What follows belongs to an exercise in optimizing a design on an open flow for small area; a production flow would make more cautious choices.
Only simulation tests tie the RTL to the original design; equivalence was not proved.
Not every run is shown, and edits may drop behaviour that the tests do not exercise.

[flow/config.mk]
export PLATFORM = sky130hd
export DESIGN_NAME = Neuron
export DESIGN_NICKNAME = Neuron
export VERILOG_FILES = /design/flow/design.v
export SDC_FILE = /design/flow/constraint.sdc
export NUM_CORES = 4
export LEC_CHECK = 0
export CAP_MARGIN = 20
export CORE_MARGIN = 2
export CORE_UTILIZATION = 40
export SLEW_MARGIN = 20
[flow/constraint.sdc]
create_clock -name core_clock -period 22.0 [get_ports {CLOCK_50}]
set_input_delay 4.4000 -clock core_clock [delete_from_list [all_inputs] [get_ports {CLOCK_50}]]
set_output_delay 4.4000 -clock core_clock [all_outputs]
set_load 0.01 [all_outputs]
[flow/design.v]
module Neuron(
	input CLOCK_50, 
	input [1:0] KEY, 
	input [3:0] SW,  
	input [3:0] GPIO_0, 
	output [7:0] LED,
	output [3:0] GPIO_1,
	output [17:0] V_OUT,
	output [17:0] W_OUT,
	output [17:0] SPIKE_COUNT
);
	reg signed [17:0] v1, v2;  
	reg [5:0] count; 
	reg signed [17:0] w1,w2,c1, c2, c3, c4; 
	reg signed [17:0] v1new, w1new,w2new,v2new,v12,v13,v22,v23; 
	reg signed	[35:0]	temp_mult_out_v12,temp_mult_out_v22; 
	reg signed	[35:0]	temp_mult_out_v13,temp_mult_out_v23; 
	reg [17:0] spike_counter;  
	reg v2_active;
	reg [3:0] led_sw;
	reg [1:0] led_lo;
	reg gpio1_r;
	assign V_OUT = v1;
	assign W_OUT = w1;
	assign SPIKE_COUNT = spike_counter;
	assign LED = {1'b0, led_sw, 1'b0, led_lo};
	assign GPIO_1 = {3'b000, gpio1_r};
always @ (posedge CLOCK_50) 
begin 
	count <= count + 1; 
	if (KEY[0]==0)  
		begin 
			count <= 1;
			led_sw <= SW[3:0];
			spike_counter <= 0;
			v1 = 18'h3_2148 ;  
			w1 = 18'h3_C9BB ;  
			v2 = 0 ;  
			v1new=0;
			w1new=0;
			v2new=0;
			v12=0;
			v13=0;
			v22=0;
			v23=0;
			if(SW[0]==1)
				begin
					c1<=18'h0_1000;
				end
			else
				begin
					c1<=0;
				end
			if(SW[1]==1)
				begin
					c2<=18'h0_1000;
				end
			else
				begin
					c2<=0;
				end
			if(SW[2]==1)
				begin
					c3<=18'h0_2000;
				end
			else
				begin
					c3<=0;
				end
			if(SW[3]==1)
				begin
					c4<=18'h0_2000;
				end
			else
				begin
					c4<=0;
				end
		end
	else if(count==0) 
		begin
		if(GPIO_0[0]==1) 
			begin
				v2=18'h0_1000;
				led_lo[1] <= 1;
			end
		else 
			begin
					v2=0;	
					led_lo[1] <= 0;	
			end
		temp_mult_out_v12=v1*(v1>>>1); 
		v12 = {temp_mult_out_v12[35], temp_mult_out_v12[32:16]}; 
		temp_mult_out_v13=v12*(v1>>>1); 
		v13 = {temp_mult_out_v13[35], temp_mult_out_v13[32:16]}; 
		v1new = v1 + (((v1>>>2)-v13-(w1>>>2)+(c1>>>2)-(c2>>>2)+(c3>>>2)+(c4>>>2)-(v2>>>2))>>>4);  
		w1new = w1 + (((v1>>>1)-(w1>>>1)) >>>9);  
		v1 = v1new ;
		w1 = w1new ;
		led_lo[0] <= spike_counter[17];
		if(v1[17]==0 & v1[16]==0 & v1[15]==1)
			begin
			 spike_counter <= spike_counter+1;
			gpio1_r <= 1;
			end
		else
			begin
			gpio1_r <= 0;
			end
		end
end
endmodule
[flow/run.sh]
#!/bin/bash
# synth_recipe.tcl (not shown) runs the flow's synth.tcl, then flattens the netlist and writes it again
# the make line also repeats each setting of config.mk as NAME=value (left out here)
make -C /OpenROAD-flow-scripts/flow DESIGN_CONFIG=/design/flow/config.mk WORK_HOME=/design/flow/orfs CLKGATE_MAP_FILE= SYNTH_SCRIPT=/design/flow/synth_recipe.tcl finish
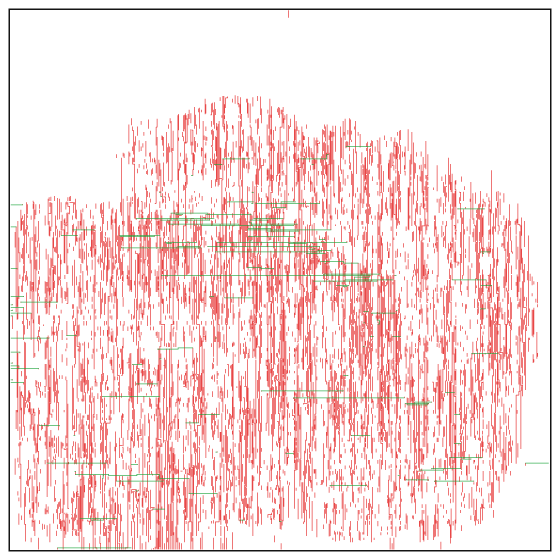
*Signal wires by layer, run 1*
Two of the layers only.
metal 2: shown in red, wire length 31.5 mm. metal 3: shown in green, wire length 1730 um.

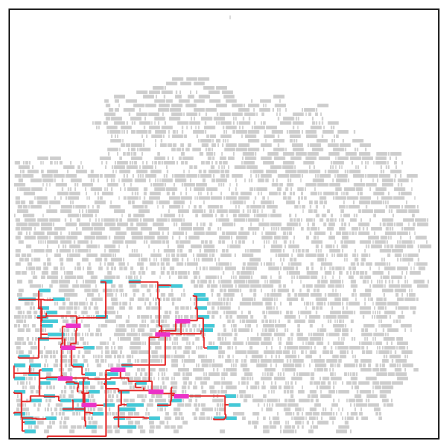
*Routed clock nets over the placement, run 1*
clock drivers: shown in magenta, count 9. clock wires: shown in red, length 1130 um. flip-flops: shown in cyan, count 67.
Position of the flops: south-west.
clk_skew: 0.0119 ns

==> reports/qor.csv, run 1 <==
metric,value,unit
"count leader, synth",inv_1,
Synth Area in Compound Gates,6.24,%
Setup CP Type,reg2reg,
fin crit period,20.00,ns
synth top area cells,"fa_1 47%, ha_1 12%, inv_1 11%",
RSZ-0062 raised after global routing,no,
Synth top cells by count,"767 x inv_1, 632 x fa_1, 291 x nand2_1, 267 x ha_1, 200 x and2_1",
met3 GRT Util,1.40,%
simple-gate area share of the yosys netlist,13.0,%
critical path endpoint,spike_counter[10],
Post-CTS Setup Bufs,0,
most frequent CP cell,fa_1,
WHS,0.430,ns
vias per cell,4.83,
Post-DRT Antenna Nets,0,
CTS tree,done,
status,timing/DRC/antenna clean,
gpl congestion,0.813,
vias in the first global route,20008,
Yosys top cell area share,46.7,%
P&R area growth vs syn,7.51,%
CP max stage cell,a2111oi_0,
Num CTS Buffers,9,
routed wl met2,31500,um
Post-DP Area,0.0288,mm2
Crit Reg-Reg Endpoint,spike_counter[10],
1st-iter DRT viols,789,
register area share after synthesis,5.21,%
GRT met2 Usage,33.5,%
die area,0.0699,mm2
XOR/XNOR Fraction of Synth Area,3.93,%
Clock Latency Late Sink,0.34,ns
layout cells sized above 1,3.49,%
most used routing layer,met2,
Syn Inst Count,2953,
post-synthesis register bit count,67,
"Reg clk slew, reported paths",0.07,ns
"area leader, netlist",fa_1,
Setup crit start,v1[3],
fillcell total,6615,
crit-path max cell delay,0.73,ns
die height,264,um
hold buffer count at CTS,0,
total number of vias,18622,
Fmax achieved,50.0,MHz
Mapped Avg Cell Area,9.18,um2
Met1 Wirelength,28700,um
Crit path depth,67,
pin count of the biggest net entering global routing,51,
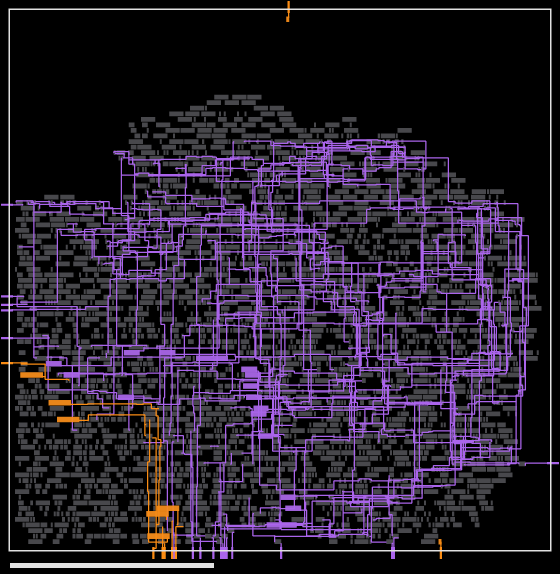
*Port wiring, run 1*
Scale bar: 100 um.
`LED`: shown in orange, bits 8, direction output, edge 6 south, 1 west, 1 north, end cells 8, buffers 6, wire 387 um. `V_OUT`: shown in purple, bits 18, direction output, edge 12 south, 5 west, 1 east, end cells 18, buffers 34, wire 14200 um.
num ports: 77
number of buffers added on ports: 67

## run 1: stage by stage
step                      cells  setup WS (ns)
final                      3852           2.00
after global routing       3852          0.550
after CTS                  3852           1.81
after detailed placement   3836           1.88
after global placement     3836           1.88
after floorplan            2957           4.08
## run 1: layout by cell type (no fill, tap or decap), types with 11 or more instances in the layout
master           Yosys  routed
nand2b_1            15      15
dfxtp_1             60      47
o21a_1              15      15
inv_1              767     767
and2_1             200     200
a21o_1              41      41
nor2b_1             11      11
ha_1               267     267
nor3_1              26      26
o21ai_0             35      35
nor2_1             111     111
o211ai_1            11      11
a21oi_1             82      82
clkdlybuf4s50_1      0      67
nand3_1             27      26
or3_1               19      19
xor2_1              38      36
xnor2_1             76      75
buf_4                6      46
nand2_1            291     291
o21bai_1            11      11
fa_1               632     632
dfxtp_2              0      13
## run 1: worst reg2reg max path: cells and delay by family (launching register included)
family | cells | cell delay (ns)
AOI/OAI and AO/OA | 19 | 5.09
xor gates and xnor gates | 5 | 1.30
adders and majority gates | 20 | 8.91
buffers and inverters | 9 | 0.70
DFF | 1 | 0.72
and+or+nand+nor | 14 | 3.17
## run 1: worst min-delay path by stage
stage | startpoint | endpoint | slack (ns)
5_1_grt | count[0] | count[0] | 0.46
4_1_cts | count[0] | count[0] | 0.43
2_1_floorplan | count[0] | count[0] | 0.39
3_3_place_gp | count[0] | count[0] | 0.41
6_report | count[0] | count[0] | 0.43
3_5_place_dp | count[0] | count[0] | 0.41
## run 1: kinds of logic (layout without fill, tap and decap cells)
logic type      Yosys count  in the layout
compound gates          254            254
xor+xnor                117            117
fa+ha+maj               899            899
buf+inv                 876            898
flops                    67             67
mux                       9              9
other cells               1              5
simple gates            730            730
## run 1: sequential cells by signal (all words and copies together) (netlist names)
name and cells:
spike_counter 18, v1 18, w1 18, count 6
led_sw 4, led_lo 2, gpio1_r 1
## run 1: area by class of cell
type | instances | share of cell area, %
clock buffer | 9 | 0.773
sequential | 67 | 4.90
multi-input combinational | 2014 | 76.9
inverter | 769 | 9.91
clock inverter | 7 | 0.262
timing repair buffer | 113 | 3.49
tap | 873 | 3.75
### Sequential cells colored by netlist name, run 1

Other sequential cells in the stronger gray, the rest of the logic in the fainter gray.
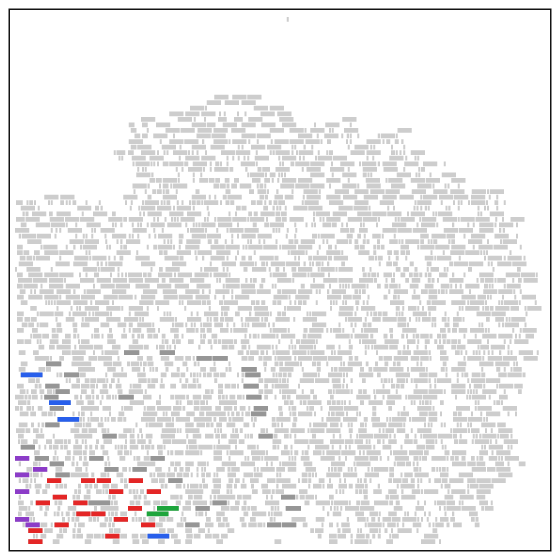

==> run 2: changes to the inputs <==
==> flow/design.v (replaced) <==
module Neuron(
	input CLOCK_50,
	input [1:0] KEY,
	input [3:0] SW,
	input [3:0] GPIO_0,
	output [7:0] LED,
	output [3:0] GPIO_1,
	output [17:0] V_OUT,
	output [17:0] W_OUT,
	output [17:0] SPIKE_COUNT
);
	reg signed [17:0] v, w;
	reg [17:0] spike_counter;
	reg [5:0] count;
	reg [3:0] led_sw;
	reg [1:0] led_lo;
	reg gpio1_r;
	reg [17:0] acc;      
	reg [16:0] qr;       
	reg wrap;            
	assign V_OUT = v;
	assign W_OUT = w;
	assign SPIKE_COUNT = spike_counter;
	assign LED = {1'b0, led_sw, 1'b0, led_lo};
	assign GPIO_1 = {3'b000, gpio1_r};
	wire rst = ~KEY[0];
	wire g = GPIO_0[0];
	wire [17:0] h = {v[17], v[17:1]};           
	wire signed [17:0] I = (led_sw[0] ? 18'sh00400 : 18'sh0) - (led_sw[1] ? 18'sh00400 : 18'sh0)
	                     + (led_sw[2] ? 18'sh00800 : 18'sh0) + (led_sw[3] ? 18'sh00800 : 18'sh0);
	reg b1;
	always @* begin
		case (count[4:0])
			5'd1: b1 = v[0];   5'd2: b1 = v[1];   5'd3: b1 = v[2];   5'd4: b1 = v[3];
			5'd5: b1 = v[4];   5'd6: b1 = v[5];   5'd7: b1 = v[6];   5'd8: b1 = v[7];
			5'd9: b1 = v[8];   5'd10: b1 = v[9];  5'd11: b1 = v[10]; 5'd12: b1 = v[11];
			5'd13: b1 = v[12]; 5'd14: b1 = v[13]; 5'd15: b1 = v[14]; 5'd16: b1 = v[15];
			5'd17: b1 = v[16];
			default: b1 = v[17];
		endcase
	end
	reg [1:0] bsel;    
	reg m;             
	reg m0mask;        
	reg inv, cin, shift;
	always @* begin
		bsel = 2'd0; m = 1'b0; m0mask = 1'b0; inv = 1'b0; cin = 1'b0; shift = 1'b0;
		if (count >= 6'd1 && count <= 6'd16) begin
			m = b1; shift = 1'b1;
		end else if (count == 6'd17) begin
			m = b1;
		end else if (count == 6'd18 || count == 6'd19) begin
			m = b1; inv = 1'b1; cin = 1'b1;
		end else if (count >= 6'd20 && count <= 6'd34) begin
			m = qr[0]; inv = 1'b1; cin = 1'b1; shift = 1'b1;
		end else if (count == 6'd35) begin
			m = ~qr[0]; m0mask = 1'b1; inv = qr[0]; cin = qr[0] & ~v[1]; shift = 1'b1;
		end else if (count == 6'd36) begin
			m = qr[0]; inv = 1'b1; cin = 1'b1;
		end else if (count == 6'd37) begin
			bsel = 2'd1; inv = 1'b1; cin = 1'b1;
		end else if (count == 6'd38) begin
			bsel = 2'd2;
		end else if (count >= 6'd39 && count <= 6'd42) begin
			shift = 1'b1;
		end else if (count == 6'd43) begin
			bsel = 2'd3;
		end
	end
	reg [17:0] bsrc;
	always @* begin
		case (bsel)
			2'd0: bsrc = {h[17:1] & {17{m}}, h[0] & m & ~m0mask};
			2'd1: bsrc = {{2{w[17]}}, w[17:2]};
			2'd2: bsrc = I;
			default: bsrc = v;
		endcase
	end
	wire [17:0] bx = bsrc ^ {18{inv}};
	wire [18:0] S = {acc[17], acc} + {bx[17], bx} + {18'd0, cin};
	wire [17:0] vnew = acc + ({18{g}} & (wrap ? 18'h03FC0 : 18'h3FFC0));
	wire [17:0] dw = h - {w[17], w[17:1]};
	wire [17:0] wnew = w + {{9{dw[17]}}, dw[17:9]};
	wire spk = (vnew[17:15] == 3'b001);
	always @(posedge CLOCK_50) begin
		count <= count + 6'd1;
		if (rst) begin
			count <= 6'd1;
			led_sw <= SW;
			spike_counter <= 18'd0;
			v <= 18'h32148;
			w <= 18'h3C9BB;
		end else if (count == 6'd0) begin
			v <= vnew;
			w <= wnew;
			led_lo[1] <= g;
			led_lo[0] <= spike_counter[17];
			gpio1_r <= spk;
			if (spk) spike_counter <= spike_counter + 18'd1;
		end
	end
	always @(posedge CLOCK_50) begin
		if (rst || count == 6'd0)
			acc <= 18'd0;
		else if (count == 6'd19)
			acc <= 18'h0FFFF;
		else if (shift)
			acc <= S[18:1];
		else
			acc <= S[17:0];
		if (count == 6'd19)
			qr <= S[16:0];
		else
			qr <= {1'b0, qr[16:1]};
		if (count == 6'd43)
			wrap <= (acc[13:6] == 8'h80);
	end
endmodule
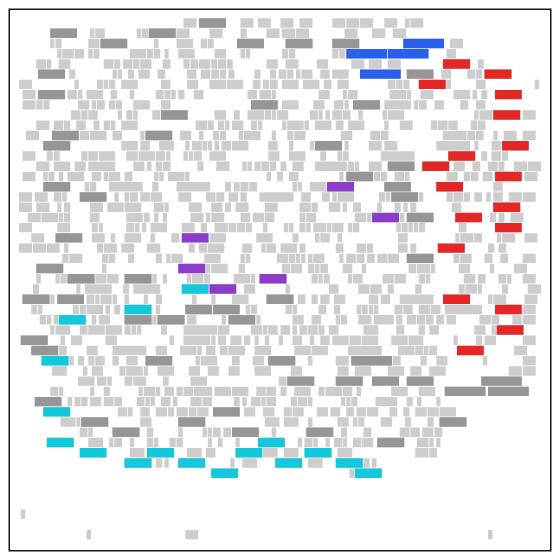
*Sequential cells colored by netlist name, run 2*
Other sequential cells in the stronger gray, the rest of the logic in the fainter gray.
`led_sw`: shown in blue, flops 4. `count`: shown in purple, flops 6, where center. `spike_counter`: shown in red, flops 18. `qr`: shown in cyan, flops 17.
Another 58 sequential cells are not colored.
sequential fraction of total cell area: 24.0%
post-layout util: 46.4%
register area: 0.00214 mm2

==> reports/qor.csv, run 2 <==
metric,value,unit,change
status,timing/DRC/antenna clean,,
1st-iter DRT viols,407,,-48%
RSZ-0062 raised after global routing,no,,
Fmax achieved,128,MHz,+160%
placed cells,1256,,-67%
Post-DRT Antenna Nets,0,,unchanged
Post-Layout Cell Count,1272,,-67%
Num CTS Buffers,9,,unchanged
register area share after synthesis,27.5,%,+22 points
hold endpoint,qr[0],,
fillcell total,1973,,-70%
fin crit period,7.80,ns,-12.20 ns
pin count of the biggest net entering global routing,61,,+20%
most frequent cells in the layout,"117 x nand2_1, 95 x dfxtp_1, 83 x a21oi_1",,
layout cells sized above 1,5.46,%,+2.0 points
Hold Startpoint,qr[1],,
"count leader, synth",nand2_1,,
P&R area growth vs syn,14.8,%,
CP max stage cell,clkdlybuf4s50_1,,
post-synthesis register bit count,103,,+54%
Yosys top cell area share,24.4,%,-22 points
crit-path max cell delay,0.77,ns,+0.04 ns
Post-DP Area,0.00865,mm2,-70%
number of buffers added on ports,67,,unchanged
synth top area cells,"dfxtp_1 24%, ha_1 11%, nand2_1 5.6%",,
Clock Latency Late Sink,0.36,ns,+0.02 ns
CTS tree,done,,
vias per cell,5.60,,+16%
"Reg clk slew, reported paths",0.08,ns,about the same
vias in the first global route,6387,,-68%
dpl ws,13.85,ns,+11.97 ns
gpl congestion,0.856,,+5.3%
die area,0.0206,mm2,-71%
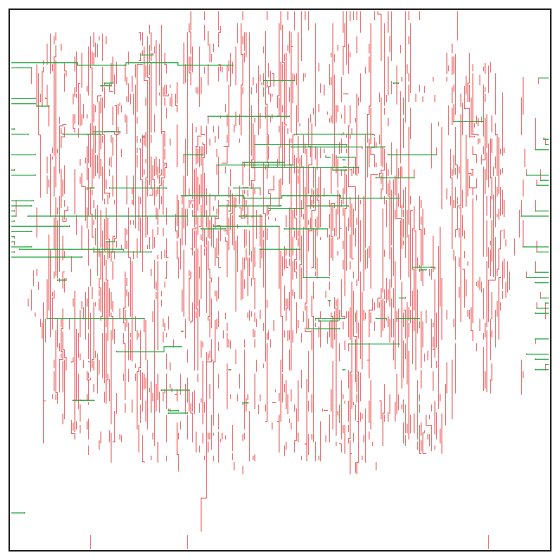
*Signal wires by layer, run 2*
Two of the layers only.
DR WL/cell: 16.5 um
gr usage total: 20.5%
aggregate routed wire length: 21000 um
total number of vias: 7123

## run 2: cell types whose count changed after synthesis, moves of 37 or more
cell,change
xnor2_1,-37
fa_1,-627
inv_1,-720
ha_1,-196
and2_1,-194
nor2_1,-52
nand2_1,-174
clkbuf_1,-68
## run 2: cell families after synthesis
logic type,share of synthesized area (%)
other,0.0482
AOI/OAI and AO/OA,25.1
buffers and inverters,5.21
adders and majority gates,12.7
DFF,27.5
and+or+nand+nor,20.4
muxes,2.49
xor gates and xnor gates,6.64
## run 2: final cells by class
cell class                 instances  area share, %
inverter                          48           2.01
tap                              265           3.71
multi-input combinational        764           58.8
clock inverter                     6          0.574
clock buffer                      10           2.67
timing repair buffer              76           8.26
sequential                       103           24.0
## run 2: worst max-delay path by stage
stage | depth (start not counted) | slack, ns | startpoint | to
CTS | 12 | 14.20 | GPIO_0[0] | spike_counter[4]
global route | 12 | 13.85 | GPIO_0[0] | spike_counter[10]
floorplan | 12 | 15.26 | GPIO_0[0] | spike_counter[14]
global placement | 12 | 13.85 | GPIO_0[0] | spike_counter[9]
finish | 12 | 14.20 | GPIO_0[0] | spike_counter[4]
detailed placement | 12 | 13.85 | GPIO_0[0] | spike_counter[10]
## run 2: metal layers
layer	GRT usage, %	routed length, um	share of wire, %	up-vias
li1	-	-	-	3581
met1	29.8	10500	50	3354
met2	32.4	9330	44	171
met3	2.83	869	4.1	17
met4	4.28	280	1.3	0
met5	0	0	0	-
## run 2: worst register-to-register path: cells and delay by family (launching register included)
family	cells	cell delay [ns]
xor gates and xnor gates	2	0.43
AOI/OAI and AO/OA	11	3.35
and+or+nand+nor	3	0.64
buffers and inverters	1	0.14
adders and majority gates	3	0.85
DFF	1	0.49
## run 2: through the flow
stage          utilization [%]  hold WS, ns
2_1_floorplan                -        0.401
4_1_cts                   46.4        0.444
3_3_place_gp              44.9        0.414
3_5_place_dp              44.9        0.418
5_1_grt                   46.4        0.470
6_report                  46.4        0.436
### Routed clock nets over the placement, run 2

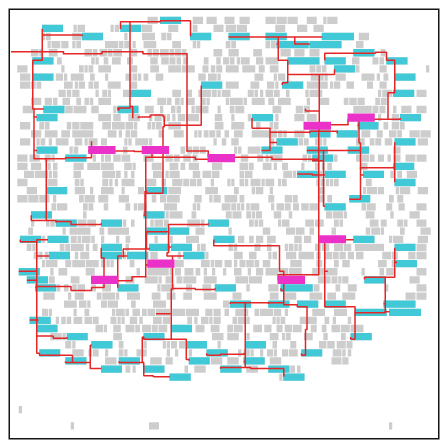

## Run 3: files that changed since run 2, shown whole
==> flow/design.v <==
module Neuron(
	input CLOCK_50,
	input [1:0] KEY,
	input [3:0] SW,
	input [3:0] GPIO_0,
	output [7:0] LED,
	output [3:0] GPIO_1,
	output [17:0] V_OUT,
	output [17:0] W_OUT,
	output [17:0] SPIKE_COUNT
);
	reg [17:0] v, w;
	reg [17:0] spike_counter;
	reg [5:0] count;
	reg [3:0] led_sw;
	reg [1:0] led_lo;
	reg gpio1_r;
	reg [17:0] acc;      
	reg [17:0] qr;       
	reg wrap;            
	assign V_OUT = v;
	assign W_OUT = w;
	assign SPIKE_COUNT = spike_counter;
	assign LED = {1'b0, led_sw, 1'b0, led_lo};
	assign GPIO_1 = {3'b000, gpio1_r};
	wire rst = ~KEY[0];
	wire upd = (count == 6'd0);
	wire g = GPIO_0[0];
	wire [17:0] h = {v[17], v[17:1]};           
	wire [17:0] I = (led_sw[0] ? 18'h00400 : 18'h0) - (led_sw[1] ? 18'h00400 : 18'h0)
	              + (led_sw[2] ? 18'h00800 : 18'h0) + (led_sw[3] ? 18'h00800 : 18'h0);
	reg b1;
	always @* begin
		case (count[4:0])
			5'd1: b1 = v[0];   5'd2: b1 = v[1];   5'd3: b1 = v[2];   5'd4: b1 = v[3];
			5'd5: b1 = v[4];   5'd6: b1 = v[5];   5'd7: b1 = v[6];   5'd8: b1 = v[7];
			5'd9: b1 = v[8];   5'd10: b1 = v[9];  5'd11: b1 = v[10]; 5'd12: b1 = v[11];
			5'd13: b1 = v[12]; 5'd14: b1 = v[13]; 5'd15: b1 = v[14]; 5'd16: b1 = v[15];
			5'd17: b1 = v[16];
			default: b1 = v[17];
		endcase
	end
	wire q15 = qr[17];
	reg [1:0] bsel;    
	reg m;             
	reg m0mask;        
	reg inv, cin, shift;
	always @* begin
		bsel = 2'd0; m = 1'b0; m0mask = 1'b0; inv = 1'b0; cin = 1'b0; shift = 1'b0;
		case (count)
			6'd1, 6'd2, 6'd3, 6'd4, 6'd5, 6'd6, 6'd7, 6'd8,
			6'd9, 6'd10, 6'd11, 6'd12, 6'd13, 6'd14, 6'd15, 6'd16: begin
				m = b1; shift = 1'b1;
			end
			6'd17: m = b1;
			6'd18, 6'd19: begin m = b1; inv = 1'b1; cin = 1'b1; end
			6'd20, 6'd21, 6'd22, 6'd23, 6'd24, 6'd25, 6'd26,
			6'd27, 6'd28, 6'd29, 6'd30, 6'd31, 6'd32, 6'd33: begin
				m = qr[0]; inv = 1'b1; cin = 1'b1; shift = 1'b1;
			end
			6'd34: begin m = qr[0]; inv = 1'b1; cin = 1'b1; end
			6'd35: begin bsel = 2'd1; m0mask = 1'b1; inv = 1'b1; cin = 1'b1; shift = 1'b1; end
			6'd36: begin
				m = ~q15; m0mask = 1'b1; inv = q15 & v[1] & ~w[1];
				cin = w[1] & ~(q15 & v[1]); shift = 1'b1;
			end
			6'd37: begin m = q15; inv = 1'b1; cin = 1'b1; end
			6'd38: bsel = 2'd2;
			6'd39, 6'd40, 6'd41, 6'd42: shift = 1'b1;
			6'd44: begin m = 1'b1; cin = v[0]; end
			6'd45: m = 1'b1;
			6'd46, 6'd47: m = 1'b1;
			6'd48: begin bsel = 2'd1; m0mask = 1'b1; inv = 1'b1; cin = 1'b1; shift = 1'b1; end
			6'd49, 6'd50, 6'd51, 6'd52, 6'd53, 6'd54, 6'd55, 6'd56, 6'd57: shift = 1'b1;
			6'd58: bsel = 2'd1;
			default: ;
		endcase
	end
	reg [17:0] bsrc;
	always @* begin
		case (bsel)
			2'd0: bsrc = {h[17:1] & {17{m}}, h[0] & m & ~m0mask};
			2'd1: bsrc = {w[17:1], w[0] & ~m0mask};
			default: bsrc = I;
		endcase
	end
	wire [17:0] bx = bsrc ^ {18{inv}};
	wire [18:0] S;
	wire [18:0] cy;
	genvar gi;
	generate for (gi = 0; gi < 18; gi = gi + 1) begin : add
		wire ci = (gi == 0) ? cin : cy[gi-1];
		assign S[gi] = acc[gi] ^ bx[gi] ^ ci;
		assign cy[gi] = (acc[gi] & bx[gi]) | (ci & (acc[gi] ^ bx[gi]));
	end endgenerate
	assign S[18] = acc[17] ^ bx[17] ^ cy[17];
	function [17:0] inc18(input [17:0] a, input c);
		integer i;
		reg cc;
		begin
			cc = c;
			for (i = 0; i < 18; i = i + 1) begin
				inc18[i] = a[i] ^ cc;
				cc = a[i] & cc;
			end
		end
	endfunction
	wire [7:0] lo = qr[13:6];
	wire [7:0] lo_new;
	wire [8:0] bw;
	assign bw[0] = g;
	generate for (gi = 0; gi < 8; gi = gi + 1) begin : dec
		assign lo_new[gi] = lo[gi] ^ bw[gi];
		assign bw[gi+1] = bw[gi] & ~lo[gi];
	end endgenerate
	wire up = g & wrap & ~bw[8];
	wire dn = bw[8] & ~(g & wrap);
	wire [3:0] hi = qr[17:14];
	wire [3:0] hi_new = hi + {{3{dn}}, up | dn};
	wire [17:0] vnew = {hi_new, lo_new, qr[5:0]};
	wire spk = (vnew[17:15] == 3'b001);
	wire [17:0] count_inc = inc18({12'd0, count}, 1'b1);
	always @(posedge CLOCK_50) begin
		count <= count_inc[5:0];
		spike_counter <= inc18(spike_counter, upd & spk) & {18{~rst}};
		if (rst) begin
			count <= 6'd1;
			led_sw <= SW;
			v <= 18'h32148;
			w <= 18'h3C9BB;
		end else if (upd) begin
			v <= vnew;
			w <= acc;
			led_lo[1] <= g;
			led_lo[0] <= spike_counter[17];
			gpio1_r <= spk;
		end
	end
	always @(posedge CLOCK_50) begin
		if (rst || upd || count == 6'd45)
			acc <= 18'd0;
		else if (count == 6'd19)
			acc <= 18'h0FFFF;
		else if (shift)
			acc <= S[18:1];
		else
			acc <= S[17:0];
		if (count == 6'd19 || count == 6'd45)
			qr <= S[17:0];
		else
			qr <= {qr[0], qr[17:1]};
		if (count == 6'd44)
			wrap <= (acc[13:6] == 8'h80);
	end
endmodule
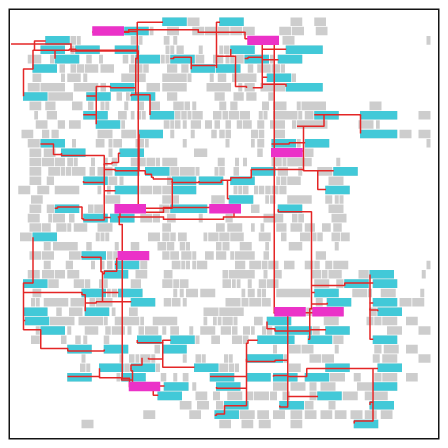
*Routed clock nets over the placement, run 3*
clock drivers: shown in magenta, count 9. clock wires: shown in red, length 1340 um. flip-flops: shown in cyan, count 104.
Position of the flops: all over the die.
Clock Latency Late Sink: 0.36 ns

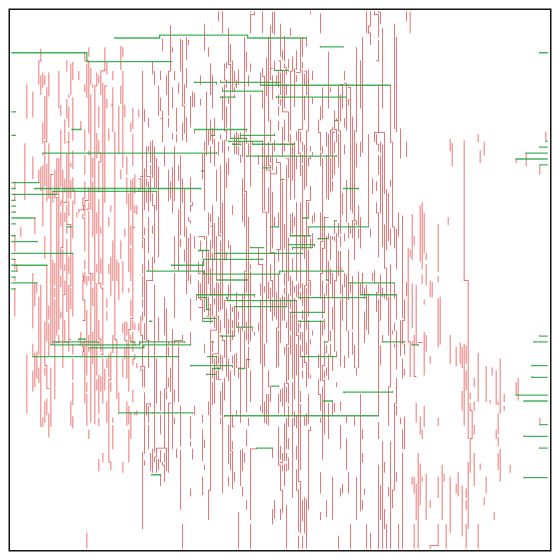
*Signal wires by layer, run 3*
Two of the layers only.
metal 2: shown in red, wire length 7380 um. metal 3: shown in green, wire length 916 um.

==> reports/qor.csv, run 3 <==
metric,value,unit,change
GRT overflow,0,,
vias in the first global route,4654,,-27%
fin crit period,10.88,ns,+3.08 ns
total number of vias,4768,,-33%
1st-iter DRT viols,361,,-11%
area of the multi-input gates,0.00327,mm2,
Post-DRT Antenna Nets,0,,unchanged
"count leader, synth",dfxtp_1,,
gr usage total,20.1,%,-0.44 points
Crit path depth,34,,+22
met3 GRT Util,3.74,%,+0.90 points
Syn Inst Count,623,,
most used routing layer,met2,,
status,timing/DRC/antenna clean,,
P&R area growth vs syn,17.7,%,
DR WL/cell,18.0,um,+9.0%
register area,0.00216,mm2,+0.93%
Relative slew margins,27.9,%,
layout cells sized above 1,5.23,%,-0.23 points
die area,0.0155,mm2,-25%
gpl congestion,0.949,,+11%
Setup crit start,GPIO_0[0],,
PnR worst setup slack,11.12,ns,
Post-CTS Setup Bufs,0,,
CP max stage cell,clkdlybuf4s50_1,,
period utilisation layout,49.4,%,
number of buffers added on ports,67,,unchanged
RSZ-0062 raised after global routing,no,,
GRT met2 Usage,32.7,%,+0.23 points
met1 Usage GRT,25.8,%,-3.9 points
clk sink count,104,,
"Reg clk slew, reported paths",0.07,ns,about the same
pin count of the biggest net entering global routing,49,,-20%
most frequent cells in the layout,"96 x dfxtp_1, 67 x clkdlybuf4s50_1, 63 x nand2_1",,
Yosys top cell area share,33.1,%,+8.7 points
vias per cell,5.59,,-0.18%
synthesized area,0.00580,mm2,
most frequent CP cell,ha_1,,
synth top area cells,"dfxtp_1 33%, ha_1 8.2%, fa_1 7.2%",,
aggregate routed wire length,15300,um,-27%
Fmax achieved,91.9,MHz,-28%
fillcell total,1375,,-30%
CP max FO,3,,
Hold/Removal Path Class,reg2reg,,
dpl ws,10.70,ns,-3.15 ns
CTS tree,done,,
register area share after synthesis,37.3,%,+9.8 points
critical path endpoint,spike_counter[16],,
Num CTS Buffers,9,,unchanged
crit-path max cell delay,0.55,ns,-0.22 ns
post-synthesis register bit count,104,,+0.97%
-- run 3: cell count changes in the layout (fill, tap and decap cells not counted), sizes merged, moves of 18 or more --
cell / delta
nand2: -53
a21oi: -28
and2: +18
ha: -33
o21ai: -40
xnor2: -33
-- run 3: cell families after synthesis --
group	share of synthesized area [%]
compound gates	16.7
flops	37.3
buf+inv	6.75
simple gates	16.2
xor+xnor	3.62
mux	3.97
other cells	0.0646
fa+ha+maj	15.4
-- run 3: worst register-to-register path, delay by kind of cell (launching register included) --
family | cells | cell delay, ns
flops | 1 | 0.38
simple gates | 2 | 0.24
mux | 2 | 0.72
xor+xnor | 1 | 0.18
fa+ha+maj | 19 | 7.67
compound gates | 3 | 1.09
buf+inv | 3 | 0.21
-- run 3: cell type report --
| cell class | instances | share of cell area [%] |
|---|---|---|
| multi-input cells | 434 | 47.9 |
| flip-flops and latches | 104 | 31.7 |
| repair buffers | 73 | 10.5 |
| clock buffers | 12 | 3.92 |
| well taps | 184 | 3.37 |
| inverters | 42 | 2.31 |
| clock inverters | 4 | 0.403 |
-- run 3: how the worst min path moves through the flow --
| stage | from | to | slack, ns |
|---|---|---|---|
| 2_1_floorplan | count[0] | count[0] | 0.39 |
| 3_3_place_gp | count[0] | count[0] | 0.40 |
| 3_5_place_dp | count[0] | count[0] | 0.42 |
| 4_1_cts | count[0] | count[0] | 0.44 |
| 5_1_grt | count[0] | count[0] | 0.48 |
| 6_report | count[0] | count[0] | 0.43 |
-- run 3: stage by stage --
step	utilization (%)	hold WS [ns]	cells	area (um2)
floorplan	-	0.392	627	5820
global placement	45.5	0.398	837	6530
detailed placement	45.5	0.425	837	6530
CTS	47.5	0.438	853	6830
global route	47.5	0.477	853	6830
finish	47.5	0.432	853	6830
-- run 3: metal layers --
metal  routed length, um  up-vias
li1                    -     2242
met1                6490     2312
met2                7380      178
met3                 915       36
met4                 544        0
met5                   0        -
### Placed standard cells, run 3

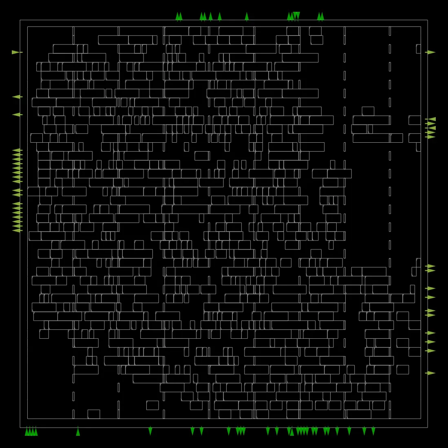

## Run 4: files that changed since run 3, shown whole
removed: flow/run.sh
==> flow/design.v <==
module Neuron(
	input CLOCK_50,
	input [1:0] KEY,
	input [3:0] SW,
	input [3:0] GPIO_0,
	output [7:0] LED,
	output [3:0] GPIO_1,
	output [17:0] V_OUT,
	output [17:0] W_OUT,
	output [17:0] SPIKE_COUNT
);
	reg [17:0] v, w;
	reg [17:0] spike_counter;
	reg [5:0] count;
	reg [3:0] led_sw;
	reg [1:0] led_lo;
	reg gpio1_r;
	reg [17:0] acc;      
	reg [17:0] qr;       
	reg wrap;            
	assign V_OUT = v;
	assign W_OUT = w;
	assign SPIKE_COUNT = spike_counter;
	assign LED = {1'b0, led_sw, 1'b0, led_lo};
	assign GPIO_1 = {3'b000, gpio1_r};
	wire rst = ~KEY[0];
	wire upd = (count == 6'd0);
	wire g = GPIO_0[0];
	wire [17:0] h = {v[17], v[17:1]};           
	wire [17:0] I = (led_sw[0] ? 18'h00400 : 18'h0) - (led_sw[1] ? 18'h00400 : 18'h0)
	              + (led_sw[2] ? 18'h00800 : 18'h0) + (led_sw[3] ? 18'h00800 : 18'h0);
	wire q15 = qr[17];
	wire b1 = (count == 6'd19) ? qr[17] : qr[0];    
	reg [1:0] bsel;    
	reg m;             
	reg m0mask;        
	reg inv, cin, shift;
	always @* begin
		bsel = 2'd0; m = 1'b0; m0mask = 1'b0; inv = 1'b0; cin = 1'b0; shift = 1'b0;
		case (count)
			6'd1, 6'd2, 6'd3, 6'd4, 6'd5, 6'd6, 6'd7, 6'd8,
			6'd9, 6'd10, 6'd11, 6'd12, 6'd13, 6'd14, 6'd15, 6'd16: begin
				m = b1; shift = 1'b1;
			end
			6'd17: m = b1;
			6'd18, 6'd19: begin m = b1; inv = 1'b1; cin = 1'b1; end
			6'd20, 6'd21, 6'd22, 6'd23, 6'd24, 6'd25, 6'd26,
			6'd27, 6'd28, 6'd29, 6'd30, 6'd31, 6'd32, 6'd33: begin
				m = qr[0]; inv = 1'b1; cin = 1'b1; shift = 1'b1;
			end
			6'd34: begin m = qr[0]; inv = 1'b1; cin = 1'b1; end
			6'd35: begin bsel = 2'd1; m0mask = 1'b1; inv = 1'b1; cin = 1'b1; shift = 1'b1; end
			6'd36: begin
				m = ~q15; m0mask = 1'b1; inv = q15 & v[1] & ~w[1];
				cin = w[1] & ~(q15 & v[1]); shift = 1'b1;
			end
			6'd37: begin m = q15; inv = 1'b1; cin = 1'b1; end
			6'd38: bsel = 2'd2;
			6'd39, 6'd40, 6'd41, 6'd42: shift = 1'b1;
			6'd43: begin m = 1'b1; cin = v[0]; end
			6'd44: m = 1'b1;
			6'd45, 6'd46: m = 1'b1;
			6'd47: begin bsel = 2'd1; m0mask = 1'b1; inv = 1'b1; cin = 1'b1; shift = 1'b1; end
			6'd48, 6'd49, 6'd50, 6'd51, 6'd52, 6'd53, 6'd54, 6'd55, 6'd56: shift = 1'b1;
			6'd57: bsel = 2'd1;
			6'd0: bsel = 2'd3;
			default: ;
		endcase
	end
	reg [17:0] bsrc;
	always @* begin
		case (bsel)
			2'd0: bsrc = {h[17:1] & {17{m}}, h[0] & m & ~m0mask};
			2'd1: bsrc = {w[17:1], w[0] & ~m0mask};
			2'd2: bsrc = I;
			default: bsrc = {{4{g & ~wrap}}, {8{g}}, 6'd0};
		endcase
	end
	wire [17:0] bx = bsrc ^ {18{inv}};
	wire [18:0] S;
	wire [18:0] cy;
	genvar gi;
	generate for (gi = 0; gi < 18; gi = gi + 1) begin : add
		wire ci = (gi == 0) ? cin : cy[gi-1];
		assign S[gi] = acc[gi] ^ bx[gi] ^ ci;
		assign cy[gi] = (acc[gi] & bx[gi]) | (ci & (acc[gi] ^ bx[gi]));
	end endgenerate
	assign S[18] = acc[17] ^ bx[17] ^ cy[17];
	function [17:0] inc18(input [17:0] a, input c);
		integer i;
		reg cc;
		begin
			cc = c;
			for (i = 0; i < 18; i = i + 1) begin
				inc18[i] = a[i] ^ cc;
				cc = a[i] & cc;
			end
		end
	endfunction
	wire [17:0] vnew = S[17:0];
	wire spk = (vnew[17:15] == 3'b001);
	wire [17:0] count_inc = inc18({12'd0, count}, 1'b1);
	always @(posedge CLOCK_50) begin
		count <= count_inc[5:0];
		spike_counter <= inc18(spike_counter, upd & spk) & {18{~rst}};
		if (rst) begin
			count <= 6'd1;
			led_sw <= SW;
			v <= 18'h32148;
			w <= 18'h3C9BB;
		end else if (upd) begin
			v <= vnew;
			w <= qr;
			led_lo[1] <= g;
			led_lo[0] <= spike_counter[17];
			gpio1_r <= spk;
		end
	end
	always @(posedge CLOCK_50) begin
		if (rst || upd || count == 6'd44)
			acc <= 18'd0;
		else if (count == 6'd63)
			acc <= qr;
		else if (count == 6'd19)
			acc <= 18'h0FFFF;
		else if (shift)
			acc <= S[18:1];
		else
			acc <= S[17:0];
		if (rst)
			qr <= 18'h32148;
		else if (upd || count == 6'd19 || count == 6'd44 || count == 6'd63)
			qr <= S[17:0];
		else
			qr <= {qr[0], qr[17:1]};
		if (count == 6'd43)
			wrap <= (acc[13:6] == 8'h80);
	end
endmodule
==> flow/flow/run.sh <==
#!/bin/bash
# Standard ORFS layout (standard.sh, standard synthesis unchanged), with
# two placement/CTS options changed:
#  - port buffers use sky130_fd_sc_hd__buf_1 instead of the resizer's default pick
#    (every input and output port still gets its own buffer);
#  - clock tree built from clkbuf_8 cells, without dummy loads.
set -euo pipefail
export BUFFER_PORTS_ARGS="-buffer_cell sky130_fd_sc_hd__buf_1"
export CTS_ARGS="-sink_clustering_enable -sink_clustering_size 40 -sink_clustering_max_diameter 300 -repair_clock_nets -dont_use_dummy_load -buf_list sky130_fd_sc_hd__clkbuf_8"
bash standard.sh finish > flow_make.log 2>&1
==> flow/standard.sh <==
#!/bin/bash
# synth_recipe.tcl (not shown) runs the flow's synth.tcl, then flattens the netlist and writes it again
# the make line also repeats each setting of config.mk as NAME=value (left out here)
make -C /OpenROAD-flow-scripts/flow DESIGN_CONFIG=/design/flow/config.mk WORK_HOME=/design/flow/orfs CLKGATE_MAP_FILE= SYNTH_SCRIPT=/design/flow/synth_recipe.tcl "${@:-finish}"
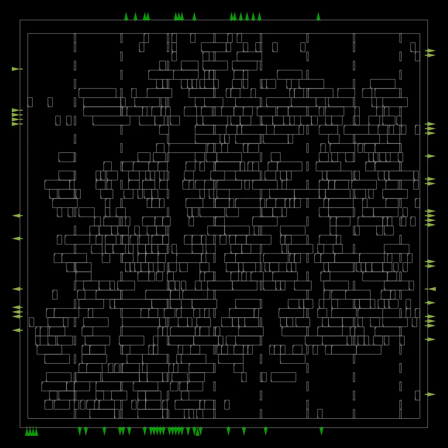
*Placed standard cells, run 4*
num sequential: 104
post-layout util: 44.3%
total core area: 0.0133 mm2
sequential fraction of total cell area: 36.7%
fillcell total: 1336

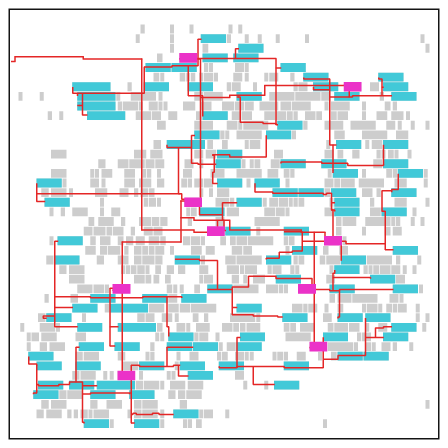
*Routed clock nets over the placement, run 4*
clock wires: shown in red, length 1360 um. flip-flops: shown in cyan, count 104. clock drivers: shown in magenta, count 9.
Position of the flops: all over the die. There are 10 routed clock nets.

==> reports/qor.csv, run 4 <==
metric,value,unit,change
status,timing/DRC/antenna clean,,
Syn Inst Count,579,,-7.1%
gr usage total,19.1,%,-0.93 points
Post-Layout Cell Count,793,,-7.0%
number of synthesized flops with an enable pin,8,,
Relative slew margins,30.1,%,+2.2 points
post-synthesis register bit count,104,,unchanged
1st-iter DRT viols,357,,-1.1%
die area,0.0146,mm2,-5.5%
PnR worst setup slack,8.25,ns,-2.87 ns
RSZ-0062 raised after global routing,no,,
final design instance area without fill,0.00589,mm2,-14%
"most common cell after layout, fill and taps aside",dfxtp_1,,
WHS,0.443,ns,+0.0112 ns
CTS tree,done,,
Post-DRT Antenna Nets,0,,unchanged
"Reg clk slew, reported paths",0.09,ns,+0.02 ns
Clock Latency Late Sink,0.39,ns,+0.03 ns
register area,0.00216,mm2,unchanged
CP max stage cell,or4b_2,,
total number of vias,4296,,-9.9%
DR WL/cell,16.9,um,-6.1%
Hold/Removal Path Class,reg2reg,,
Post-CTS Setup Bufs,0,,unchanged
Num CTS Buffers,9,,unchanged
"count leader, synth",dfxtp_1,,
crit-path max cell delay,0.65,ns,+0.10 ns
area of the multi-input gates,0.00295,mm2,-9.9%
H-Tree Level Count,3,,
placed cells,784,,-6.3%
gpl congestion,0.864,,-9.0%
vias per cell,5.42,,-3.1%
Yosys top cell area share,35.1,%,+2.0 points
synthesized area,0.00547,mm2,-5.7%
most frequent cells in the layout,"96 x dfxtp_1, 69 x nand2_1, 66 x buf_1",,
layout cells sized above 1,7.62,%,+2.4 points
Post-DP Area,0.00577,mm2,-12%
Fmax achieved,72.7,MHz,-21%
clk sink count,104,,unchanged
CP max FO,20,,+17
fin crit period,13.75,ns,+2.87 ns
[run 4: worst paths after layout]
path              startpoint  slack (ns)           endpoint  depth (start not counted)
setup reg to reg    count[0]        8.25  spike_counter[17]                         48
setup / recovery    count[0]        8.25  spike_counter[17]                         48
hold / removal      count[0]        0.44           count[0]                          1
hold reg to reg     count[0]        0.44           count[0]                          1
[run 4: logic make-up (layout without fill, tap and decap cells)]
family                     Yosys count  count (layout)  share of synthesized area [%]
muxes                               21              21                           4.57
and+or+nand+nor                    172             172                           15.0
DFF                                104             104                           39.5
xor gates and xnor gates            21              21                           3.36
buffers and inverters               84             118                           7.27
AOI/OAI and AO/OA                  130             130                           16.9
adders and majority gates           46              46                           13.3
other                                1               5                         0.0685
[run 4: final cells by class]
cell class / count / share of cell area, %
Sequential cell: 104 / 36.7
Clock buffer: 9 / 2.10
Timing Repair Buffer: 75 / 5.31
Tap cell: 176 / 3.74
Multi-Input combinational cell: 395 / 50.0
Inverter: 34 / 2.17
[run 4: routing by layer]
layer	vias up	GRT usage [%]	wire length, um
met5	-	0	0
li1	2064	-	-
met3	16	3.15	681
met2	111	30.0	6320
met1	2105	26.2	6180
met4	0	7.85	212
==> run 5: changes to the inputs <==
--- a/flow/flow/run.sh
+++ b/flow/flow/run.sh
@@ -7,4 +7,4 @@
 set -euo pipefail
 export BUFFER_PORTS_ARGS="-buffer_cell sky130_fd_sc_hd__buf_1"
-export CTS_ARGS="-sink_clustering_enable -sink_clustering_size 40 -sink_clustering_max_diameter 300 -repair_clock_nets -dont_use_dummy_load -buf_list sky130_fd_sc_hd__clkbuf_8"
+export CTS_ARGS="-sink_clustering_enable -repair_clock_nets -dont_use_dummy_load -buf_list sky130_fd_sc_hd__clkbuf_8"
 bash standard.sh finish > flow_make.log 2>&1
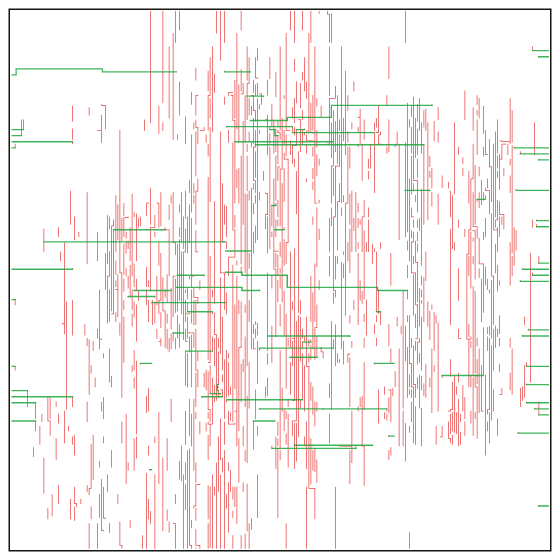
*Signal wires by layer, run 5*
Two of the layers only.
metal 3: shown in green, wire length 681 um. metal 2: shown in red, wire length 6320 um.

==> reports/qor.csv, run 5 <==
metric,value,unit,change
vias in the first global route,4119,,
Relative slew margins,30.1,%,unchanged
clk sink count,104,,unchanged
Syn Inst Count,579,,unchanged
hold endpoint,count[0],,
final design instance area without fill,0.00589,mm2,unchanged
most frequent cells in the layout,"96 x dfxtp_1, 69 x nand2_1, 66 x buf_1",,
FP Rows,42,,
Fmax achieved,72.7,MHz,unchanged
CTS tree,done,,
r2r setup slk,8.25,ns,about the same
Clock Latency Late Sink,0.39,ns,about the same
"count leader, synth",dfxtp_1,,
Crit Reg-Reg Endpoint,spike_counter[17],,
Post-DRT Antenna Nets,0,,unchanged
gr usage total,19.1,%,unchanged
crit-path max cell delay,0.65,ns,about the same
synthesized area,0.00547,mm2,unchanged
die area,0.0146,mm2,unchanged
Hold Startpoint,count[0],,
gpl congestion,0.864,,unchanged
R2R Path Start,count[0],,
vias per cell,5.42,,unchanged
Post-DP Area,0.00577,mm2,unchanged
Num CTS Buffers,9,,unchanged
DR WL/cell,16.9,um,unchanged
total number of vias,4296,,unchanged
ys flop type,dfxtp_1,,
Yosys top cell area share,35.1,%,unchanged
placed cells,784,,unchanged
"most common cell after layout, fill and taps aside",dfxtp_1,,
1st-iter DRT viols,357,,unchanged
Post-CTS Setup Bufs,0,,unchanged
hold path depth,1,,unchanged
CP max FO,20,,unchanged
cells on worst reg2reg path,48,,unchanged
CP max stage cell,or4b_2,,
fin crit period,13.75,ns,unchanged
total core area,0.0133,mm2,unchanged
register area share after synthesis,39.5,%,
number of synthesized flops with an enable pin,8,,unchanged
status,timing/DRC/antenna clean,,
"Reg clk slew, reported paths",0.09,ns,about the same
Post-Layout Cell Count,793,,unchanged
fillcell total,1336,,unchanged
post-layout util,44.3,%,unchanged
RSZ-0062 raised after global routing,no,,
H-Tree Level Count,3,,unchanged
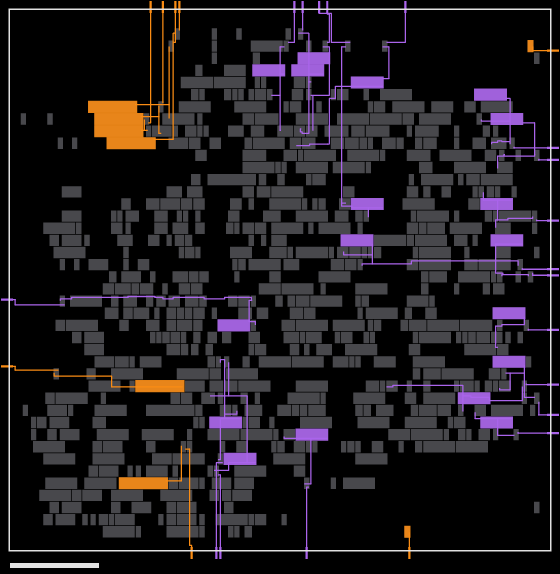
*Port wiring, run 5*
Scale bar: 20 um.

## run 5: how the worst max path moves through the flow
stage | startpoint | endpoint | slack [ns]
finish | count[0] | spike_counter[17] | 8.25
global route | count[0] | spike_counter[17] | 7.66
CTS | count[0] | spike_counter[17] | 8.24
detailed placement | GPIO_0[0] | spike_counter[17] | 8.06
global placement | GPIO_0[0] | spike_counter[17] | 8.10
floorplan | GPIO_0[0] | spike_counter[16] | 8.96
## run 5: stage by stage
step | hold WS, ns | worst slack (ns)
global placement | 0.410 | 8.10
floorplan | 0.400 | 8.96
finish | 0.443 | 8.25
CTS | 0.452 | 8.24
global route | 0.466 | 7.66
detailed placement | 0.431 | 8.06
## run 5: final cells by class
class,instances,area [um2],share of cell area [%]
repair buffers,75,313,5.31
flip-flops and latches,104,2160,36.7
multi-input cells,395,2950,50.0
well taps,176,220,3.74
inverters,34,128,2.17
clock buffers,9,124,2.10
## run 5: cells by family after synthesis
| logic type | Yosys count | synth area share, % |
|---|---|---|
| fa+ha+maj | 46 | 13.3 |
| flops | 104 | 39.5 |
| compound gates | 130 | 16.9 |
| simple gates | 172 | 15.0 |
| buf+inv | 84 | 7.27 |
| xor+xnor | 21 | 3.36 |
| mux | 21 | 4.57 |
| other cells | 1 | 0.0685 |
## run 5: worst max-delay path, delay by kind of cell (launching register included)
kind	cells	cell delay, ns
adders and majority gates	36	10.83
and+or+nand+nor	5	1.36
buffers and inverters	3	0.45
DFF	1	0.39
AOI/OAI and AO/OA	2	0.31
xor gates and xnor gates	2	0.27
## run 5: metal layers
| metal | up-vias | global-route usage (%) | share of wire (%) |
|---|---|---|---|
| met3 | 16 | 3.15 | 5.1 |
| li1 | 2064 | - | - |
| met5 | - | 0 | 0 |
| met4 | 0 | 7.85 | 1.6 |
| met1 | 2105 | 26.2 | 46 |
| met2 | 111 | 30.0 | 47 |
### Sequential cells colored by netlist name, run 5

Other sequential cells in the stronger gray, the rest of the logic in the fainter gray.
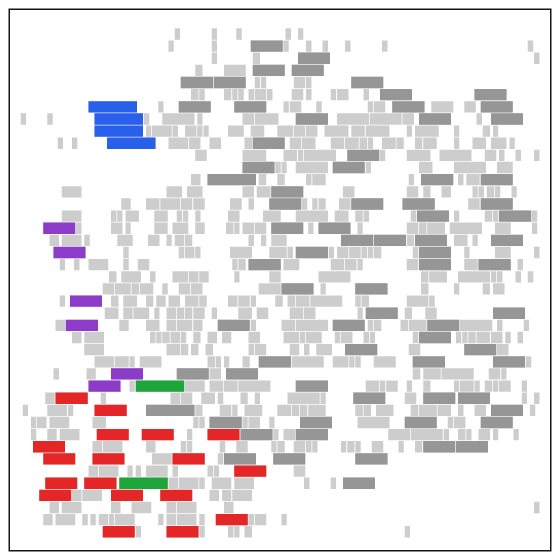

==> run 6: changes to the inputs <==
--- a/flow/design.v
+++ b/flow/design.v
@@ -25,5 +25,5 @@
 	assign GPIO_1 = {3'b000, gpio1_r};
 	wire rst = ~KEY[0];
-	wire upd = (count == 6'd0);
+	wire upd = (count == 6'd63);
 	wire g = GPIO_0[0];
 	wire [17:0] h = {v[17], v[17:1]};           
@@ -31,5 +31,5 @@
 	              + (led_sw[2] ? 18'h00800 : 18'h0) + (led_sw[3] ? 18'h00800 : 18'h0);
 	wire q15 = qr[17];
-	wire b1 = (count == 6'd19) ? qr[17] : qr[0];    
+	wire b1 = (count == 6'd18) ? qr[17] : qr[0];    
 	reg [1:0] bsel;    
 	reg m;             
@@ -39,30 +39,30 @@
 		bsel = 2'd0; m = 1'b0; m0mask = 1'b0; inv = 1'b0; cin = 1'b0; shift = 1'b0;
 		case (count)
-			6'd1, 6'd2, 6'd3, 6'd4, 6'd5, 6'd6, 6'd7, 6'd8,
-			6'd9, 6'd10, 6'd11, 6'd12, 6'd13, 6'd14, 6'd15, 6'd16: begin
+			6'd0, 6'd1, 6'd2, 6'd3, 6'd4, 6'd5, 6'd6, 6'd7,
+			6'd8, 6'd9, 6'd10, 6'd11, 6'd12, 6'd13, 6'd14, 6'd15: begin
 				m = b1; shift = 1'b1;
 			end
-			6'd17: m = b1;
-			6'd18, 6'd19: begin m = b1; inv = 1'b1; cin = 1'b1; end
-			6'd20, 6'd21, 6'd22, 6'd23, 6'd24, 6'd25, 6'd26,
-			6'd27, 6'd28, 6'd29, 6'd30, 6'd31, 6'd32, 6'd33: begin
+			6'd16: m = b1;
+			6'd17, 6'd18: begin m = b1; inv = 1'b1; cin = 1'b1; end
+			6'd19, 6'd20, 6'd21, 6'd22, 6'd23, 6'd24, 6'd25,
+			6'd26, 6'd27, 6'd28, 6'd29, 6'd30, 6'd31, 6'd32: begin
 				m = qr[0]; inv = 1'b1; cin = 1'b1; shift = 1'b1;
 			end
-			6'd34: begin m = qr[0]; inv = 1'b1; cin = 1'b1; end
-			6'd35: begin bsel = 2'd1; m0mask = 1'b1; inv = 1'b1; cin = 1'b1; shift = 1'b1; end
-			6'd36: begin
+			6'd33: begin m = qr[0]; inv = 1'b1; cin = 1'b1; end
+			6'd34: begin bsel = 2'd1; m0mask = 1'b1; inv = 1'b1; cin = 1'b1; shift = 1'b1; end
+			6'd35: begin
 				m = ~q15; m0mask = 1'b1; inv = q15 & v[1] & ~w[1];
 				cin = w[1] & ~(q15 & v[1]); shift = 1'b1;
 			end
-			6'd37: begin m = q15; inv = 1'b1; cin = 1'b1; end
-			6'd38: bsel = 2'd2;
-			6'd39, 6'd40, 6'd41, 6'd42: shift = 1'b1;
-			6'd43: begin m = 1'b1; cin = v[0]; end
-			6'd44: m = 1'b1;
-			6'd45, 6'd46: m = 1'b1;
-			6'd47: begin bsel = 2'd1; m0mask = 1'b1; inv = 1'b1; cin = 1'b1; shift = 1'b1; end
-			6'd48, 6'd49, 6'd50, 6'd51, 6'd52, 6'd53, 6'd54, 6'd55, 6'd56: shift = 1'b1;
-			6'd57: bsel = 2'd1;
-			6'd0: bsel = 2'd3;
+			6'd36: begin m = q15; inv = 1'b1; cin = 1'b1; end
+			6'd37: bsel = 2'd2;
+			6'd38, 6'd39, 6'd40, 6'd41: shift = 1'b1;
+			6'd42: begin m = 1'b1; cin = v[0]; end
+			6'd43: m = 1'b1;
+			6'd44, 6'd45: m = 1'b1;
+			6'd46: begin bsel = 2'd1; m0mask = 1'b1; inv = 1'b1; cin = 1'b1; shift = 1'b1; end
+			6'd47, 6'd48, 6'd49, 6'd50, 6'd51, 6'd52, 6'd53, 6'd54, 6'd55: shift = 1'b1;
+			6'd56: bsel = 2'd1;
+			6'd63: bsel = 2'd3;
 			default: ;
 		endcase
@@ -105,5 +105,5 @@
 		spike_counter <= inc18(spike_counter, upd & spk) & {18{~rst}};
 		if (rst) begin
-			count <= 6'd1;
+			count <= 6'd0;
 			led_sw <= SW;
 			v <= 18'h32148;
@@ -118,9 +118,9 @@
 	end
 	always @(posedge CLOCK_50) begin
-		if (rst || upd || count == 6'd44)
+		if (rst || upd || count == 6'd43)
 			acc <= 18'd0;
-		else if (count == 6'd63)
+		else if (count == 6'd62)
 			acc <= qr;
-		else if (count == 6'd19)
+		else if (count == 6'd18)
 			acc <= 18'h0FFFF;
 		else if (shift)
@@ -130,9 +130,9 @@
 		if (rst)
 			qr <= 18'h32148;
-		else if (upd || count == 6'd19 || count == 6'd44 || count == 6'd63)
+		else if (upd || count == 6'd18 || count == 6'd43 || count == 6'd62)
 			qr <= S[17:0];
 		else
 			qr <= {qr[0], qr[17:1]};
-		if (count == 6'd43)
+		if (count == 6'd42)
 			wrap <= (acc[13:6] == 8'h80);
 	end
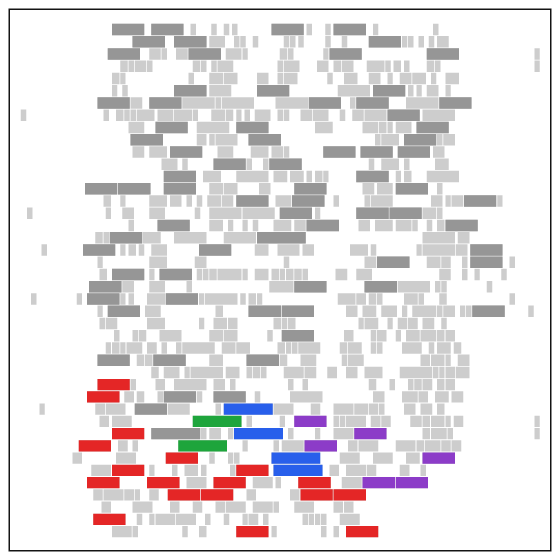
*Sequential cells colored by netlist name, run 6*
Other sequential cells in the stronger gray, the rest of the logic in the fainter gray.
post-layout util: 44.2%
sequential fraction of total cell area: 37.1%

==> reports/qor.csv, run 6 <==
metric,value,unit,change
status,timing/DRC/antenna clean,,
H-Tree Level Count,3,,unchanged
synthesized area,0.00538,mm2,-1.8%
"most common cell after layout, fill and taps aside",dfxtp_1,,
register area share after synthesis,40.2,%,+0.72 points
RSZ-0062 raised after global routing,no,,
fin crit period,13.79,ns,+0.0401 ns
most frequent cells in the layout,"96 x dfxtp_1, 69 x nand2_1, 66 x buf_1",,
adder-cell share of the synthesized area,13.5,%,+0.24 points
gpl congestion,0.857,,-0.75%
Num CTS Buffers,9,,unchanged
Hold Startpoint,count[0],,
largest family of logic cells by synthesized area,compound AO/OA/AOI/OAI gates,,
clk sink count,104,,unchanged
vias in the first global route,4120,,+0.024%
DR WL/cell,16.6,um,-1.7%
CTS tree,done,,
cells on worst reg2reg path,48,,unchanged
Fmax achieved,72.5,MHz,-0.29%
vias per cell,5.37,,-0.80%
hold path depth,1,,unchanged
CP max FO,19,,-5.0%
fillcell total,1299,,-2.8%
Clock Latency Late Sink,0.37,ns,-0.02 ns
Yosys top cell area share,35.8,%,+0.64 points
placed cells,766,,-2.3%
gr usage total,18.4,%,-0.76 points
Setup crit end kind,flip-flop,,
XOR/XNOR Fraction of Synth Area,3.58,%,+0.22 points
"Reg clk slew, reported paths",0.09,ns,about the same
CP max stage cell,or2_2,,
Synth Area in Compound Gates,17.2,%,+0.26 points
total number of vias,4165,,-3.0%
FP Rows,42,,unchanged
Post-Layout Cell Count,775,,-2.3%
simple-gate area share of the yosys netlist,15.0,%,-0.053 points
1st-iter DRT viols,435,,+22%
ys flop type,dfxtp_1,,
Syn Inst Count,559,,-3.5%
mux cell area share after synthesis,3.93,%,-0.64 points
total core area,0.0132,mm2,-0.79%
crit-path max cell delay,0.59,ns,-0.06 ns
Post-CTS Setup Bufs,0,,unchanged
r2r setup slk,8.21,ns,-0.04 ns
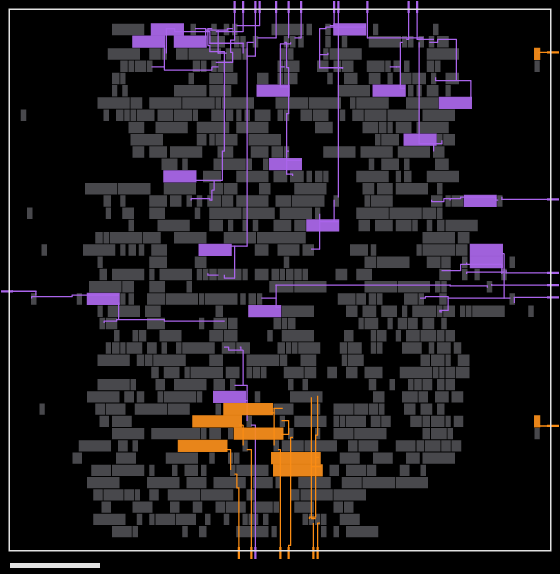
*Port wiring, run 6*
Scale bar: 20 um.

run 6: cell families after synthesis:
logic type | after synthesis
other | 1
buffers and inverters | 79
adder cells (fa/ha/maj) | 46
XOR/XNOR | 22
multiplexers | 21
AO/OA/AOI/OAI | 114
AND/OR/NAND/NOR | 172
flip-flops | 104
run 6: how the worst max path moves through the flow:
stage / cells past startpoint / slack (ns) / to / startpoint
after floorplan: 37 / 8.78 / spike_counter[16] / GPIO_0[0]
after global placement: 39 / 8.23 / spike_counter[17] / GPIO_0[0]
after detailed placement: 39 / 8.17 / spike_counter[17] / GPIO_0[0]
after CTS: 48 / 8.25 / spike_counter[17] / count[0]
after global routing: 48 / 7.55 / spike_counter[17] / count[0]
final: 48 / 8.21 / spike_counter[17] / count[0]
run 6: critical path: cells and delay by family (launching register included):
| kind | cells | cell delay (ns) |
|---|---|---|
| DFF | 1 | 0.39 |
| adders and majority gates | 36 | 10.66 |
| and+or+nand+nor | 5 | 1.53 |
| xor gates and xnor gates | 2 | 0.41 |
| buffers and inverters | 3 | 0.21 |
| AOI/OAI and AO/OA | 2 | 0.50 |
run 6: cell type report:
type                    instances  area, um2  share of cell area [%]
clock buffers                   9        124                    2.13
inverters                      33        124                    2.13
multi-input cells             380       2900                    49.7
flip-flops and latches        104       2160                    37.1
repair buffers                 73        298                    5.11
well taps                     176        220                    3.78
run 6: per-layer routing:
layer  GRT usage [%]  wire length (um)  vias to the layer above
li1                -                 -                     2008
met1            23.8              5620                     2024
met2            31.2              6380                      116
met3            3.04               688                       17
met4            6.03               170                        0
met5               0                 0                        -
run 6: metrics by stage:
stage	instance area, um2	hold slack [ns]	util, %	setup slack, ns
2_1_floorplan	5390	0.418	-	8.78
3_3_place_gp	5700	0.430	43.2	8.23
3_5_place_dp	5700	0.448	43.2	8.17
4_1_cts	5820	0.465	44.2	8.25
5_1_grt	5820	0.498	44.2	7.55
6_report	5820	0.462	44.2	8.21
### Placed standard cells, run 6

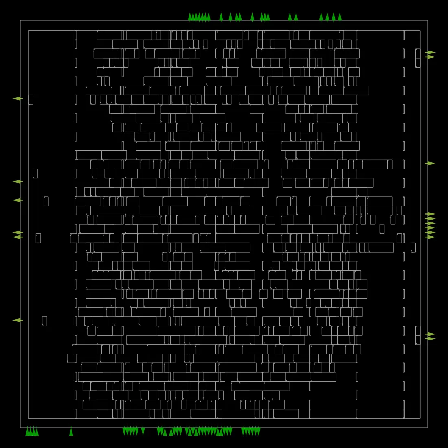

==> run 7: changes to the inputs <==
--- a/flow/config.mk
+++ b/flow/config.mk
@@ -8,4 +8,5 @@
 export CAP_MARGIN = 20
 export CORE_MARGIN = 2
-export CORE_UTILIZATION = 40
+export CORE_UTILIZATION = 65
+export PLACE_DENSITY = 0.75
 export SLEW_MARGIN = 20
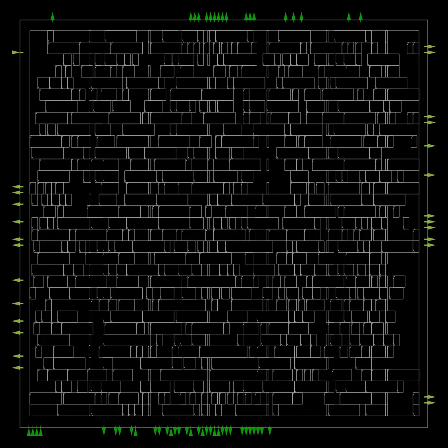
*Placed standard cells, run 7*
sequential fraction of total cell area: 37.7%
FP Rows: 33
post-layout util: 70.6%

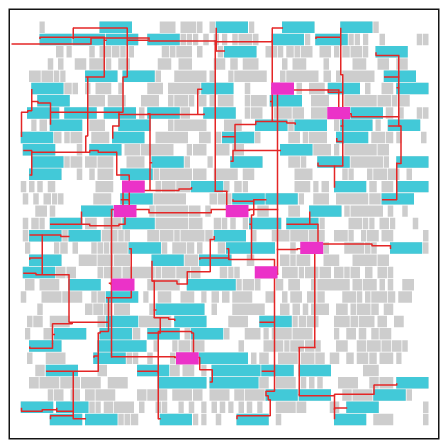
*Routed clock nets over the placement, run 7*
clock drivers: shown in magenta, count 9. clock wires: shown in red, length 1150 um. flip-flops: shown in cyan, count 104.
Position of the flops: all over the die.
Clock Latency Late Sink: 0.37 ns
clk_skew: 0.0316 ns

==> reports/qor.csv, run 7 <==
metric,value,unit,change
status,timing/DRC/antenna clean,,
die area,0.00901,mm2,
Die X-Extent,94.9,um,
register area,0.00216,mm2,unchanged
"CP delay by family, top",adder cells,,
vias per cell,6.00,,+12%
"count leader, synth",dfxtp_1,,
Post-CTS Setup Bufs,0,,unchanged
layout cells sized above 1,7.83,%,
most frequent cells in the layout,"96 x dfxtp_1, 69 x nand2_1, 66 x buf_1",,
Nets,659,,
fin crit period,13.69,ns,-0.106 ns
ys flop type,dfxtp_1,,
total number of vias,4232,,+1.6%
gr usage total,29.1,%,+11 points
router iterations before antenna repair,8,,
crit-path max cell delay,0.76,ns,+0.17 ns
gpl congestion,0.865,,+0.87%
CP max stage cell,a211oi_4,,
Relative slew margins,38.0,%,
clk sink count,104,,unchanged
DRC Markers,0,,
period utilisation layout,62.2,%,
register area share after synthesis,40.2,%,unchanged
worst path bufs/invs,2,,-1
GRT overflow,0,,
"Reg clk slew, reported paths",0.07,ns,-0.02 ns
Mapped Avg Cell Area,9.62,um2,
"most common cell after layout, fill and taps aside",dfxtp_1,,
Setup crit end kind,flip-flop,,
fillcell total,667,,-49%
vias in the first global route,3979,,-3.4%
area of the multi-input gates,0.00289,mm2,-0.13%
RSZ-0062 raised after global routing,no,,
Syn Inst Count,559,,unchanged
synthesized area,0.00538,mm2,unchanged
Fmax achieved,73.1,MHz,+0.77%
total core area,0.00813,mm2,-38%
CTS tree,done,,
actual slew at the worst max-slew pin,0.931,ns,
Final Setup Violations,0,,
num ports,77,,
1st-iter DRT viols,311,,-29%
synth top area cells,"dfxtp_1 36%, fa_1 7.4%, ha_1 6.1%",,
Yosys top cell area share,35.8,%,unchanged
hold buffer count at CTS,0,,
CP max FO,36,,+17
Root Buffer,clkbuf_8,,
r2r setup slk,8.31,ns,+0.11 ns
DR WL/cell,17.5,um,+5.4%
H-Tree Level Count,3,,unchanged
Num CTS Buffers,9,,unchanged
[run 7: cell counts after synthesis]
Identical to the previous run, type by type.
[run 7: metrics by stage]
stage	cell area (um2)	worst slack, ns	utilization [%]	hold slack (ns)	instances
after floorplan	5390	8.78	-	0.418	563
after global placement	5620	8.33	69.0	0.427	696
after detailed placement	5620	8.17	69.0	0.443	696
after CTS	5740	8.34	70.6	0.461	705
after global routing	5740	7.74	70.6	0.493	705
final	5740	8.31	70.6	0.457	705
[run 7: cell type report]
type | count | share of cell area, %
timing repair buffer | 74 | 5.32
sequential | 104 | 37.7
tap | 105 | 2.29
multi-input combinational | 380 | 50.4
clock buffer | 9 | 2.16
inverter | 33 | 2.16
[run 7: final timing paths]
check | startpoint | endpoint | cells past startpoint
max | count[0] | spike_counter[16] | 46
min | count[0] | count[0] | 1
max reg2reg | count[0] | spike_counter[16] | 46
min reg2reg | count[0] | count[0] | 1
[run 7: layer usage]
layer	track usage, %	share of wire (%)
met5	0	0
met1	39.2	43
met2	48.3	49
met4	7.97	1.2
met3	5.19	6.6
[run 7: logic make-up (layout without fill, tap and decap cells)]
| logic type | count (synthesis) | after routing | synth area share (%) |
|---|---|---|---|
| adder cells (fa/ha/maj) | 46 | 46 | 13.5 |
| buffers and inverters | 79 | 116 | 6.52 |
| AO/OA/AOI/OAI | 114 | 114 | 17.2 |
| AND/OR/NAND/NOR | 172 | 172 | 15.0 |
| XOR/XNOR | 22 | 22 | 3.58 |
| flip-flops | 104 | 104 | 40.2 |
| multiplexers | 21 | 21 | 3.93 |
| other | 1 | 5 | 0.0698 |
### Signal wires by layer, run 7

Two of the layers only.
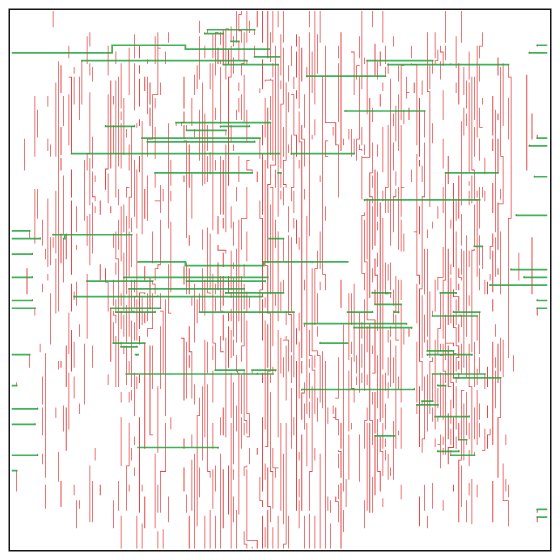

==> run 8: changes to the inputs <==
--- a/flow/flow/run.sh
+++ b/flow/flow/run.sh
@@ -7,4 +7,4 @@
 set -euo pipefail
 export BUFFER_PORTS_ARGS="-buffer_cell sky130_fd_sc_hd__buf_1"
-export CTS_ARGS="-sink_clustering_enable -repair_clock_nets -dont_use_dummy_load -buf_list sky130_fd_sc_hd__clkbuf_8"
+export CTS_ARGS="-repair_clock_nets -dont_use_dummy_load -buf_list sky130_fd_sc_hd__clkbuf_8"
 bash standard.sh finish > flow_make.log 2>&1
--- a/flow/config.mk
+++ b/flow/config.mk
@@ -8,5 +8,4 @@
 export CAP_MARGIN = 20
 export CORE_MARGIN = 2
-export CORE_UTILIZATION = 65
-export PLACE_DENSITY = 0.75
+export CORE_UTILIZATION = 40
 export SLEW_MARGIN = 20
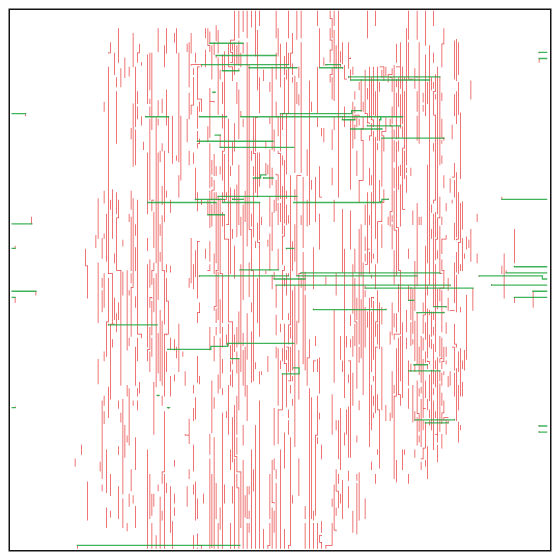
*Signal wires by layer, run 8*
Two of the layers only.
gr usage total: 18.4%
DR WL/cell: 16.6 um
aggregate routed wire length: 12900 um

==> reports/qor.csv, run 8 <==
metric,value,unit,change
period utilisation layout,62.7,%,+0.48 points
"count leader, synth",dfxtp_1,,
Final Setup Violations,0,,unchanged
H-Tree Level Count,3,,unchanged
Crit Reg-Reg Endpoint,spike_counter[17],,
register area share after synthesis,40.2,%,unchanged
synthesized area,0.00538,mm2,unchanged
Clock Latency Late Sink,0.37,ns,about the same
Nets,658,,-0.15%
CTS tree,done,,
final design instance area without fill,0.00582,mm2,+1.5%
Root Buffer,clkbuf_8,,
hold endpoint,count[0],,
actual slew at the worst max-slew pin,0.950,ns,+0.0189 ns
synth top area cells,"dfxtp_1 36%, fa_1 7.4%, ha_1 6.1%",,
ys flop type,dfxtp_1,,
CP max FO,19,,-47%
Relative slew margins,36.7,%,-1.3 points
"most common cell after layout, fill and taps aside",dfxtp_1,,
vias per cell,5.37,,-10%
post-layout util,44.2,%,-26 points
router iterations before antenna repair,6,,-2
total core area,0.0132,mm2,+62%
num ports,77,,unchanged
gpl congestion,0.857,,-0.87%
fin crit period,13.79,ns,+0.106 ns
Post-CTS Setup Bufs,0,,unchanged
vias in the first global route,4120,,+3.5%
Num CTS Buffers,9,,unchanged
"Reg clk slew, reported paths",0.09,ns,+0.02 ns
DRC Markers,0,,unchanged
status,timing/DRC/antenna clean,,
Die X-Extent,120,um,+26%
GRT overflow,0,,unchanged
layout cells sized above 1,7.85,%,+0.013 points
WHS,0.462,ns,+0.00515 ns
Syn Inst Count,559,,unchanged
hold buffer count at CTS,0,,unchanged
Setup crit end kind,flip-flop,,
FP Rows,42,,+27%
crit-path max cell delay,0.59,ns,-0.17 ns
Mapped Avg Cell Area,9.62,um2,unchanged
hold path depth,1,,unchanged
RSZ-0062 raised after global routing,no,,
placed cells,766,,+10%
Post-Layout Cell Count,775,,+9.9%
r2r setup slk,8.21,ns,-0.11 ns
Post-DP Area,0.00570,mm2,+1.5%
total number of vias,4165,,-1.6%
R2R Path Start,count[0],,
Yosys top cell area share,35.8,%,unchanged
1st-iter DRT viols,435,,+40%
Hold Startpoint,count[0],,
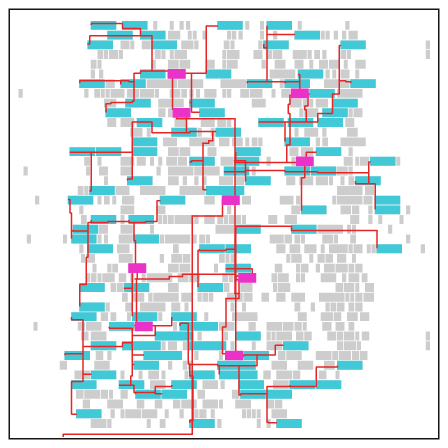
*Routed clock nets over the placement, run 8*
clk_skew: 0.0160 ns

## run 8: through the flow
stage | setup slack (ns)
after floorplan | 8.78
after global placement | 8.23
after detailed placement | 8.17
after CTS | 8.25
after global routing | 7.55
final | 8.21
## run 8: area by class of cell
type	instances	area [um2]
Fill cell	1299	7370
Multi-Input combinational cell	380	2900
Sequential cell	104	2160
Timing Repair Buffer	73	298
Tap cell	176	220
Clock buffer	9	124
Inverter	33	124
## run 8: routing by layer
metal | up-vias | share of wire (%) | global-route usage (%)
li1 | 2008 | - | -
met1 | 2024 | 44 | 23.8
met2 | 116 | 50 | 31.2
met3 | 17 | 5.3 | 3.04
met4 | 0 | 1.3 | 6.03
met5 | - | 0 | 0
## run 8: how the worst max path moves through the flow
stage,to,slack [ns],depth (start not counted)
final,spike_counter[17],8.21,48
after global routing,spike_counter[17],7.55,48
after CTS,spike_counter[17],8.25,48
after detailed placement,spike_counter[17],8.17,39
after global placement,spike_counter[17],8.23,39
after floorplan,spike_counter[16],8.78,37
## run 8: cells by family after synthesis
family / Yosys count / synth area share (%)
XOR/XNOR: 22 / 3.58
adder cells (fa/ha/maj): 46 / 13.5
buffers and inverters: 79 / 6.52
AND/OR/NAND/NOR: 172 / 15.0
other: 1 / 0.0698
multiplexers: 21 / 3.93
AO/OA/AOI/OAI: 114 / 17.2
flip-flops: 104 / 40.2
## run 8: critical path: cells and delay by family, from the launching register on
family,cells,cell delay [ns]
compound gates,2,0.50
buf+inv,3,0.21
flops,1,0.39
simple gates,5,1.53
fa+ha+maj,36,10.66
xor+xnor,2,0.41
==> run 9: changes to the inputs <==
--- a/flow/flow/run.sh
+++ b/flow/flow/run.sh
@@ -7,4 +7,4 @@
 set -euo pipefail
 export BUFFER_PORTS_ARGS="-buffer_cell sky130_fd_sc_hd__buf_1"
-export CTS_ARGS="-repair_clock_nets -dont_use_dummy_load -buf_list sky130_fd_sc_hd__clkbuf_8"
+export CTS_ARGS="-sink_clustering_enable -sink_clustering_size 30 -sink_clustering_max_diameter 500 -repair_clock_nets -dont_use_dummy_load -buf_list sky130_fd_sc_hd__clkbuf_16"
 bash standard.sh finish > flow_make.log 2>&1
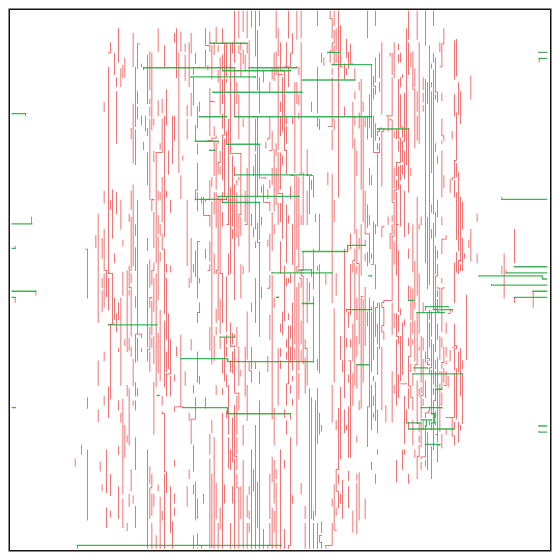
*Signal wires by layer, run 9*
Two of the layers only.
metal 3: shown in green, wire length 522 um. metal 2: shown in red, wire length 6280 um.

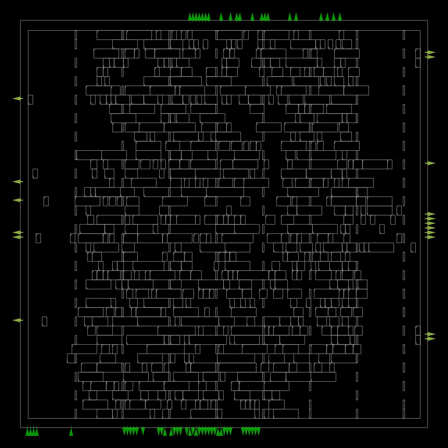
*Placed standard cells, run 9*
FP Rows: 42
total core area: 0.0132 mm2
fillcell total: 1293

==> reports/qor.csv, run 9 <==
metric,value,unit,change
status,timing/DRC/antenna clean,,
aggregate routed wire length,12900,um,+0.40%
gr usage total,18.5,%,+0.10 points
Syn Inst Count,559,,unchanged
"Reg clk slew, reported paths",0.07,ns,-0.02 ns
actual slew at the worst max-slew pin,0.942,ns,-0.00713 ns
Post-CTS Setup Bufs,0,,unchanged
fin crit period,13.79,ns,+0.00277 ns
period utilisation layout,62.7,%,about the same
Nets,658,,unchanged
gpl congestion,0.857,,unchanged
CTS tree,done,,
clk_skew,0.0123,ns,-0.00369 ns
register area share after synthesis,40.2,%,unchanged
synth top area cells,"dfxtp_1 36%, fa_1 7.4%, ha_1 6.1%",,
PnR worst setup slack,8.21,ns,-0.00277 ns
GRT overflow,0,,unchanged
total number of vias,4186,,+0.50%
R2R Path Start,count[0],,
vias per cell,5.40,,+0.50%
synthesized area,0.00538,mm2,unchanged
ys flop type,dfxtp_1,,
Yosys top cell area share,35.8,%,unchanged
CP max FO,19,,unchanged
RSZ-0062 raised after global routing,no,,
layout cells sized above 1,7.85,%,unchanged
DRC Markers,0,,unchanged
-- run 9: worst max-delay path: cells and delay by family (launching register included) --
kind / cells / cell delay (ns)
buffers and inverters: 3 / 0.21
adders and majority gates: 36 / 10.63
and+or+nand+nor: 5 / 1.54
DFF: 1 / 0.39
AOI/OAI and AO/OA: 2 / 0.50
xor gates and xnor gates: 2 / 0.41
-- run 9: metrics by stage --
step	hold WS [ns]	instances	area (um2)	util (%)
3_3_place_gp	0.430	766	5700	43.2
6_report	0.469	775	5930	44.9
2_1_floorplan	0.418	563	5390	-
5_1_grt	0.506	775	5930	44.9
3_5_place_dp	0.448	766	5700	43.2
4_1_cts	0.471	775	5930	44.9
-- run 9: final cells by class --
class,instances,area [um2]
inverter,33,124
multi-input combinational,380,2900
clock buffer,9,225
sequential,104,2160
timing repair buffer,73,298
tap,176,220
fill,1293,7260
-- run 9: final timing paths --
check | to | slack, ns | depth (start not counted)
hold reg to reg | w[13] | 0.47 | 2
setup reg to reg | spike_counter[17] | 8.21 | 48
setup / recovery | spike_counter[17] | 8.21 | 48
hold / removal | w[13] | 0.47 | 2
-- run 9: logic make-up (layout without fill, tap and decap cells) --
group,after synthesis,after routing,synth area share [%]
compound gates,114,114,17.2
xor+xnor,22,22,3.58
fa+ha+maj,46,46,13.5
buf+inv,79,115,6.52
flops,104,104,40.2
mux,21,21,3.93
other cells,1,5,0.0698
simple gates,172,172,15.0
-- run 9: metal layers --
layer,GRT usage (%),wire (um)
met2,30.9,6280
met5,0,0
met4,6.03,168
met1,23.9,5940
met3,3.61,521
### Sequential cells colored by netlist name, run 9

Other sequential cells in the stronger gray, the rest of the logic in the fainter gray.
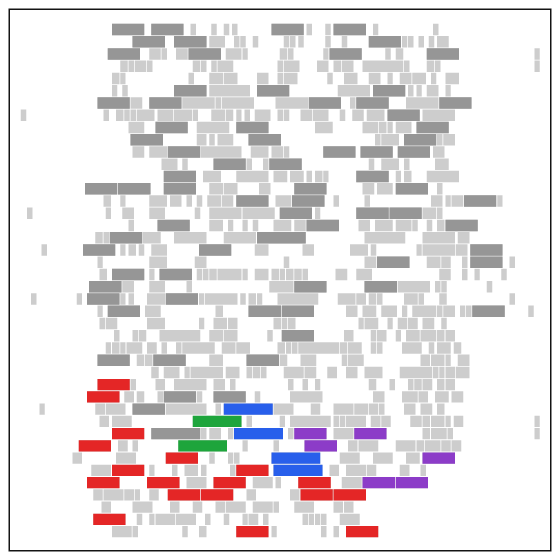

==> run 10: changes to the inputs <==
--- a/flow/flow/run.sh
+++ b/flow/flow/run.sh
@@ -7,4 +7,4 @@
 set -euo pipefail
 export BUFFER_PORTS_ARGS="-buffer_cell sky130_fd_sc_hd__buf_1"
-export CTS_ARGS="-sink_clustering_enable -sink_clustering_size 30 -sink_clustering_max_diameter 500 -repair_clock_nets -dont_use_dummy_load -buf_list sky130_fd_sc_hd__clkbuf_16"
+export CTS_ARGS="-sink_clustering_enable -repair_clock_nets -dont_use_dummy_load -root_buf sky130_fd_sc_hd__clkbuf_8 -buf_list sky130_fd_sc_hd__clkbuf_4"
 bash standard.sh finish > flow_make.log 2>&1
--- a/flow/config.mk
+++ b/flow/config.mk
@@ -8,4 +8,5 @@
 export CAP_MARGIN = 20
 export CORE_MARGIN = 2
-export CORE_UTILIZATION = 40
+export CORE_UTILIZATION = 65
+export PLACE_DENSITY = 0.75
 export SLEW_MARGIN = 20
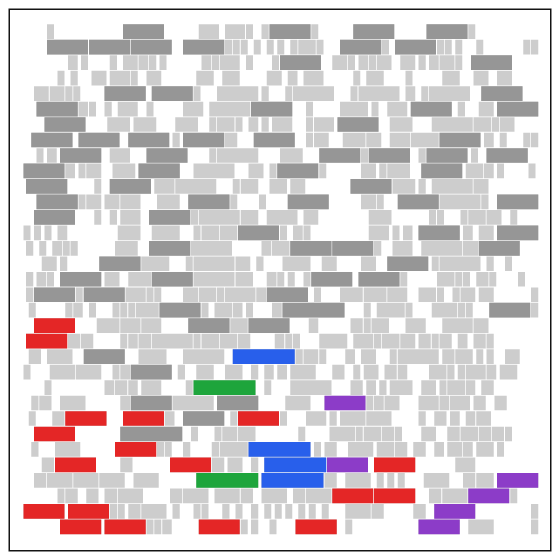
*Sequential cells colored by netlist name, run 10*
Other sequential cells in the stronger gray, the rest of the logic in the fainter gray.
register area: 0.00216 mm2

==> reports/qor.csv, run 10 <==
metric,value,unit,change
status,timing/DRC/antenna clean,,
adder-cell share of the synthesized area,13.5,%,unchanged
Nets,659,,+0.15%
total core area,0.00813,mm2,-38%
most frequent CP cell,ha_1,,
simple-gate area share of the yosys netlist,15.0,%,unchanged
"Reg clk slew, reported paths",0.07,ns,about the same
CP max FO,36,,+17
clk_skew,0.0316,ns,+0.0194 ns
setup TNS,0,ns,
RSZ-0062 raised after global routing,no,,
Hold/Removal Path Class,reg2reg,,
Yosys top cell area share,35.8,%,unchanged
post-synthesis register bit count,104,,
layout cells sized above 1,7.83,%,-0.013 points
DRC Markers,0,,unchanged
period utilisation layout,62.2,%,-0.49 points
FP Rows,33,,-21%
placed cells,696,,-9.1%
CTS tree,done,,
gr usage total,29.1,%,+11 points
"most common cell after layout, fill and taps aside",dfxtp_1,,
ys flop type,dfxtp_1,,
vias per cell,6.00,,+11%
Syn Inst Count,559,,unchanged
total number of vias,4232,,+1.1%
largest family of logic cells by synthesized area,compound AO/OA/AOI/OAI gates,,
GRT overflow,0,,unchanged
Post-Layout Cell Count,705,,-9.0%
actual slew at the worst max-slew pin,0.931,ns,-0.0118 ns
Synth Area in Compound Gates,17.2,%,unchanged
die area,0.00901,mm2,
fin crit period,13.69,ns,-0.109 ns
PnR worst setup slack,8.31,ns,+0.109 ns
mux cell area share after synthesis,3.93,%,unchanged
Setup crit end kind,flip-flop,,
synth top area cells,"dfxtp_1 36%, fa_1 7.4%, ha_1 6.1%",,
WHS,0.457,ns,-0.0120 ns
Post-CTS Setup Bufs,0,,unchanged
gpl congestion,0.865,,+0.87%
register area share after synthesis,40.2,%,unchanged
XOR/XNOR Fraction of Synth Area,3.58,%,unchanged
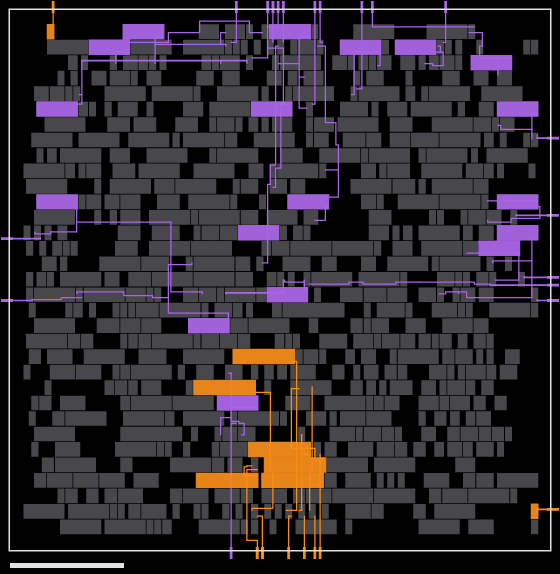
*Port wiring, run 10*
Scale bar: 20 um.
`V_OUT`: shown in purple, bits 18, direction output, edge 10 north, 5 east, 2 west, 1 south, end cells 18, buffers 18, wire 683 um. `LED`: shown in orange, bits 8, direction output, edge 6 south, 1 north, 1 east, end cells 8, buffers 6, wire 183 um.

-- run 10: worst paths after layout --
path,startpoint,endpoint,slack [ns],cells after the start
hold / removal,count[0],count[0],0.46,1
setup / recovery,count[0],spike_counter[16],8.31,46
hold reg to reg,count[0],count[0],0.46,1
setup reg to reg,count[0],spike_counter[16],8.31,46
-- run 10: logic make-up after synthesis --
group,Yosys count
AND/OR/NAND/NOR,172
XOR/XNOR,22
multiplexers,21
other,1
buffers and inverters,79
AO/OA/AOI/OAI,114
flip-flops,104
adder cells (fa/ha/maj),46
-- run 10: stage by stage --
stage / area [um2] / utilization, %
floorplan: 5390 / -
global placement: 5620 / 69.0
detailed placement: 5620 / 69.0
CTS: 5740 / 70.6
global route: 5740 / 70.6
finish: 5740 / 70.6
-- run 10: cell type report --
cell class	count	area [um2]
inverters	33	124
flip-flops and latches	104	2160
fillers	667	2390
clock buffers	9	124
repair buffers	74	305
well taps	105	131
multi-input cells	380	2890
-- run 10: per-layer routing --
metal  track usage, %  up-vias  share of wire [%]
li1                 -     2018                  -
met1             39.2     2044                 43
met2             48.3      156                 49
met3             5.19       14                6.6
met4             7.97        0                1.2
met5                0        -                  0
-- run 10: critical path: cells and delay by family (launching register included) --
kind	cells	cell delay, ns
AND/OR/NAND/NOR	6	1.73
XOR/XNOR	1	0.22
buffers and inverters	2	0.13
adder cells (fa/ha/maj)	35	10.21
AO/OA/AOI/OAI	2	0.93
flip-flops	1	0.34
==> run 11: changes to the inputs <==
==> flow/flow/run.sh (replaced) <==
#!/bin/bash
set -euo pipefail
here=$(cd "$(dirname "$0")" && pwd)
rm -rf scripts_area
cp -r "$FLOW_HOME/scripts" scripts_area
cp "$here/abc_area.script" scripts_area/abc_speed.script
export BUFFER_PORTS_ARGS="-buffer_cell sky130_fd_sc_hd__buf_1"
export CTS_ARGS="-sink_clustering_enable -repair_clock_nets -dont_use_dummy_load -buf_list sky130_fd_sc_hd__clkbuf_8"
bash standard.sh "SCRIPTS_DIR=$PWD/scripts_area" "ADDER_MAP_FILE=" finish > flow_make.log 2>&1
==> flow/flow/abc_area.script (new file) <==
strash
&get -n
&deepsyn -T 60
&put
dch -f
amap -m -F 2
strash
dch -f
amap -m -F 2
strash
dch -f
amap -m -F 2
topo
--- a/flow/config.mk
+++ b/flow/config.mk
@@ -8,5 +8,4 @@
 export CAP_MARGIN = 20
 export CORE_MARGIN = 2
-export CORE_UTILIZATION = 65
-export PLACE_DENSITY = 0.75
+export CORE_UTILIZATION = 40
 export SLEW_MARGIN = 20
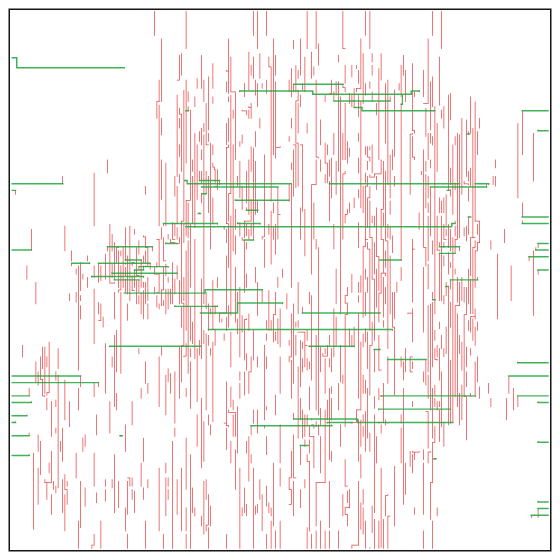
*Signal wires by layer, run 11*
Two of the layers only.
metal 2: shown in red, wire length 5430 um. metal 3: shown in green, wire length 723 um.

==> reports/qor.csv, run 11 <==
metric,value,unit,change
status,timing/DRC/antenna clean,,
dpl ws,10.55,ns,
Final Setup Violations,0,,
CTS tree,done,,
gpl congestion,0.884,,+2.2%
H-Tree Level Count,3,,
gr usage total,20.6,%,-8.5 points
most frequent CP cell,nor2_1,,
ys flop type,dfxtp_1,,
PnR worst setup slack,10.20,ns,+1.89 ns
Post-Layout Cell Count,795,,+13%
"most common cell after layout, fill and taps aside",nor2_1,,
RSZ-0062 raised after global routing,no,,
FP Rows,38,,+15%
vias in the first global route,4029,,
initial antenna violation count,0,,
register area share after synthesis,47.4,%,+7.2 points
post-layout util,46.6,%,-24 points
total number of vias,4322,,+2.1%
first-pass GRT wire length,20400,um,
register area,0.00216,mm2,unchanged
synth top area cells,"dfxtp_1 42%, nor2_1 9.8%, a21oi_1 5.8%",,
Post-DP HPWL,8670,um,
setup TNS,0,ns,unchanged
CP max FO,15,,-58%
"Reg clk slew, reported paths",0.09,ns,+0.02 ns
num ports,77,,
total core area,0.0110,mm2,+35%
Post-CTS Setup Bufs,0,,unchanged
Post-DP Area,0.00499,mm2,-11%
WHS,0.460,ns,+0.00291 ns
Setup crit end kind,flip-flop,,
"count leader, synth",nor2_1,,
Hold/Removal Path Class,reg2reg,,
Syn Inst Count,577,,+3.2%
die area,0.0123,mm2,+36%
Nets,668,,+1.4%
number of buffers added on ports,67,,
placed cells,786,,+13%
fillcell total,1116,,+67%
P&R area growth vs syn,12.2,%,
fin crit period,11.80,ns,-1.89 ns
Die X-Extent,111,um,
crit-path max cell delay,0.67,ns,
Yosys top cell area share,42.1,%,+6.4 points
final design instance area without fill,0.00512,mm2,-11%
pin count of the biggest net entering global routing,32,,
vias per cell,5.44,,-9.4%
actual slew at the worst max-slew pin,0.977,ns,+0.0460 ns
area of the multi-input gates,0.00214,mm2,-26%
layout cells sized above 1,2.14,%,-5.7 points
DRC Markers,0,,unchanged
post-synthesis register bit count,104,,unchanged
Clock Latency Late Sink,0.38,ns,
clk_skew,0.0173,ns,-0.0144 ns
period utilisation layout,53.6,%,-8.6 points
GRT overflow,0,,unchanged
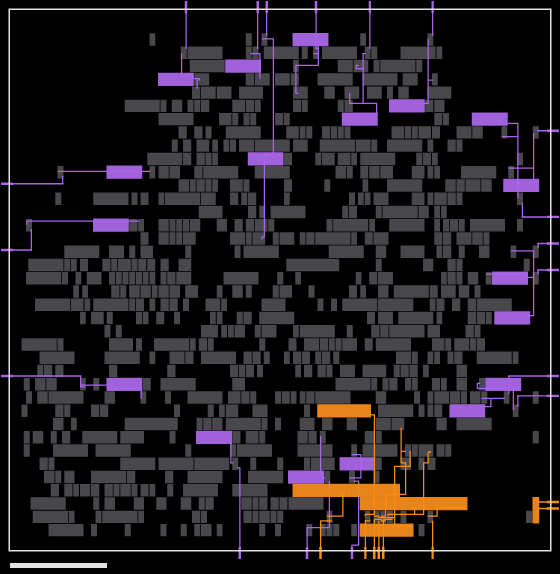
*Port wiring, run 11*
Scale bar: 20 um.
`V_OUT`: shown in purple, bits 18, direction output, edge 6 north, 6 east, 3 south, 3 west, end cells 18, buffers 18, wire 460 um. `LED`: shown in orange, bits 8, direction output, edge 6 south, 2 east, end cells 8, buffers 6, wire 165 um.

## run 11: final cells by class
cell class,instances,share of cell area (%)
clock buffer,9,2.42
inverter,63,4.62
multi-input combinational,408,41.8
sequential,104,42.3
tap,140,3.42
timing repair buffer,71,5.50
## run 11: worst paths after layout
path / from / to / slack, ns / cells past startpoint
max: count[0] / spike_counter[17] / 10.20 / 69
min: qr[2] / acc[2] / 0.46 / 2
max reg2reg: count[0] / spike_counter[17] / 10.20 / 69
min reg2reg: qr[2] / acc[2] / 0.46 / 2
## run 11: cell families (layout without fill, tap and decap cells)
| family | after synthesis | count (layout) | share of synthesized area, % |
|---|---|---|---|
| and+or+nand+nor | 208 | 208 | 19.3 |
| AOI/OAI and AO/OA | 195 | 195 | 27.1 |
| DFF | 104 | 104 | 47.4 |
| buffers and inverters | 69 | 143 | 6.17 |
| other | 1 | 5 | 0.0822 |
## run 11: worst max-delay path, delay by kind of cell, from the launching register on
family	cells	cell delay (ns)
AND/OR/NAND/NOR	48	7.71
flip-flops	1	0.47
AO/OA/AOI/OAI	17	2.36
buffers and inverters	4	1.17
## run 11: routing by layer
layer  global-route usage [%]  part of all wire, %  vias to the layer above
li1                         -                    -                     2217
met1                     28.3                   48                     1953
met2                     31.3                   44                      132
met3                     4.76                  5.9                       20
met4                     8.50                  1.8                        0
met5                        0                    0                        -
### Placed standard cells, run 11

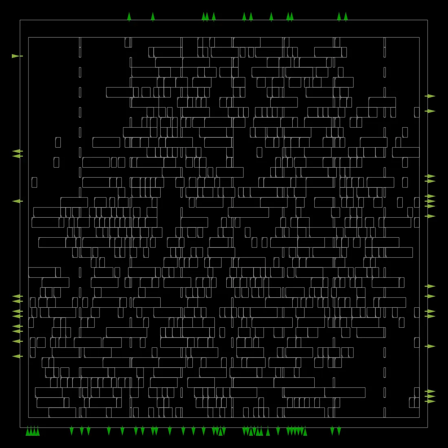

==> run 12: changes to the inputs <==
--- a/flow/flow/run.sh
+++ b/flow/flow/run.sh
@@ -7,3 +7,3 @@
 export BUFFER_PORTS_ARGS="-buffer_cell sky130_fd_sc_hd__buf_1"
 export CTS_ARGS="-sink_clustering_enable -repair_clock_nets -dont_use_dummy_load -buf_list sky130_fd_sc_hd__clkbuf_8"
-bash standard.sh "SCRIPTS_DIR=$PWD/scripts_area" "ADDER_MAP_FILE=" finish > flow_make.log 2>&1
+bash standard.sh "SCRIPTS_DIR=$PWD/scripts_area" finish > flow_make.log 2>&1
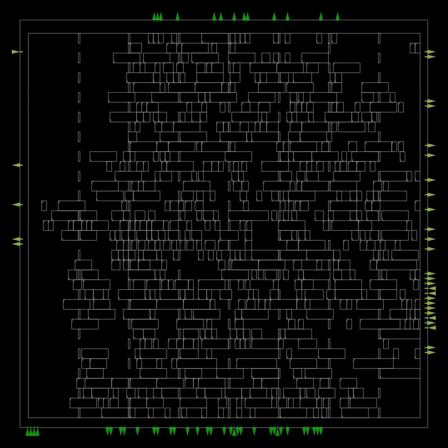
*Placed standard cells, run 12*
total core area: 0.0115 mm2
FP Rows: 39
fillcell total: 1145
Post-Layout Cell Count: 730

==> reports/qor.csv, run 12 <==
metric,value,unit,change
post-synthesis register bit count,104,,unchanged
num ports,77,,unchanged
Die X-Extent,112,um,+1.5%
gpl congestion,0.969,,+9.6%
die area,0.0127,mm2,+3.1%
pin count of the biggest net entering global routing,31,,-3.1%
period utilisation layout,63.5,%,+9.9 points
setup TNS,0,ns,unchanged
Nets,646,,-3.3%
cells on worst reg2reg path,55,,-20%
"Reg clk slew, reported paths",0.08,ns,about the same
Crit path depth,55,,-20%
number of buffers added on ports,67,,unchanged
vias per cell,5.42,,-0.32%
H-Tree Level Count,3,,unchanged
fin crit period,13.97,ns,+2.17 ns
gr usage total,19.6,%,-1.1 points
synth top area cells,"dfxtp_1 41%, fa_1 8.5%, ha_1 6.9%",,
ys flop type,dfxtp_1,,
status,timing/DRC/antenna clean,,
CTS tree,done,,
max cap viols,0,,
actual slew at the worst max-slew pin,0.924,ns,-0.0528 ns
most frequent CP cell,fa_1,,
Setup crit start,count[2],,
crit-path max cell delay,0.49,ns,-0.18 ns
Hold/Removal Path Class,reg2reg,,
Yosys top cell area share,40.8,%,-1.3 points
placed cells,721,,-8.3%
GRT overflow,0,,unchanged
layout cells sized above 1,2.56,%,+0.42 points
"count leader, synth",dfxtp_1,,
"most common cell after layout, fill and taps aside",dfxtp_1,,
Syn Inst Count,507,,-12%
R2R Path Start,count[2],,
total number of vias,3956,,-8.5%
worst path bufs/invs,6,,+2
"CP delay by family, top",adder cells,,
hold path depth,1,,-1
r2r setup slk,8.03,ns,-2.17 ns
vias in the first global route,3824,,-5.1%
hold endpoint,count[0],,
register area share after synthesis,45.9,%,-1.5 points
Final Setup Violations,0,,unchanged
Setup crit end kind,flip-flop,,
WHS,0.466,ns,+0.00586 ns
CP max FO,13,,-2
Post-DP HPWL,8430,um,-2.9%
first-pass GRT wire length,19400,um,-4.8%
Crit Reg-Reg Endpoint,spike_counter[16],,
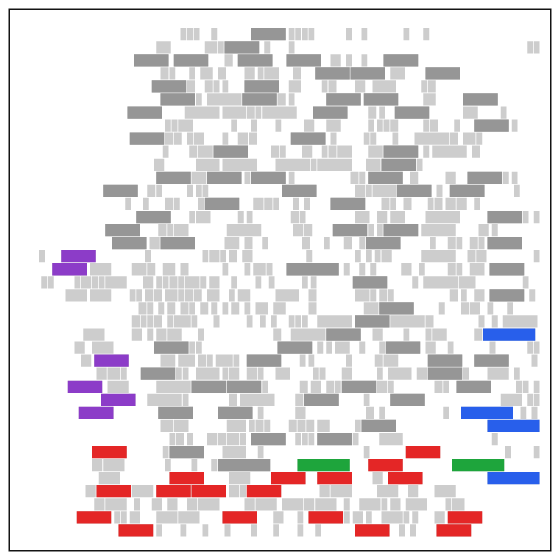
*Sequential cells colored by netlist name, run 12*
Other sequential cells in the stronger gray, the rest of the logic in the fainter gray.
`count`: shown in purple, flops 6. `spike_counter`: shown in red, flops 18. `led_sw`: shown in blue, flops 4, where south-east. `led_lo`: shown in green, flops 2.
Another 74 sequential cells are not colored.

-- run 12: cell count changes after synthesis, sizes merged, moves of 6 or more --
cell	change
ha	+26
nor3	-17
nand2	-12
clkinv	+19
nor2	-56
a22oi	+8
fa	+20
o21ai	-7
a21oi	-23
o221ai	-6
a21o	-16
and3	-15
nor2b	+20
-- run 12: kinds of logic (layout without fill, tap and decap cells) --
group	count (synthesis)	count (layout)	share of synthesized area (%)
fa+ha+maj	46	46	15.4
other cells	1	5	0.0797
simple gates	127	127	11.9
flops	104	104	45.9
compound gates	141	141	19.2
buf+inv	88	164	7.50
-- run 12: how the worst max path moves through the flow --
| stage | end | slack, ns |
|---|---|---|
| floorplan | spike_counter[16] | 8.50 |
| global placement | spike_counter[16] | 8.17 |
| detailed placement | spike_counter[16] | 8.07 |
| CTS | spike_counter[16] | 8.11 |
| global route | spike_counter[16] | 7.20 |
| finish | spike_counter[16] | 8.03 |
-- run 12: cell type report --
class | instances | area, um2 | area share (%)
repair buffers | 73 | 297 | 5.62
well taps | 143 | 179 | 3.39
clock buffers | 9 | 124 | 2.35
inverters | 82 | 308 | 5.83
multi-input cells | 319 | 2210 | 41.8
flip-flops and latches | 104 | 2160 | 41.0
-- run 12: per-stage QoR --
stage                     util, %  setup WS, ns  area [um2]
after floorplan                 -          8.50        4720
after detailed placement     44.9          8.07        5150
after CTS                    46.0          8.11        5280
after global routing         46.0          7.20        5280
after global placement       44.9          8.17        5150
final                        46.0          8.03        5280
-- run 12: metal layers --
| metal | vias to the layer above | track usage [%] | wire length (um) |
|---|---|---|---|
| li1 | 1910 | - | - |
| met1 | 1903 | 25.9 | 5470 |
| met3 | 19 | 4.48 | 656 |
| met2 | 124 | 31.1 | 5610 |
| met4 | 0 | 7.80 | 225 |
| met5 | - | 0 | 0 |
### Signal wires by layer, run 12

Two of the layers only.
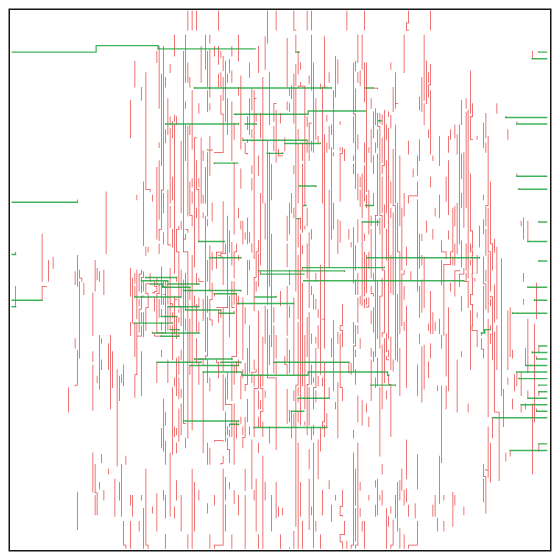

==> run 13: changes to the inputs <==
--- a/flow/flow/run.sh
+++ b/flow/flow/run.sh
@@ -1,3 +1,10 @@
 #!/bin/bash
+# Standard ORFS layout (standard.sh) with three changes in how the
+# layout is made:
+#  - ABC maps the logic with an area-oriented script (abc_area.script
+#    beside this file) instead of ORFS's delay-oriented one; the rest of the
+#    standard synthesis (synth_recipe.tcl, registers, flattening) is unchanged;
+#  - port buffers use sky130_fd_sc_hd__buf_1 (every port still gets one);
+#  - the clock tree is built from clkbuf_8 cells without dummy loads.
 set -euo pipefail
 here=$(cd "$(dirname "$0")" && pwd)
==> flow/flow/abc_area.script (replaced) <==
strash
dch -f
amap
strash
dch -f
amap
topo
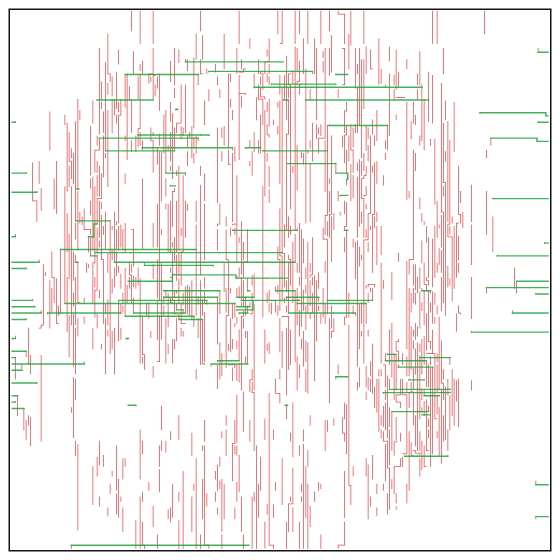
*Signal wires by layer, run 13*
Two of the layers only.
total number of vias: 4387
DR WL/cell: 15.8 um
gr usage total: 20.5%
aggregate routed wire length: 12800 um

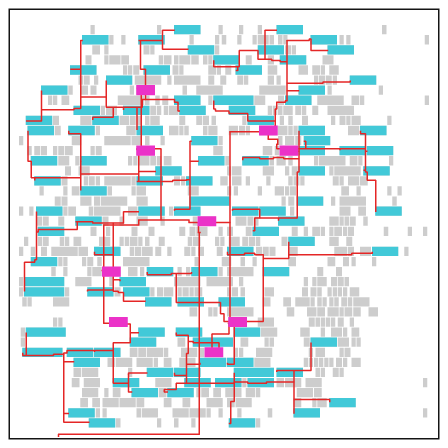
*Routed clock nets over the placement, run 13*
clock wires: shown in red, length 1260 um. flip-flops: shown in cyan, count 104. clock drivers: shown in magenta, count 9.
There are 10 routed clock nets.

==> reports/qor.csv, run 13 <==
metric,value,unit,change
largest family of logic cells by synthesized area,compound AO/OA/AOI/OAI gates,,
post-synthesis register bit count,104,,unchanged
actual slew at the worst max-slew pin,0.907,ns,-0.0168 ns
adder-cell share of the synthesized area,14.6,%,-0.82 points
"most common cell after layout, fill and taps aside",dfxtp_1,,
Yosys warning count,1,,
CP max FO,26,,+13
CTS tree,done,,
simple-gate area share of the yosys netlist,15.9,%,+4.1 points
pin count of the biggest net entering global routing,43,,+39%
fillcell total,1189,,+3.8%
status,timing/DRC/antenna clean,,
Post-DP HPWL,8830,um,+4.8%
ys flop type,dfxtp_1,,
H-Tree Level Count,3,,unchanged
Nets,700,,+8.4%
Final Setup Violations,0,,unchanged
Die X-Extent,115,um,+2.7%
Setup crit end kind,flip-flop,,
num ports,77,,unchanged
number of buffers added on ports,67,,unchanged
area of the multi-input gates,0.00252,mm2,+14%
Yosys top cell area share,38.7,%,-2.2 points
"Reg clk slew, reported paths",0.09,ns,about the same
vias per cell,5.42,,about the same
gpl congestion,0.819,,-15%
max cap viols,0,,unchanged
layout cells sized above 1,3.28,%,+0.72 points
mux cell area share after synthesis,0,%,unchanged
total core area,0.0121,mm2,+5.2%
vias in the first global route,4139,,+8.2%
first-pass GRT wire length,21300,um,+10%
router iterations before antenna repair,8,,
period utilisation layout,65.1,%,+1.6 points
WHS,0.469,ns,+0.00365 ns
crit-path max cell delay,0.55,ns,+0.06 ns
Hold/Removal Path Class,reg2reg,,
"count leader, synth",dfxtp_1,,
Syn Inst Count,558,,+10%
synth top area cells,"dfxtp_1 39%, fa_1 8.1%, ha_1 6.5%",,
Synth Area in Compound Gates,19.6,%,+0.42 points
XOR/XNOR Fraction of Synth Area,0,%,unchanged
setup TNS,0,ns,unchanged
die area,0.0133,mm2,+5.4%
register area,0.00216,mm2,unchanged
register area share after synthesis,43.5,%,-2.4 points
GRT overflow,0,,unchanged
Fmax achieved,69.9,MHz,
==> run 13: cell count changes after synthesis, sizes merged, moves of 2 or more <==
cell     delta
nor3       +14
nand3       +8
a222oi      -4
nand2      +26
nor2b       +2
o22ai      -16
a31oi       +8
a22oi       -3
o21a        +2
a211oi     +22
a221oi      +4
and3        +2
a2111oi     -6
clkinv     -11
==> run 13: critical path, delay by kind of cell, from the launching register on <==
family	cells	cell delay, ns
AOI/OAI and AO/OA	3	0.46
adders and majority gates	36	10.57
buffers and inverters	5	1.02
DFF	1	0.40
and+or+nand+nor	9	1.76
==> run 13: per-stage QoR <==
step	setup WS [ns]	std cells	area, um2
floorplan	8.66	562	4980
global placement	7.88	800	5480
detailed placement	7.75	800	5480
CTS	7.71	809	5600
global route	6.83	809	5610
finish	7.69	809	5610
==> run 13: area by class of cell <==
| cell class | instances | share of cell area (%) |
|---|---|---|
| Multi-Input combinational cell | 381 | 45.0 |
| Sequential cell | 104 | 38.6 |
| Timing Repair Buffer | 76 | 5.69 |
| Inverter | 71 | 4.75 |
| Tap cell | 168 | 3.75 |
| Clock buffer | 9 | 2.21 |
==> run 13: final timing paths <==
kind / start / slack (ns) / cells past startpoint / to
min: qr[10] / 0.47 / 2 / acc[10]
max reg2reg: count[0] / 7.69 / 53 / spike_counter[16]
max: count[0] / 7.69 / 53 / spike_counter[16]
min reg2reg: qr[10] / 0.47 / 2 / acc[10]
==> run 13: metal layers <==
metal,global-route usage (%),vias to the layer above,wire [um]
met2,32.2,180,5790
met4,8.43,0,240
li1,-,2110,-
met1,28.6,2077,5810
met3,3.03,20,970
met5,0,-,0
==> run 13: cells by family (layout without fill, tap and decap cells) <==
| group | count (synthesis) | count (layout) |
|---|---|---|
| simple gates | 179 | 179 |
| flops | 104 | 104 |
| compound gates | 151 | 151 |
| buf+inv | 77 | 156 |
| other cells | 1 | 5 |
| fa+ha+maj | 46 | 46 |
### Port wiring, run 13

Scale bar: 20 um.
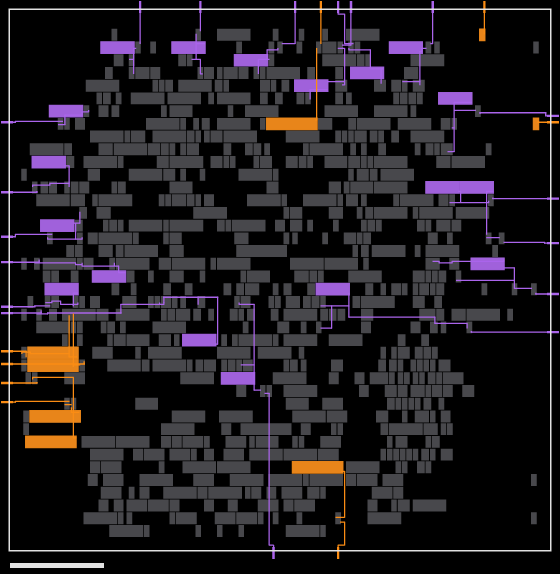

==> run 14: changes to the inputs <==
==> flow/flow/abc_area.script (replaced) <==
strash
&get -n
&deepsyn -T 60
&put
dch -f
amap -m -F 2
strash
dch -f
amap -m -F 2
strash
dch -f
amap -m -F 2
topo
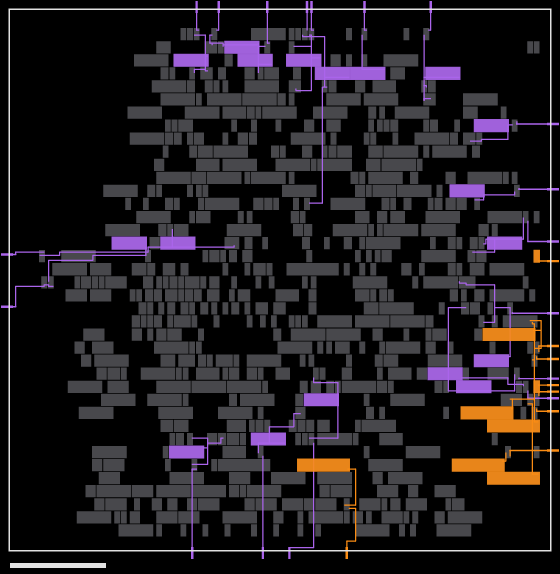
*Port wiring, run 14*
Scale bar: 20 um.

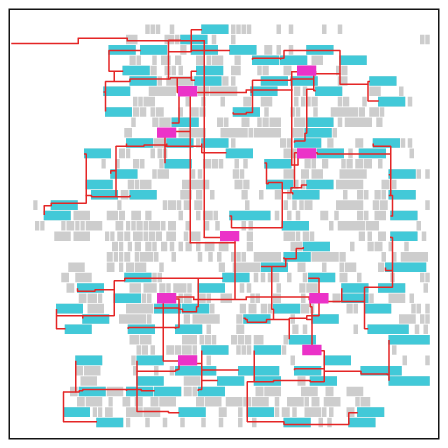
*Routed clock nets over the placement, run 14*
flip-flops: shown in cyan, count 104. clock drivers: shown in magenta, count 9. clock wires: shown in red, length 1240 um.
Position of the flops: all over the die. There are 10 routed clock nets.

==> reports/qor.csv, run 14 <==
metric,value,unit,change
Crit Reg-Reg Endpoint,spike_counter[16],,
gpl congestion,0.969,,+18%
Synth Area in Compound Gates,19.2,%,-0.42 points
gr usage total,19.6,%,-0.99 points
period utilisation layout,63.5,%,-1.6 points
CP max FO,13,,-50%
Final Setup Violations,0,,unchanged
total number of vias,3956,,-9.8%
H-Tree Level Count,3,,unchanged
Yosys warning count,1,,unchanged
placed cells,721,,-9.9%
crit-path max cell delay,0.49,ns,-0.06 ns
mux cell area share after synthesis,0,%,unchanged
cells on worst reg2reg path,55,,+3.8%
synth top area cells,"dfxtp_1 41%, fa_1 8.5%, ha_1 6.9%",,
status,timing/DRC/antenna clean,,
CTS tree,done,,
"CP delay by family, top",adder cells,,
Post-DP Area,0.00515,mm2,-6.0%
WHS,0.466,ns,-0.00365 ns
GRT overflow,0,,unchanged
ys flop type,dfxtp_1,,
post-synthesis register bit count,104,,unchanged
Hold/Removal Path Class,reg2reg,,
register area share after synthesis,45.9,%,+2.4 points
Syn Inst Count,507,,-9.1%
vias per cell,5.42,,about the same
router iterations before antenna repair,7,,-1
Yosys top cell area share,40.8,%,+2.2 points
PnR worst setup slack,8.03,ns,+0.342 ns
"count leader, synth",dfxtp_1,,
layout cells sized above 1,2.56,%,-0.72 points
dpl ws,8.07,ns,+0.313 ns
first-pass GRT wire length,19400,um,-9.2%
setup TNS,0,ns,unchanged
"Reg clk slew, reported paths",0.08,ns,about the same
Setup crit end kind,flip-flop,,
aggregate routed wire length,12000,um,-6.7%
R2R Path Start,count[2],,
final design instance area without fill,0.00528,mm2,-5.9%
Post-Layout Cell Count,730,,-9.8%
DR WL/cell,16.4,um,+3.4%
number of buffers added on ports,67,,unchanged
Hold Startpoint,count[0],,
r2r setup slk,8.03,ns,+0.34 ns
max cap viols,0,,unchanged
adder-cell share of the synthesized area,15.4,%,+0.82 points
worst path bufs/invs,6,,+1
vias in the first global route,3824,,-7.6%
XOR/XNOR Fraction of Synth Area,0,%,unchanged
largest family of logic cells by synthesized area,compound AO/OA/AOI/OAI gates,,
pin count of the biggest net entering global routing,31,,-28%
"most common cell after layout, fill and taps aside",dfxtp_1,,
[run 14: logic make-up (layout without fill, tap and decap cells)]
family	after synthesis	in the layout
flops	104	104
simple gates	127	127
fa+ha+maj	46	46
other cells	1	5
buf+inv	88	164
compound gates	141	141
[run 14: worst max path at each step]
stage,from,to,slack (ns),depth (start not counted)
floorplan,count[0],spike_counter[16],8.50,52
global placement,GPIO_0[0],spike_counter[16],8.17,40
detailed placement,GPIO_0[0],spike_counter[16],8.07,40
CTS,count[0],spike_counter[16],8.11,57
global route,count[0],spike_counter[16],7.20,56
finish,count[2],spike_counter[16],8.03,55
[run 14: cell type report]
| type | count | area, um2 |
|---|---|---|
| Clock buffer | 9 | 124 |
| Tap cell | 143 | 179 |
| Inverter | 82 | 308 |
| Multi-Input combinational cell | 319 | 2210 |
| Timing Repair Buffer | 73 | 297 |
| Sequential cell | 104 | 2160 |
| Fill cell | 1145 | 6190 |
[run 14: metal layers]
| layer | wire (um) | part of all wire, % | up-vias | global-route usage, % |
|---|---|---|---|---|
| li1 | - | - | 1910 | - |
| met1 | 5470 | 46 | 1903 | 25.9 |
| met2 | 5610 | 47 | 124 | 31.1 |
| met3 | 656 | 5.5 | 19 | 4.48 |
| met4 | 225 | 1.9 | 0 | 7.80 |
| met5 | 0 | 0 | - | 0 |
==> run 15: changes to the inputs <==
==> flow/flow/abc_area.script (replaced) <==
strash
&get -n
&dch -f
&put
amap -m -F 2
strash
dch -f
amap -m -F 2
strash
dch -f
amap -m -F 2
topo
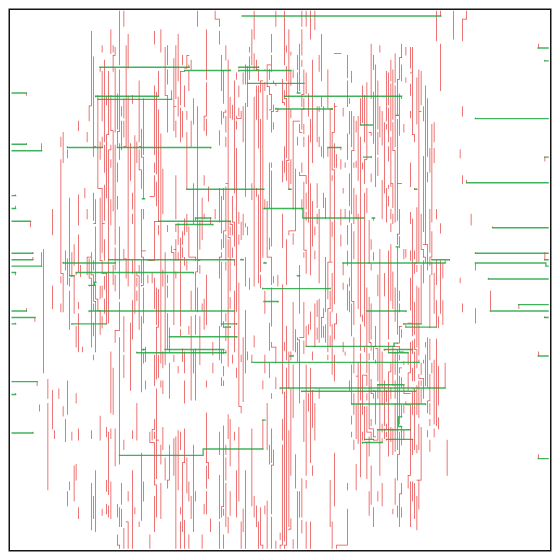
*Signal wires by layer, run 15*
Two of the layers only.
total number of vias: 4219
aggregate routed wire length: 13300 um
gr usage total: 21.3%
DR WL/cell: 17.5 um

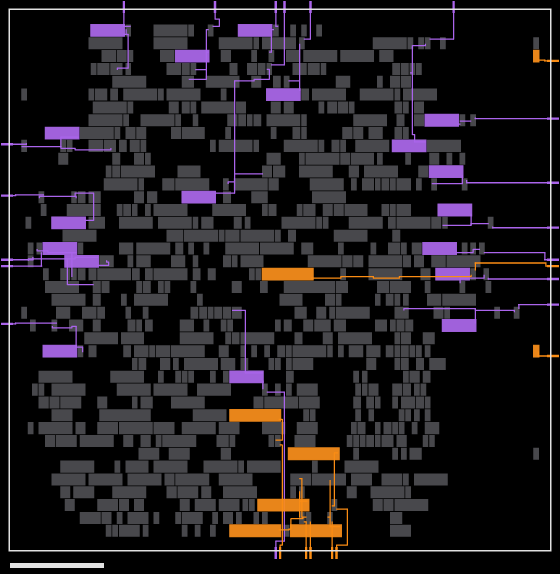
*Port wiring, run 15*
Scale bar: 20 um.
`V_OUT`: shown in purple, bits 18, direction output, edge 6 east, 6 north, 5 west, 1 south, end cells 18, buffers 18, wire 506 um. `LED`: shown in orange, bits 8, direction output, edge 5 south, 3 east, end cells 8, buffers 6, wire 167 um.

==> reports/qor.csv, run 15 <==
metric,value,unit,change
"count leader, synth",dfxtp_1,,
pin count of the biggest net entering global routing,44,,+42%
register area share after synthesis,44.3,%,-1.7 points
"most common cell after layout, fill and taps aside",dfxtp_1,,
1st-iter DRT viols,349,,
Post-DP Area,0.00535,mm2,+3.8%
crit-path max cell delay,0.74,ns,+0.25 ns
period utilisation layout,65.9,%,+2.4 points
first-pass GRT wire length,21900,um,+13%
setup TNS,0,ns,unchanged
Setup crit end kind,flip-flop,,
ys flop type,dfxtp_1,,
CTS tree,done,,
GRT overflow,0,,unchanged
placed cells,750,,+4.0%
router iterations before antenna repair,5,,-2
final design instance area without fill,0.00547,mm2,+3.7%
layout cells sized above 1,2.94,%,+0.39 points
Root Buffer,clkbuf_8,,
Hold/Removal Path Class,reg2reg,,
CP max FO,4,,-9
most frequent cells in the layout,"96 x dfxtp_1, 70 x clkinv_1, 67 x nor2_1, 67 x buf_1, 45 x o22ai_1",,
vias per cell,5.56,,+2.6%
Syn Inst Count,532,,+4.9%
most used routing layer,met2,,
Yosys warning count,1,,unchanged
synth top area cells,"dfxtp_1 39%, fa_1 8.2%, ha_1 6.7%",,
vias in the first global route,4245,,+11%
H-Tree Level Count,3,,unchanged
status,timing/DRC/antenna clean,,
max cap viols,0,,unchanged
GRT met2 Usage,33.0,%,+1.9 points
fillcell total,1163,,+1.6%
Post-Layout Cell Count,759,,+4.0%
Final Setup Violations,0,,unchanged
"Reg clk slew, reported paths",0.09,ns,about the same
met3 GRT Util,3.86,%,-0.62 points
gpl congestion,0.862,,-11%
post-synthesis register bit count,104,,unchanged
-- run 15: per-stage QoR --
step	worst slack [ns]	hold slack, ns
2_1_floorplan	8.20	0.421
3_3_place_gp	7.85	0.435
3_5_place_dp	7.71	0.461
4_1_cts	7.58	0.476
5_1_grt	6.82	0.501
6_report	7.50	0.472
-- run 15: layer usage --
metal	share of wire [%]	vias up
li1	-	2040
met1	45	2007
met2	46	151
met3	6.4	21
met4	2.3	0
met5	0	-
-- run 15: path summary, 6_finish.rpt --
path / to / from / depth (start not counted) / slack (ns)
max: spike_counter[16] / count[0] / 55 / 7.50
min: w[14] / qr[14] / 2 / 0.47
max reg2reg: spike_counter[16] / count[0] / 55 / 7.50
min reg2reg: w[14] / qr[14] / 2 / 0.47
-- run 15: cell type report --
type / instances / area (um2) / area share [%]
inverters: 70 / 263 / 4.80
repair buffers: 73 / 297 / 5.42
multi-input cells: 356 / 2440 / 44.6
clock buffers: 9 / 124 / 2.26
flip-flops and latches: 104 / 2160 / 39.5
well taps: 147 / 184 / 3.36
-- run 15: cell families (layout without fill, tap and decap cells) --
logic type	count (synthesis)	in the layout	share of synthesized area, %
other cells	1	5	0.0768
fa+ha+maj	46	46	14.9
simple gates	140	140	12.6
compound gates	165	165	21.9
buf+inv	76	152	6.30
flops	104	104	44.3
-- run 15: worst max-delay path, delay by kind of cell, from the launching register on --
kind | cells | cell delay [ns]
buffers and inverters | 5 | 0.46
and+or+nand+nor | 7 | 0.78
DFF | 1 | 0.40
adders and majority gates | 36 | 10.74
AOI/OAI and AO/OA | 7 | 1.99

## port drivers added, routing unchanged
The flow's constraints put no driver on any port. The routed layouts listed below were extracted and timed again, unchanged, in two steps.
Step 1: set_driving_cell puts a clkbuf_16 on CLOCK_50 and a buf_2 on each other input, an assumption about the parent block.
Step 2 also shifts input and output timing later by t, the mid clock arrival at the registers, as if the neighbouring blocks saw the same clock.
Slacks: ideal / step 1 / step 2; pairs: ideal / step 1.
run | t (ns) | slack for setup (ns) | clock arrival spread, ns | worst slew at a driven data input, ns
run 1 | 0.373 | 1.997 / 1.997 / 1.997 | 0.012 / 0.012 | 0.03
run 2 | 0.397 | 14.200 / 14.220 / 13.823 | 0.011 / 0.010 | 0.03
run 3 | 0.393 | 11.121 / 11.142 / 10.749 | 0.012 / 0.013 | 0.03
run 4 | 0.414 | 8.248 / 8.248 / 8.044 | 0.021 / 0.022 | 0.03
run 5 | 0.414 | 8.248 / 8.248 / 8.044 | 0.021 / 0.022 | 0.03
run 6 | 0.400 | 8.208 / 8.208 / 8.098 | 0.016 / 0.016 | 0.04
run 7 | 0.390 | 8.314 / 8.314 / 8.110 | 0.032 / 0.031 | 0.03
run 8 | 0.400 | 8.208 / 8.208 / 8.098 | 0.016 / 0.016 | 0.04
run 9 | 0.379 | 8.205 / 8.205 / 8.070 | 0.013 / 0.013 | 0.04
run 10 | 0.390 | 8.314 / 8.314 / 8.110 | 0.032 / 0.031 | 0.03
run 11 | 0.406 | 10.201 / 10.201 / 10.201 | 0.018 / 0.017 | 0.03
run 12 | 0.399 | 8.030 / 8.030 / 8.030 | 0.013 / 0.014 | 0.04
run 13 | 0.392 | 7.689 / 7.689 / 7.689 | 0.018 / 0.018 | 0.03
run 14 | 0.399 | 8.030 / 8.030 / 8.030 | 0.013 / 0.014 | 0.04
run 15 | 0.392 | 7.499 / 7.499 / 7.499 | 0.025 / 0.025 | 0.03
After both steps every run listed still meets setup and hold. The setup slack of run 2, which loses most, moves by +0.020 ns with the drivers and by -0.377 ns with both steps.
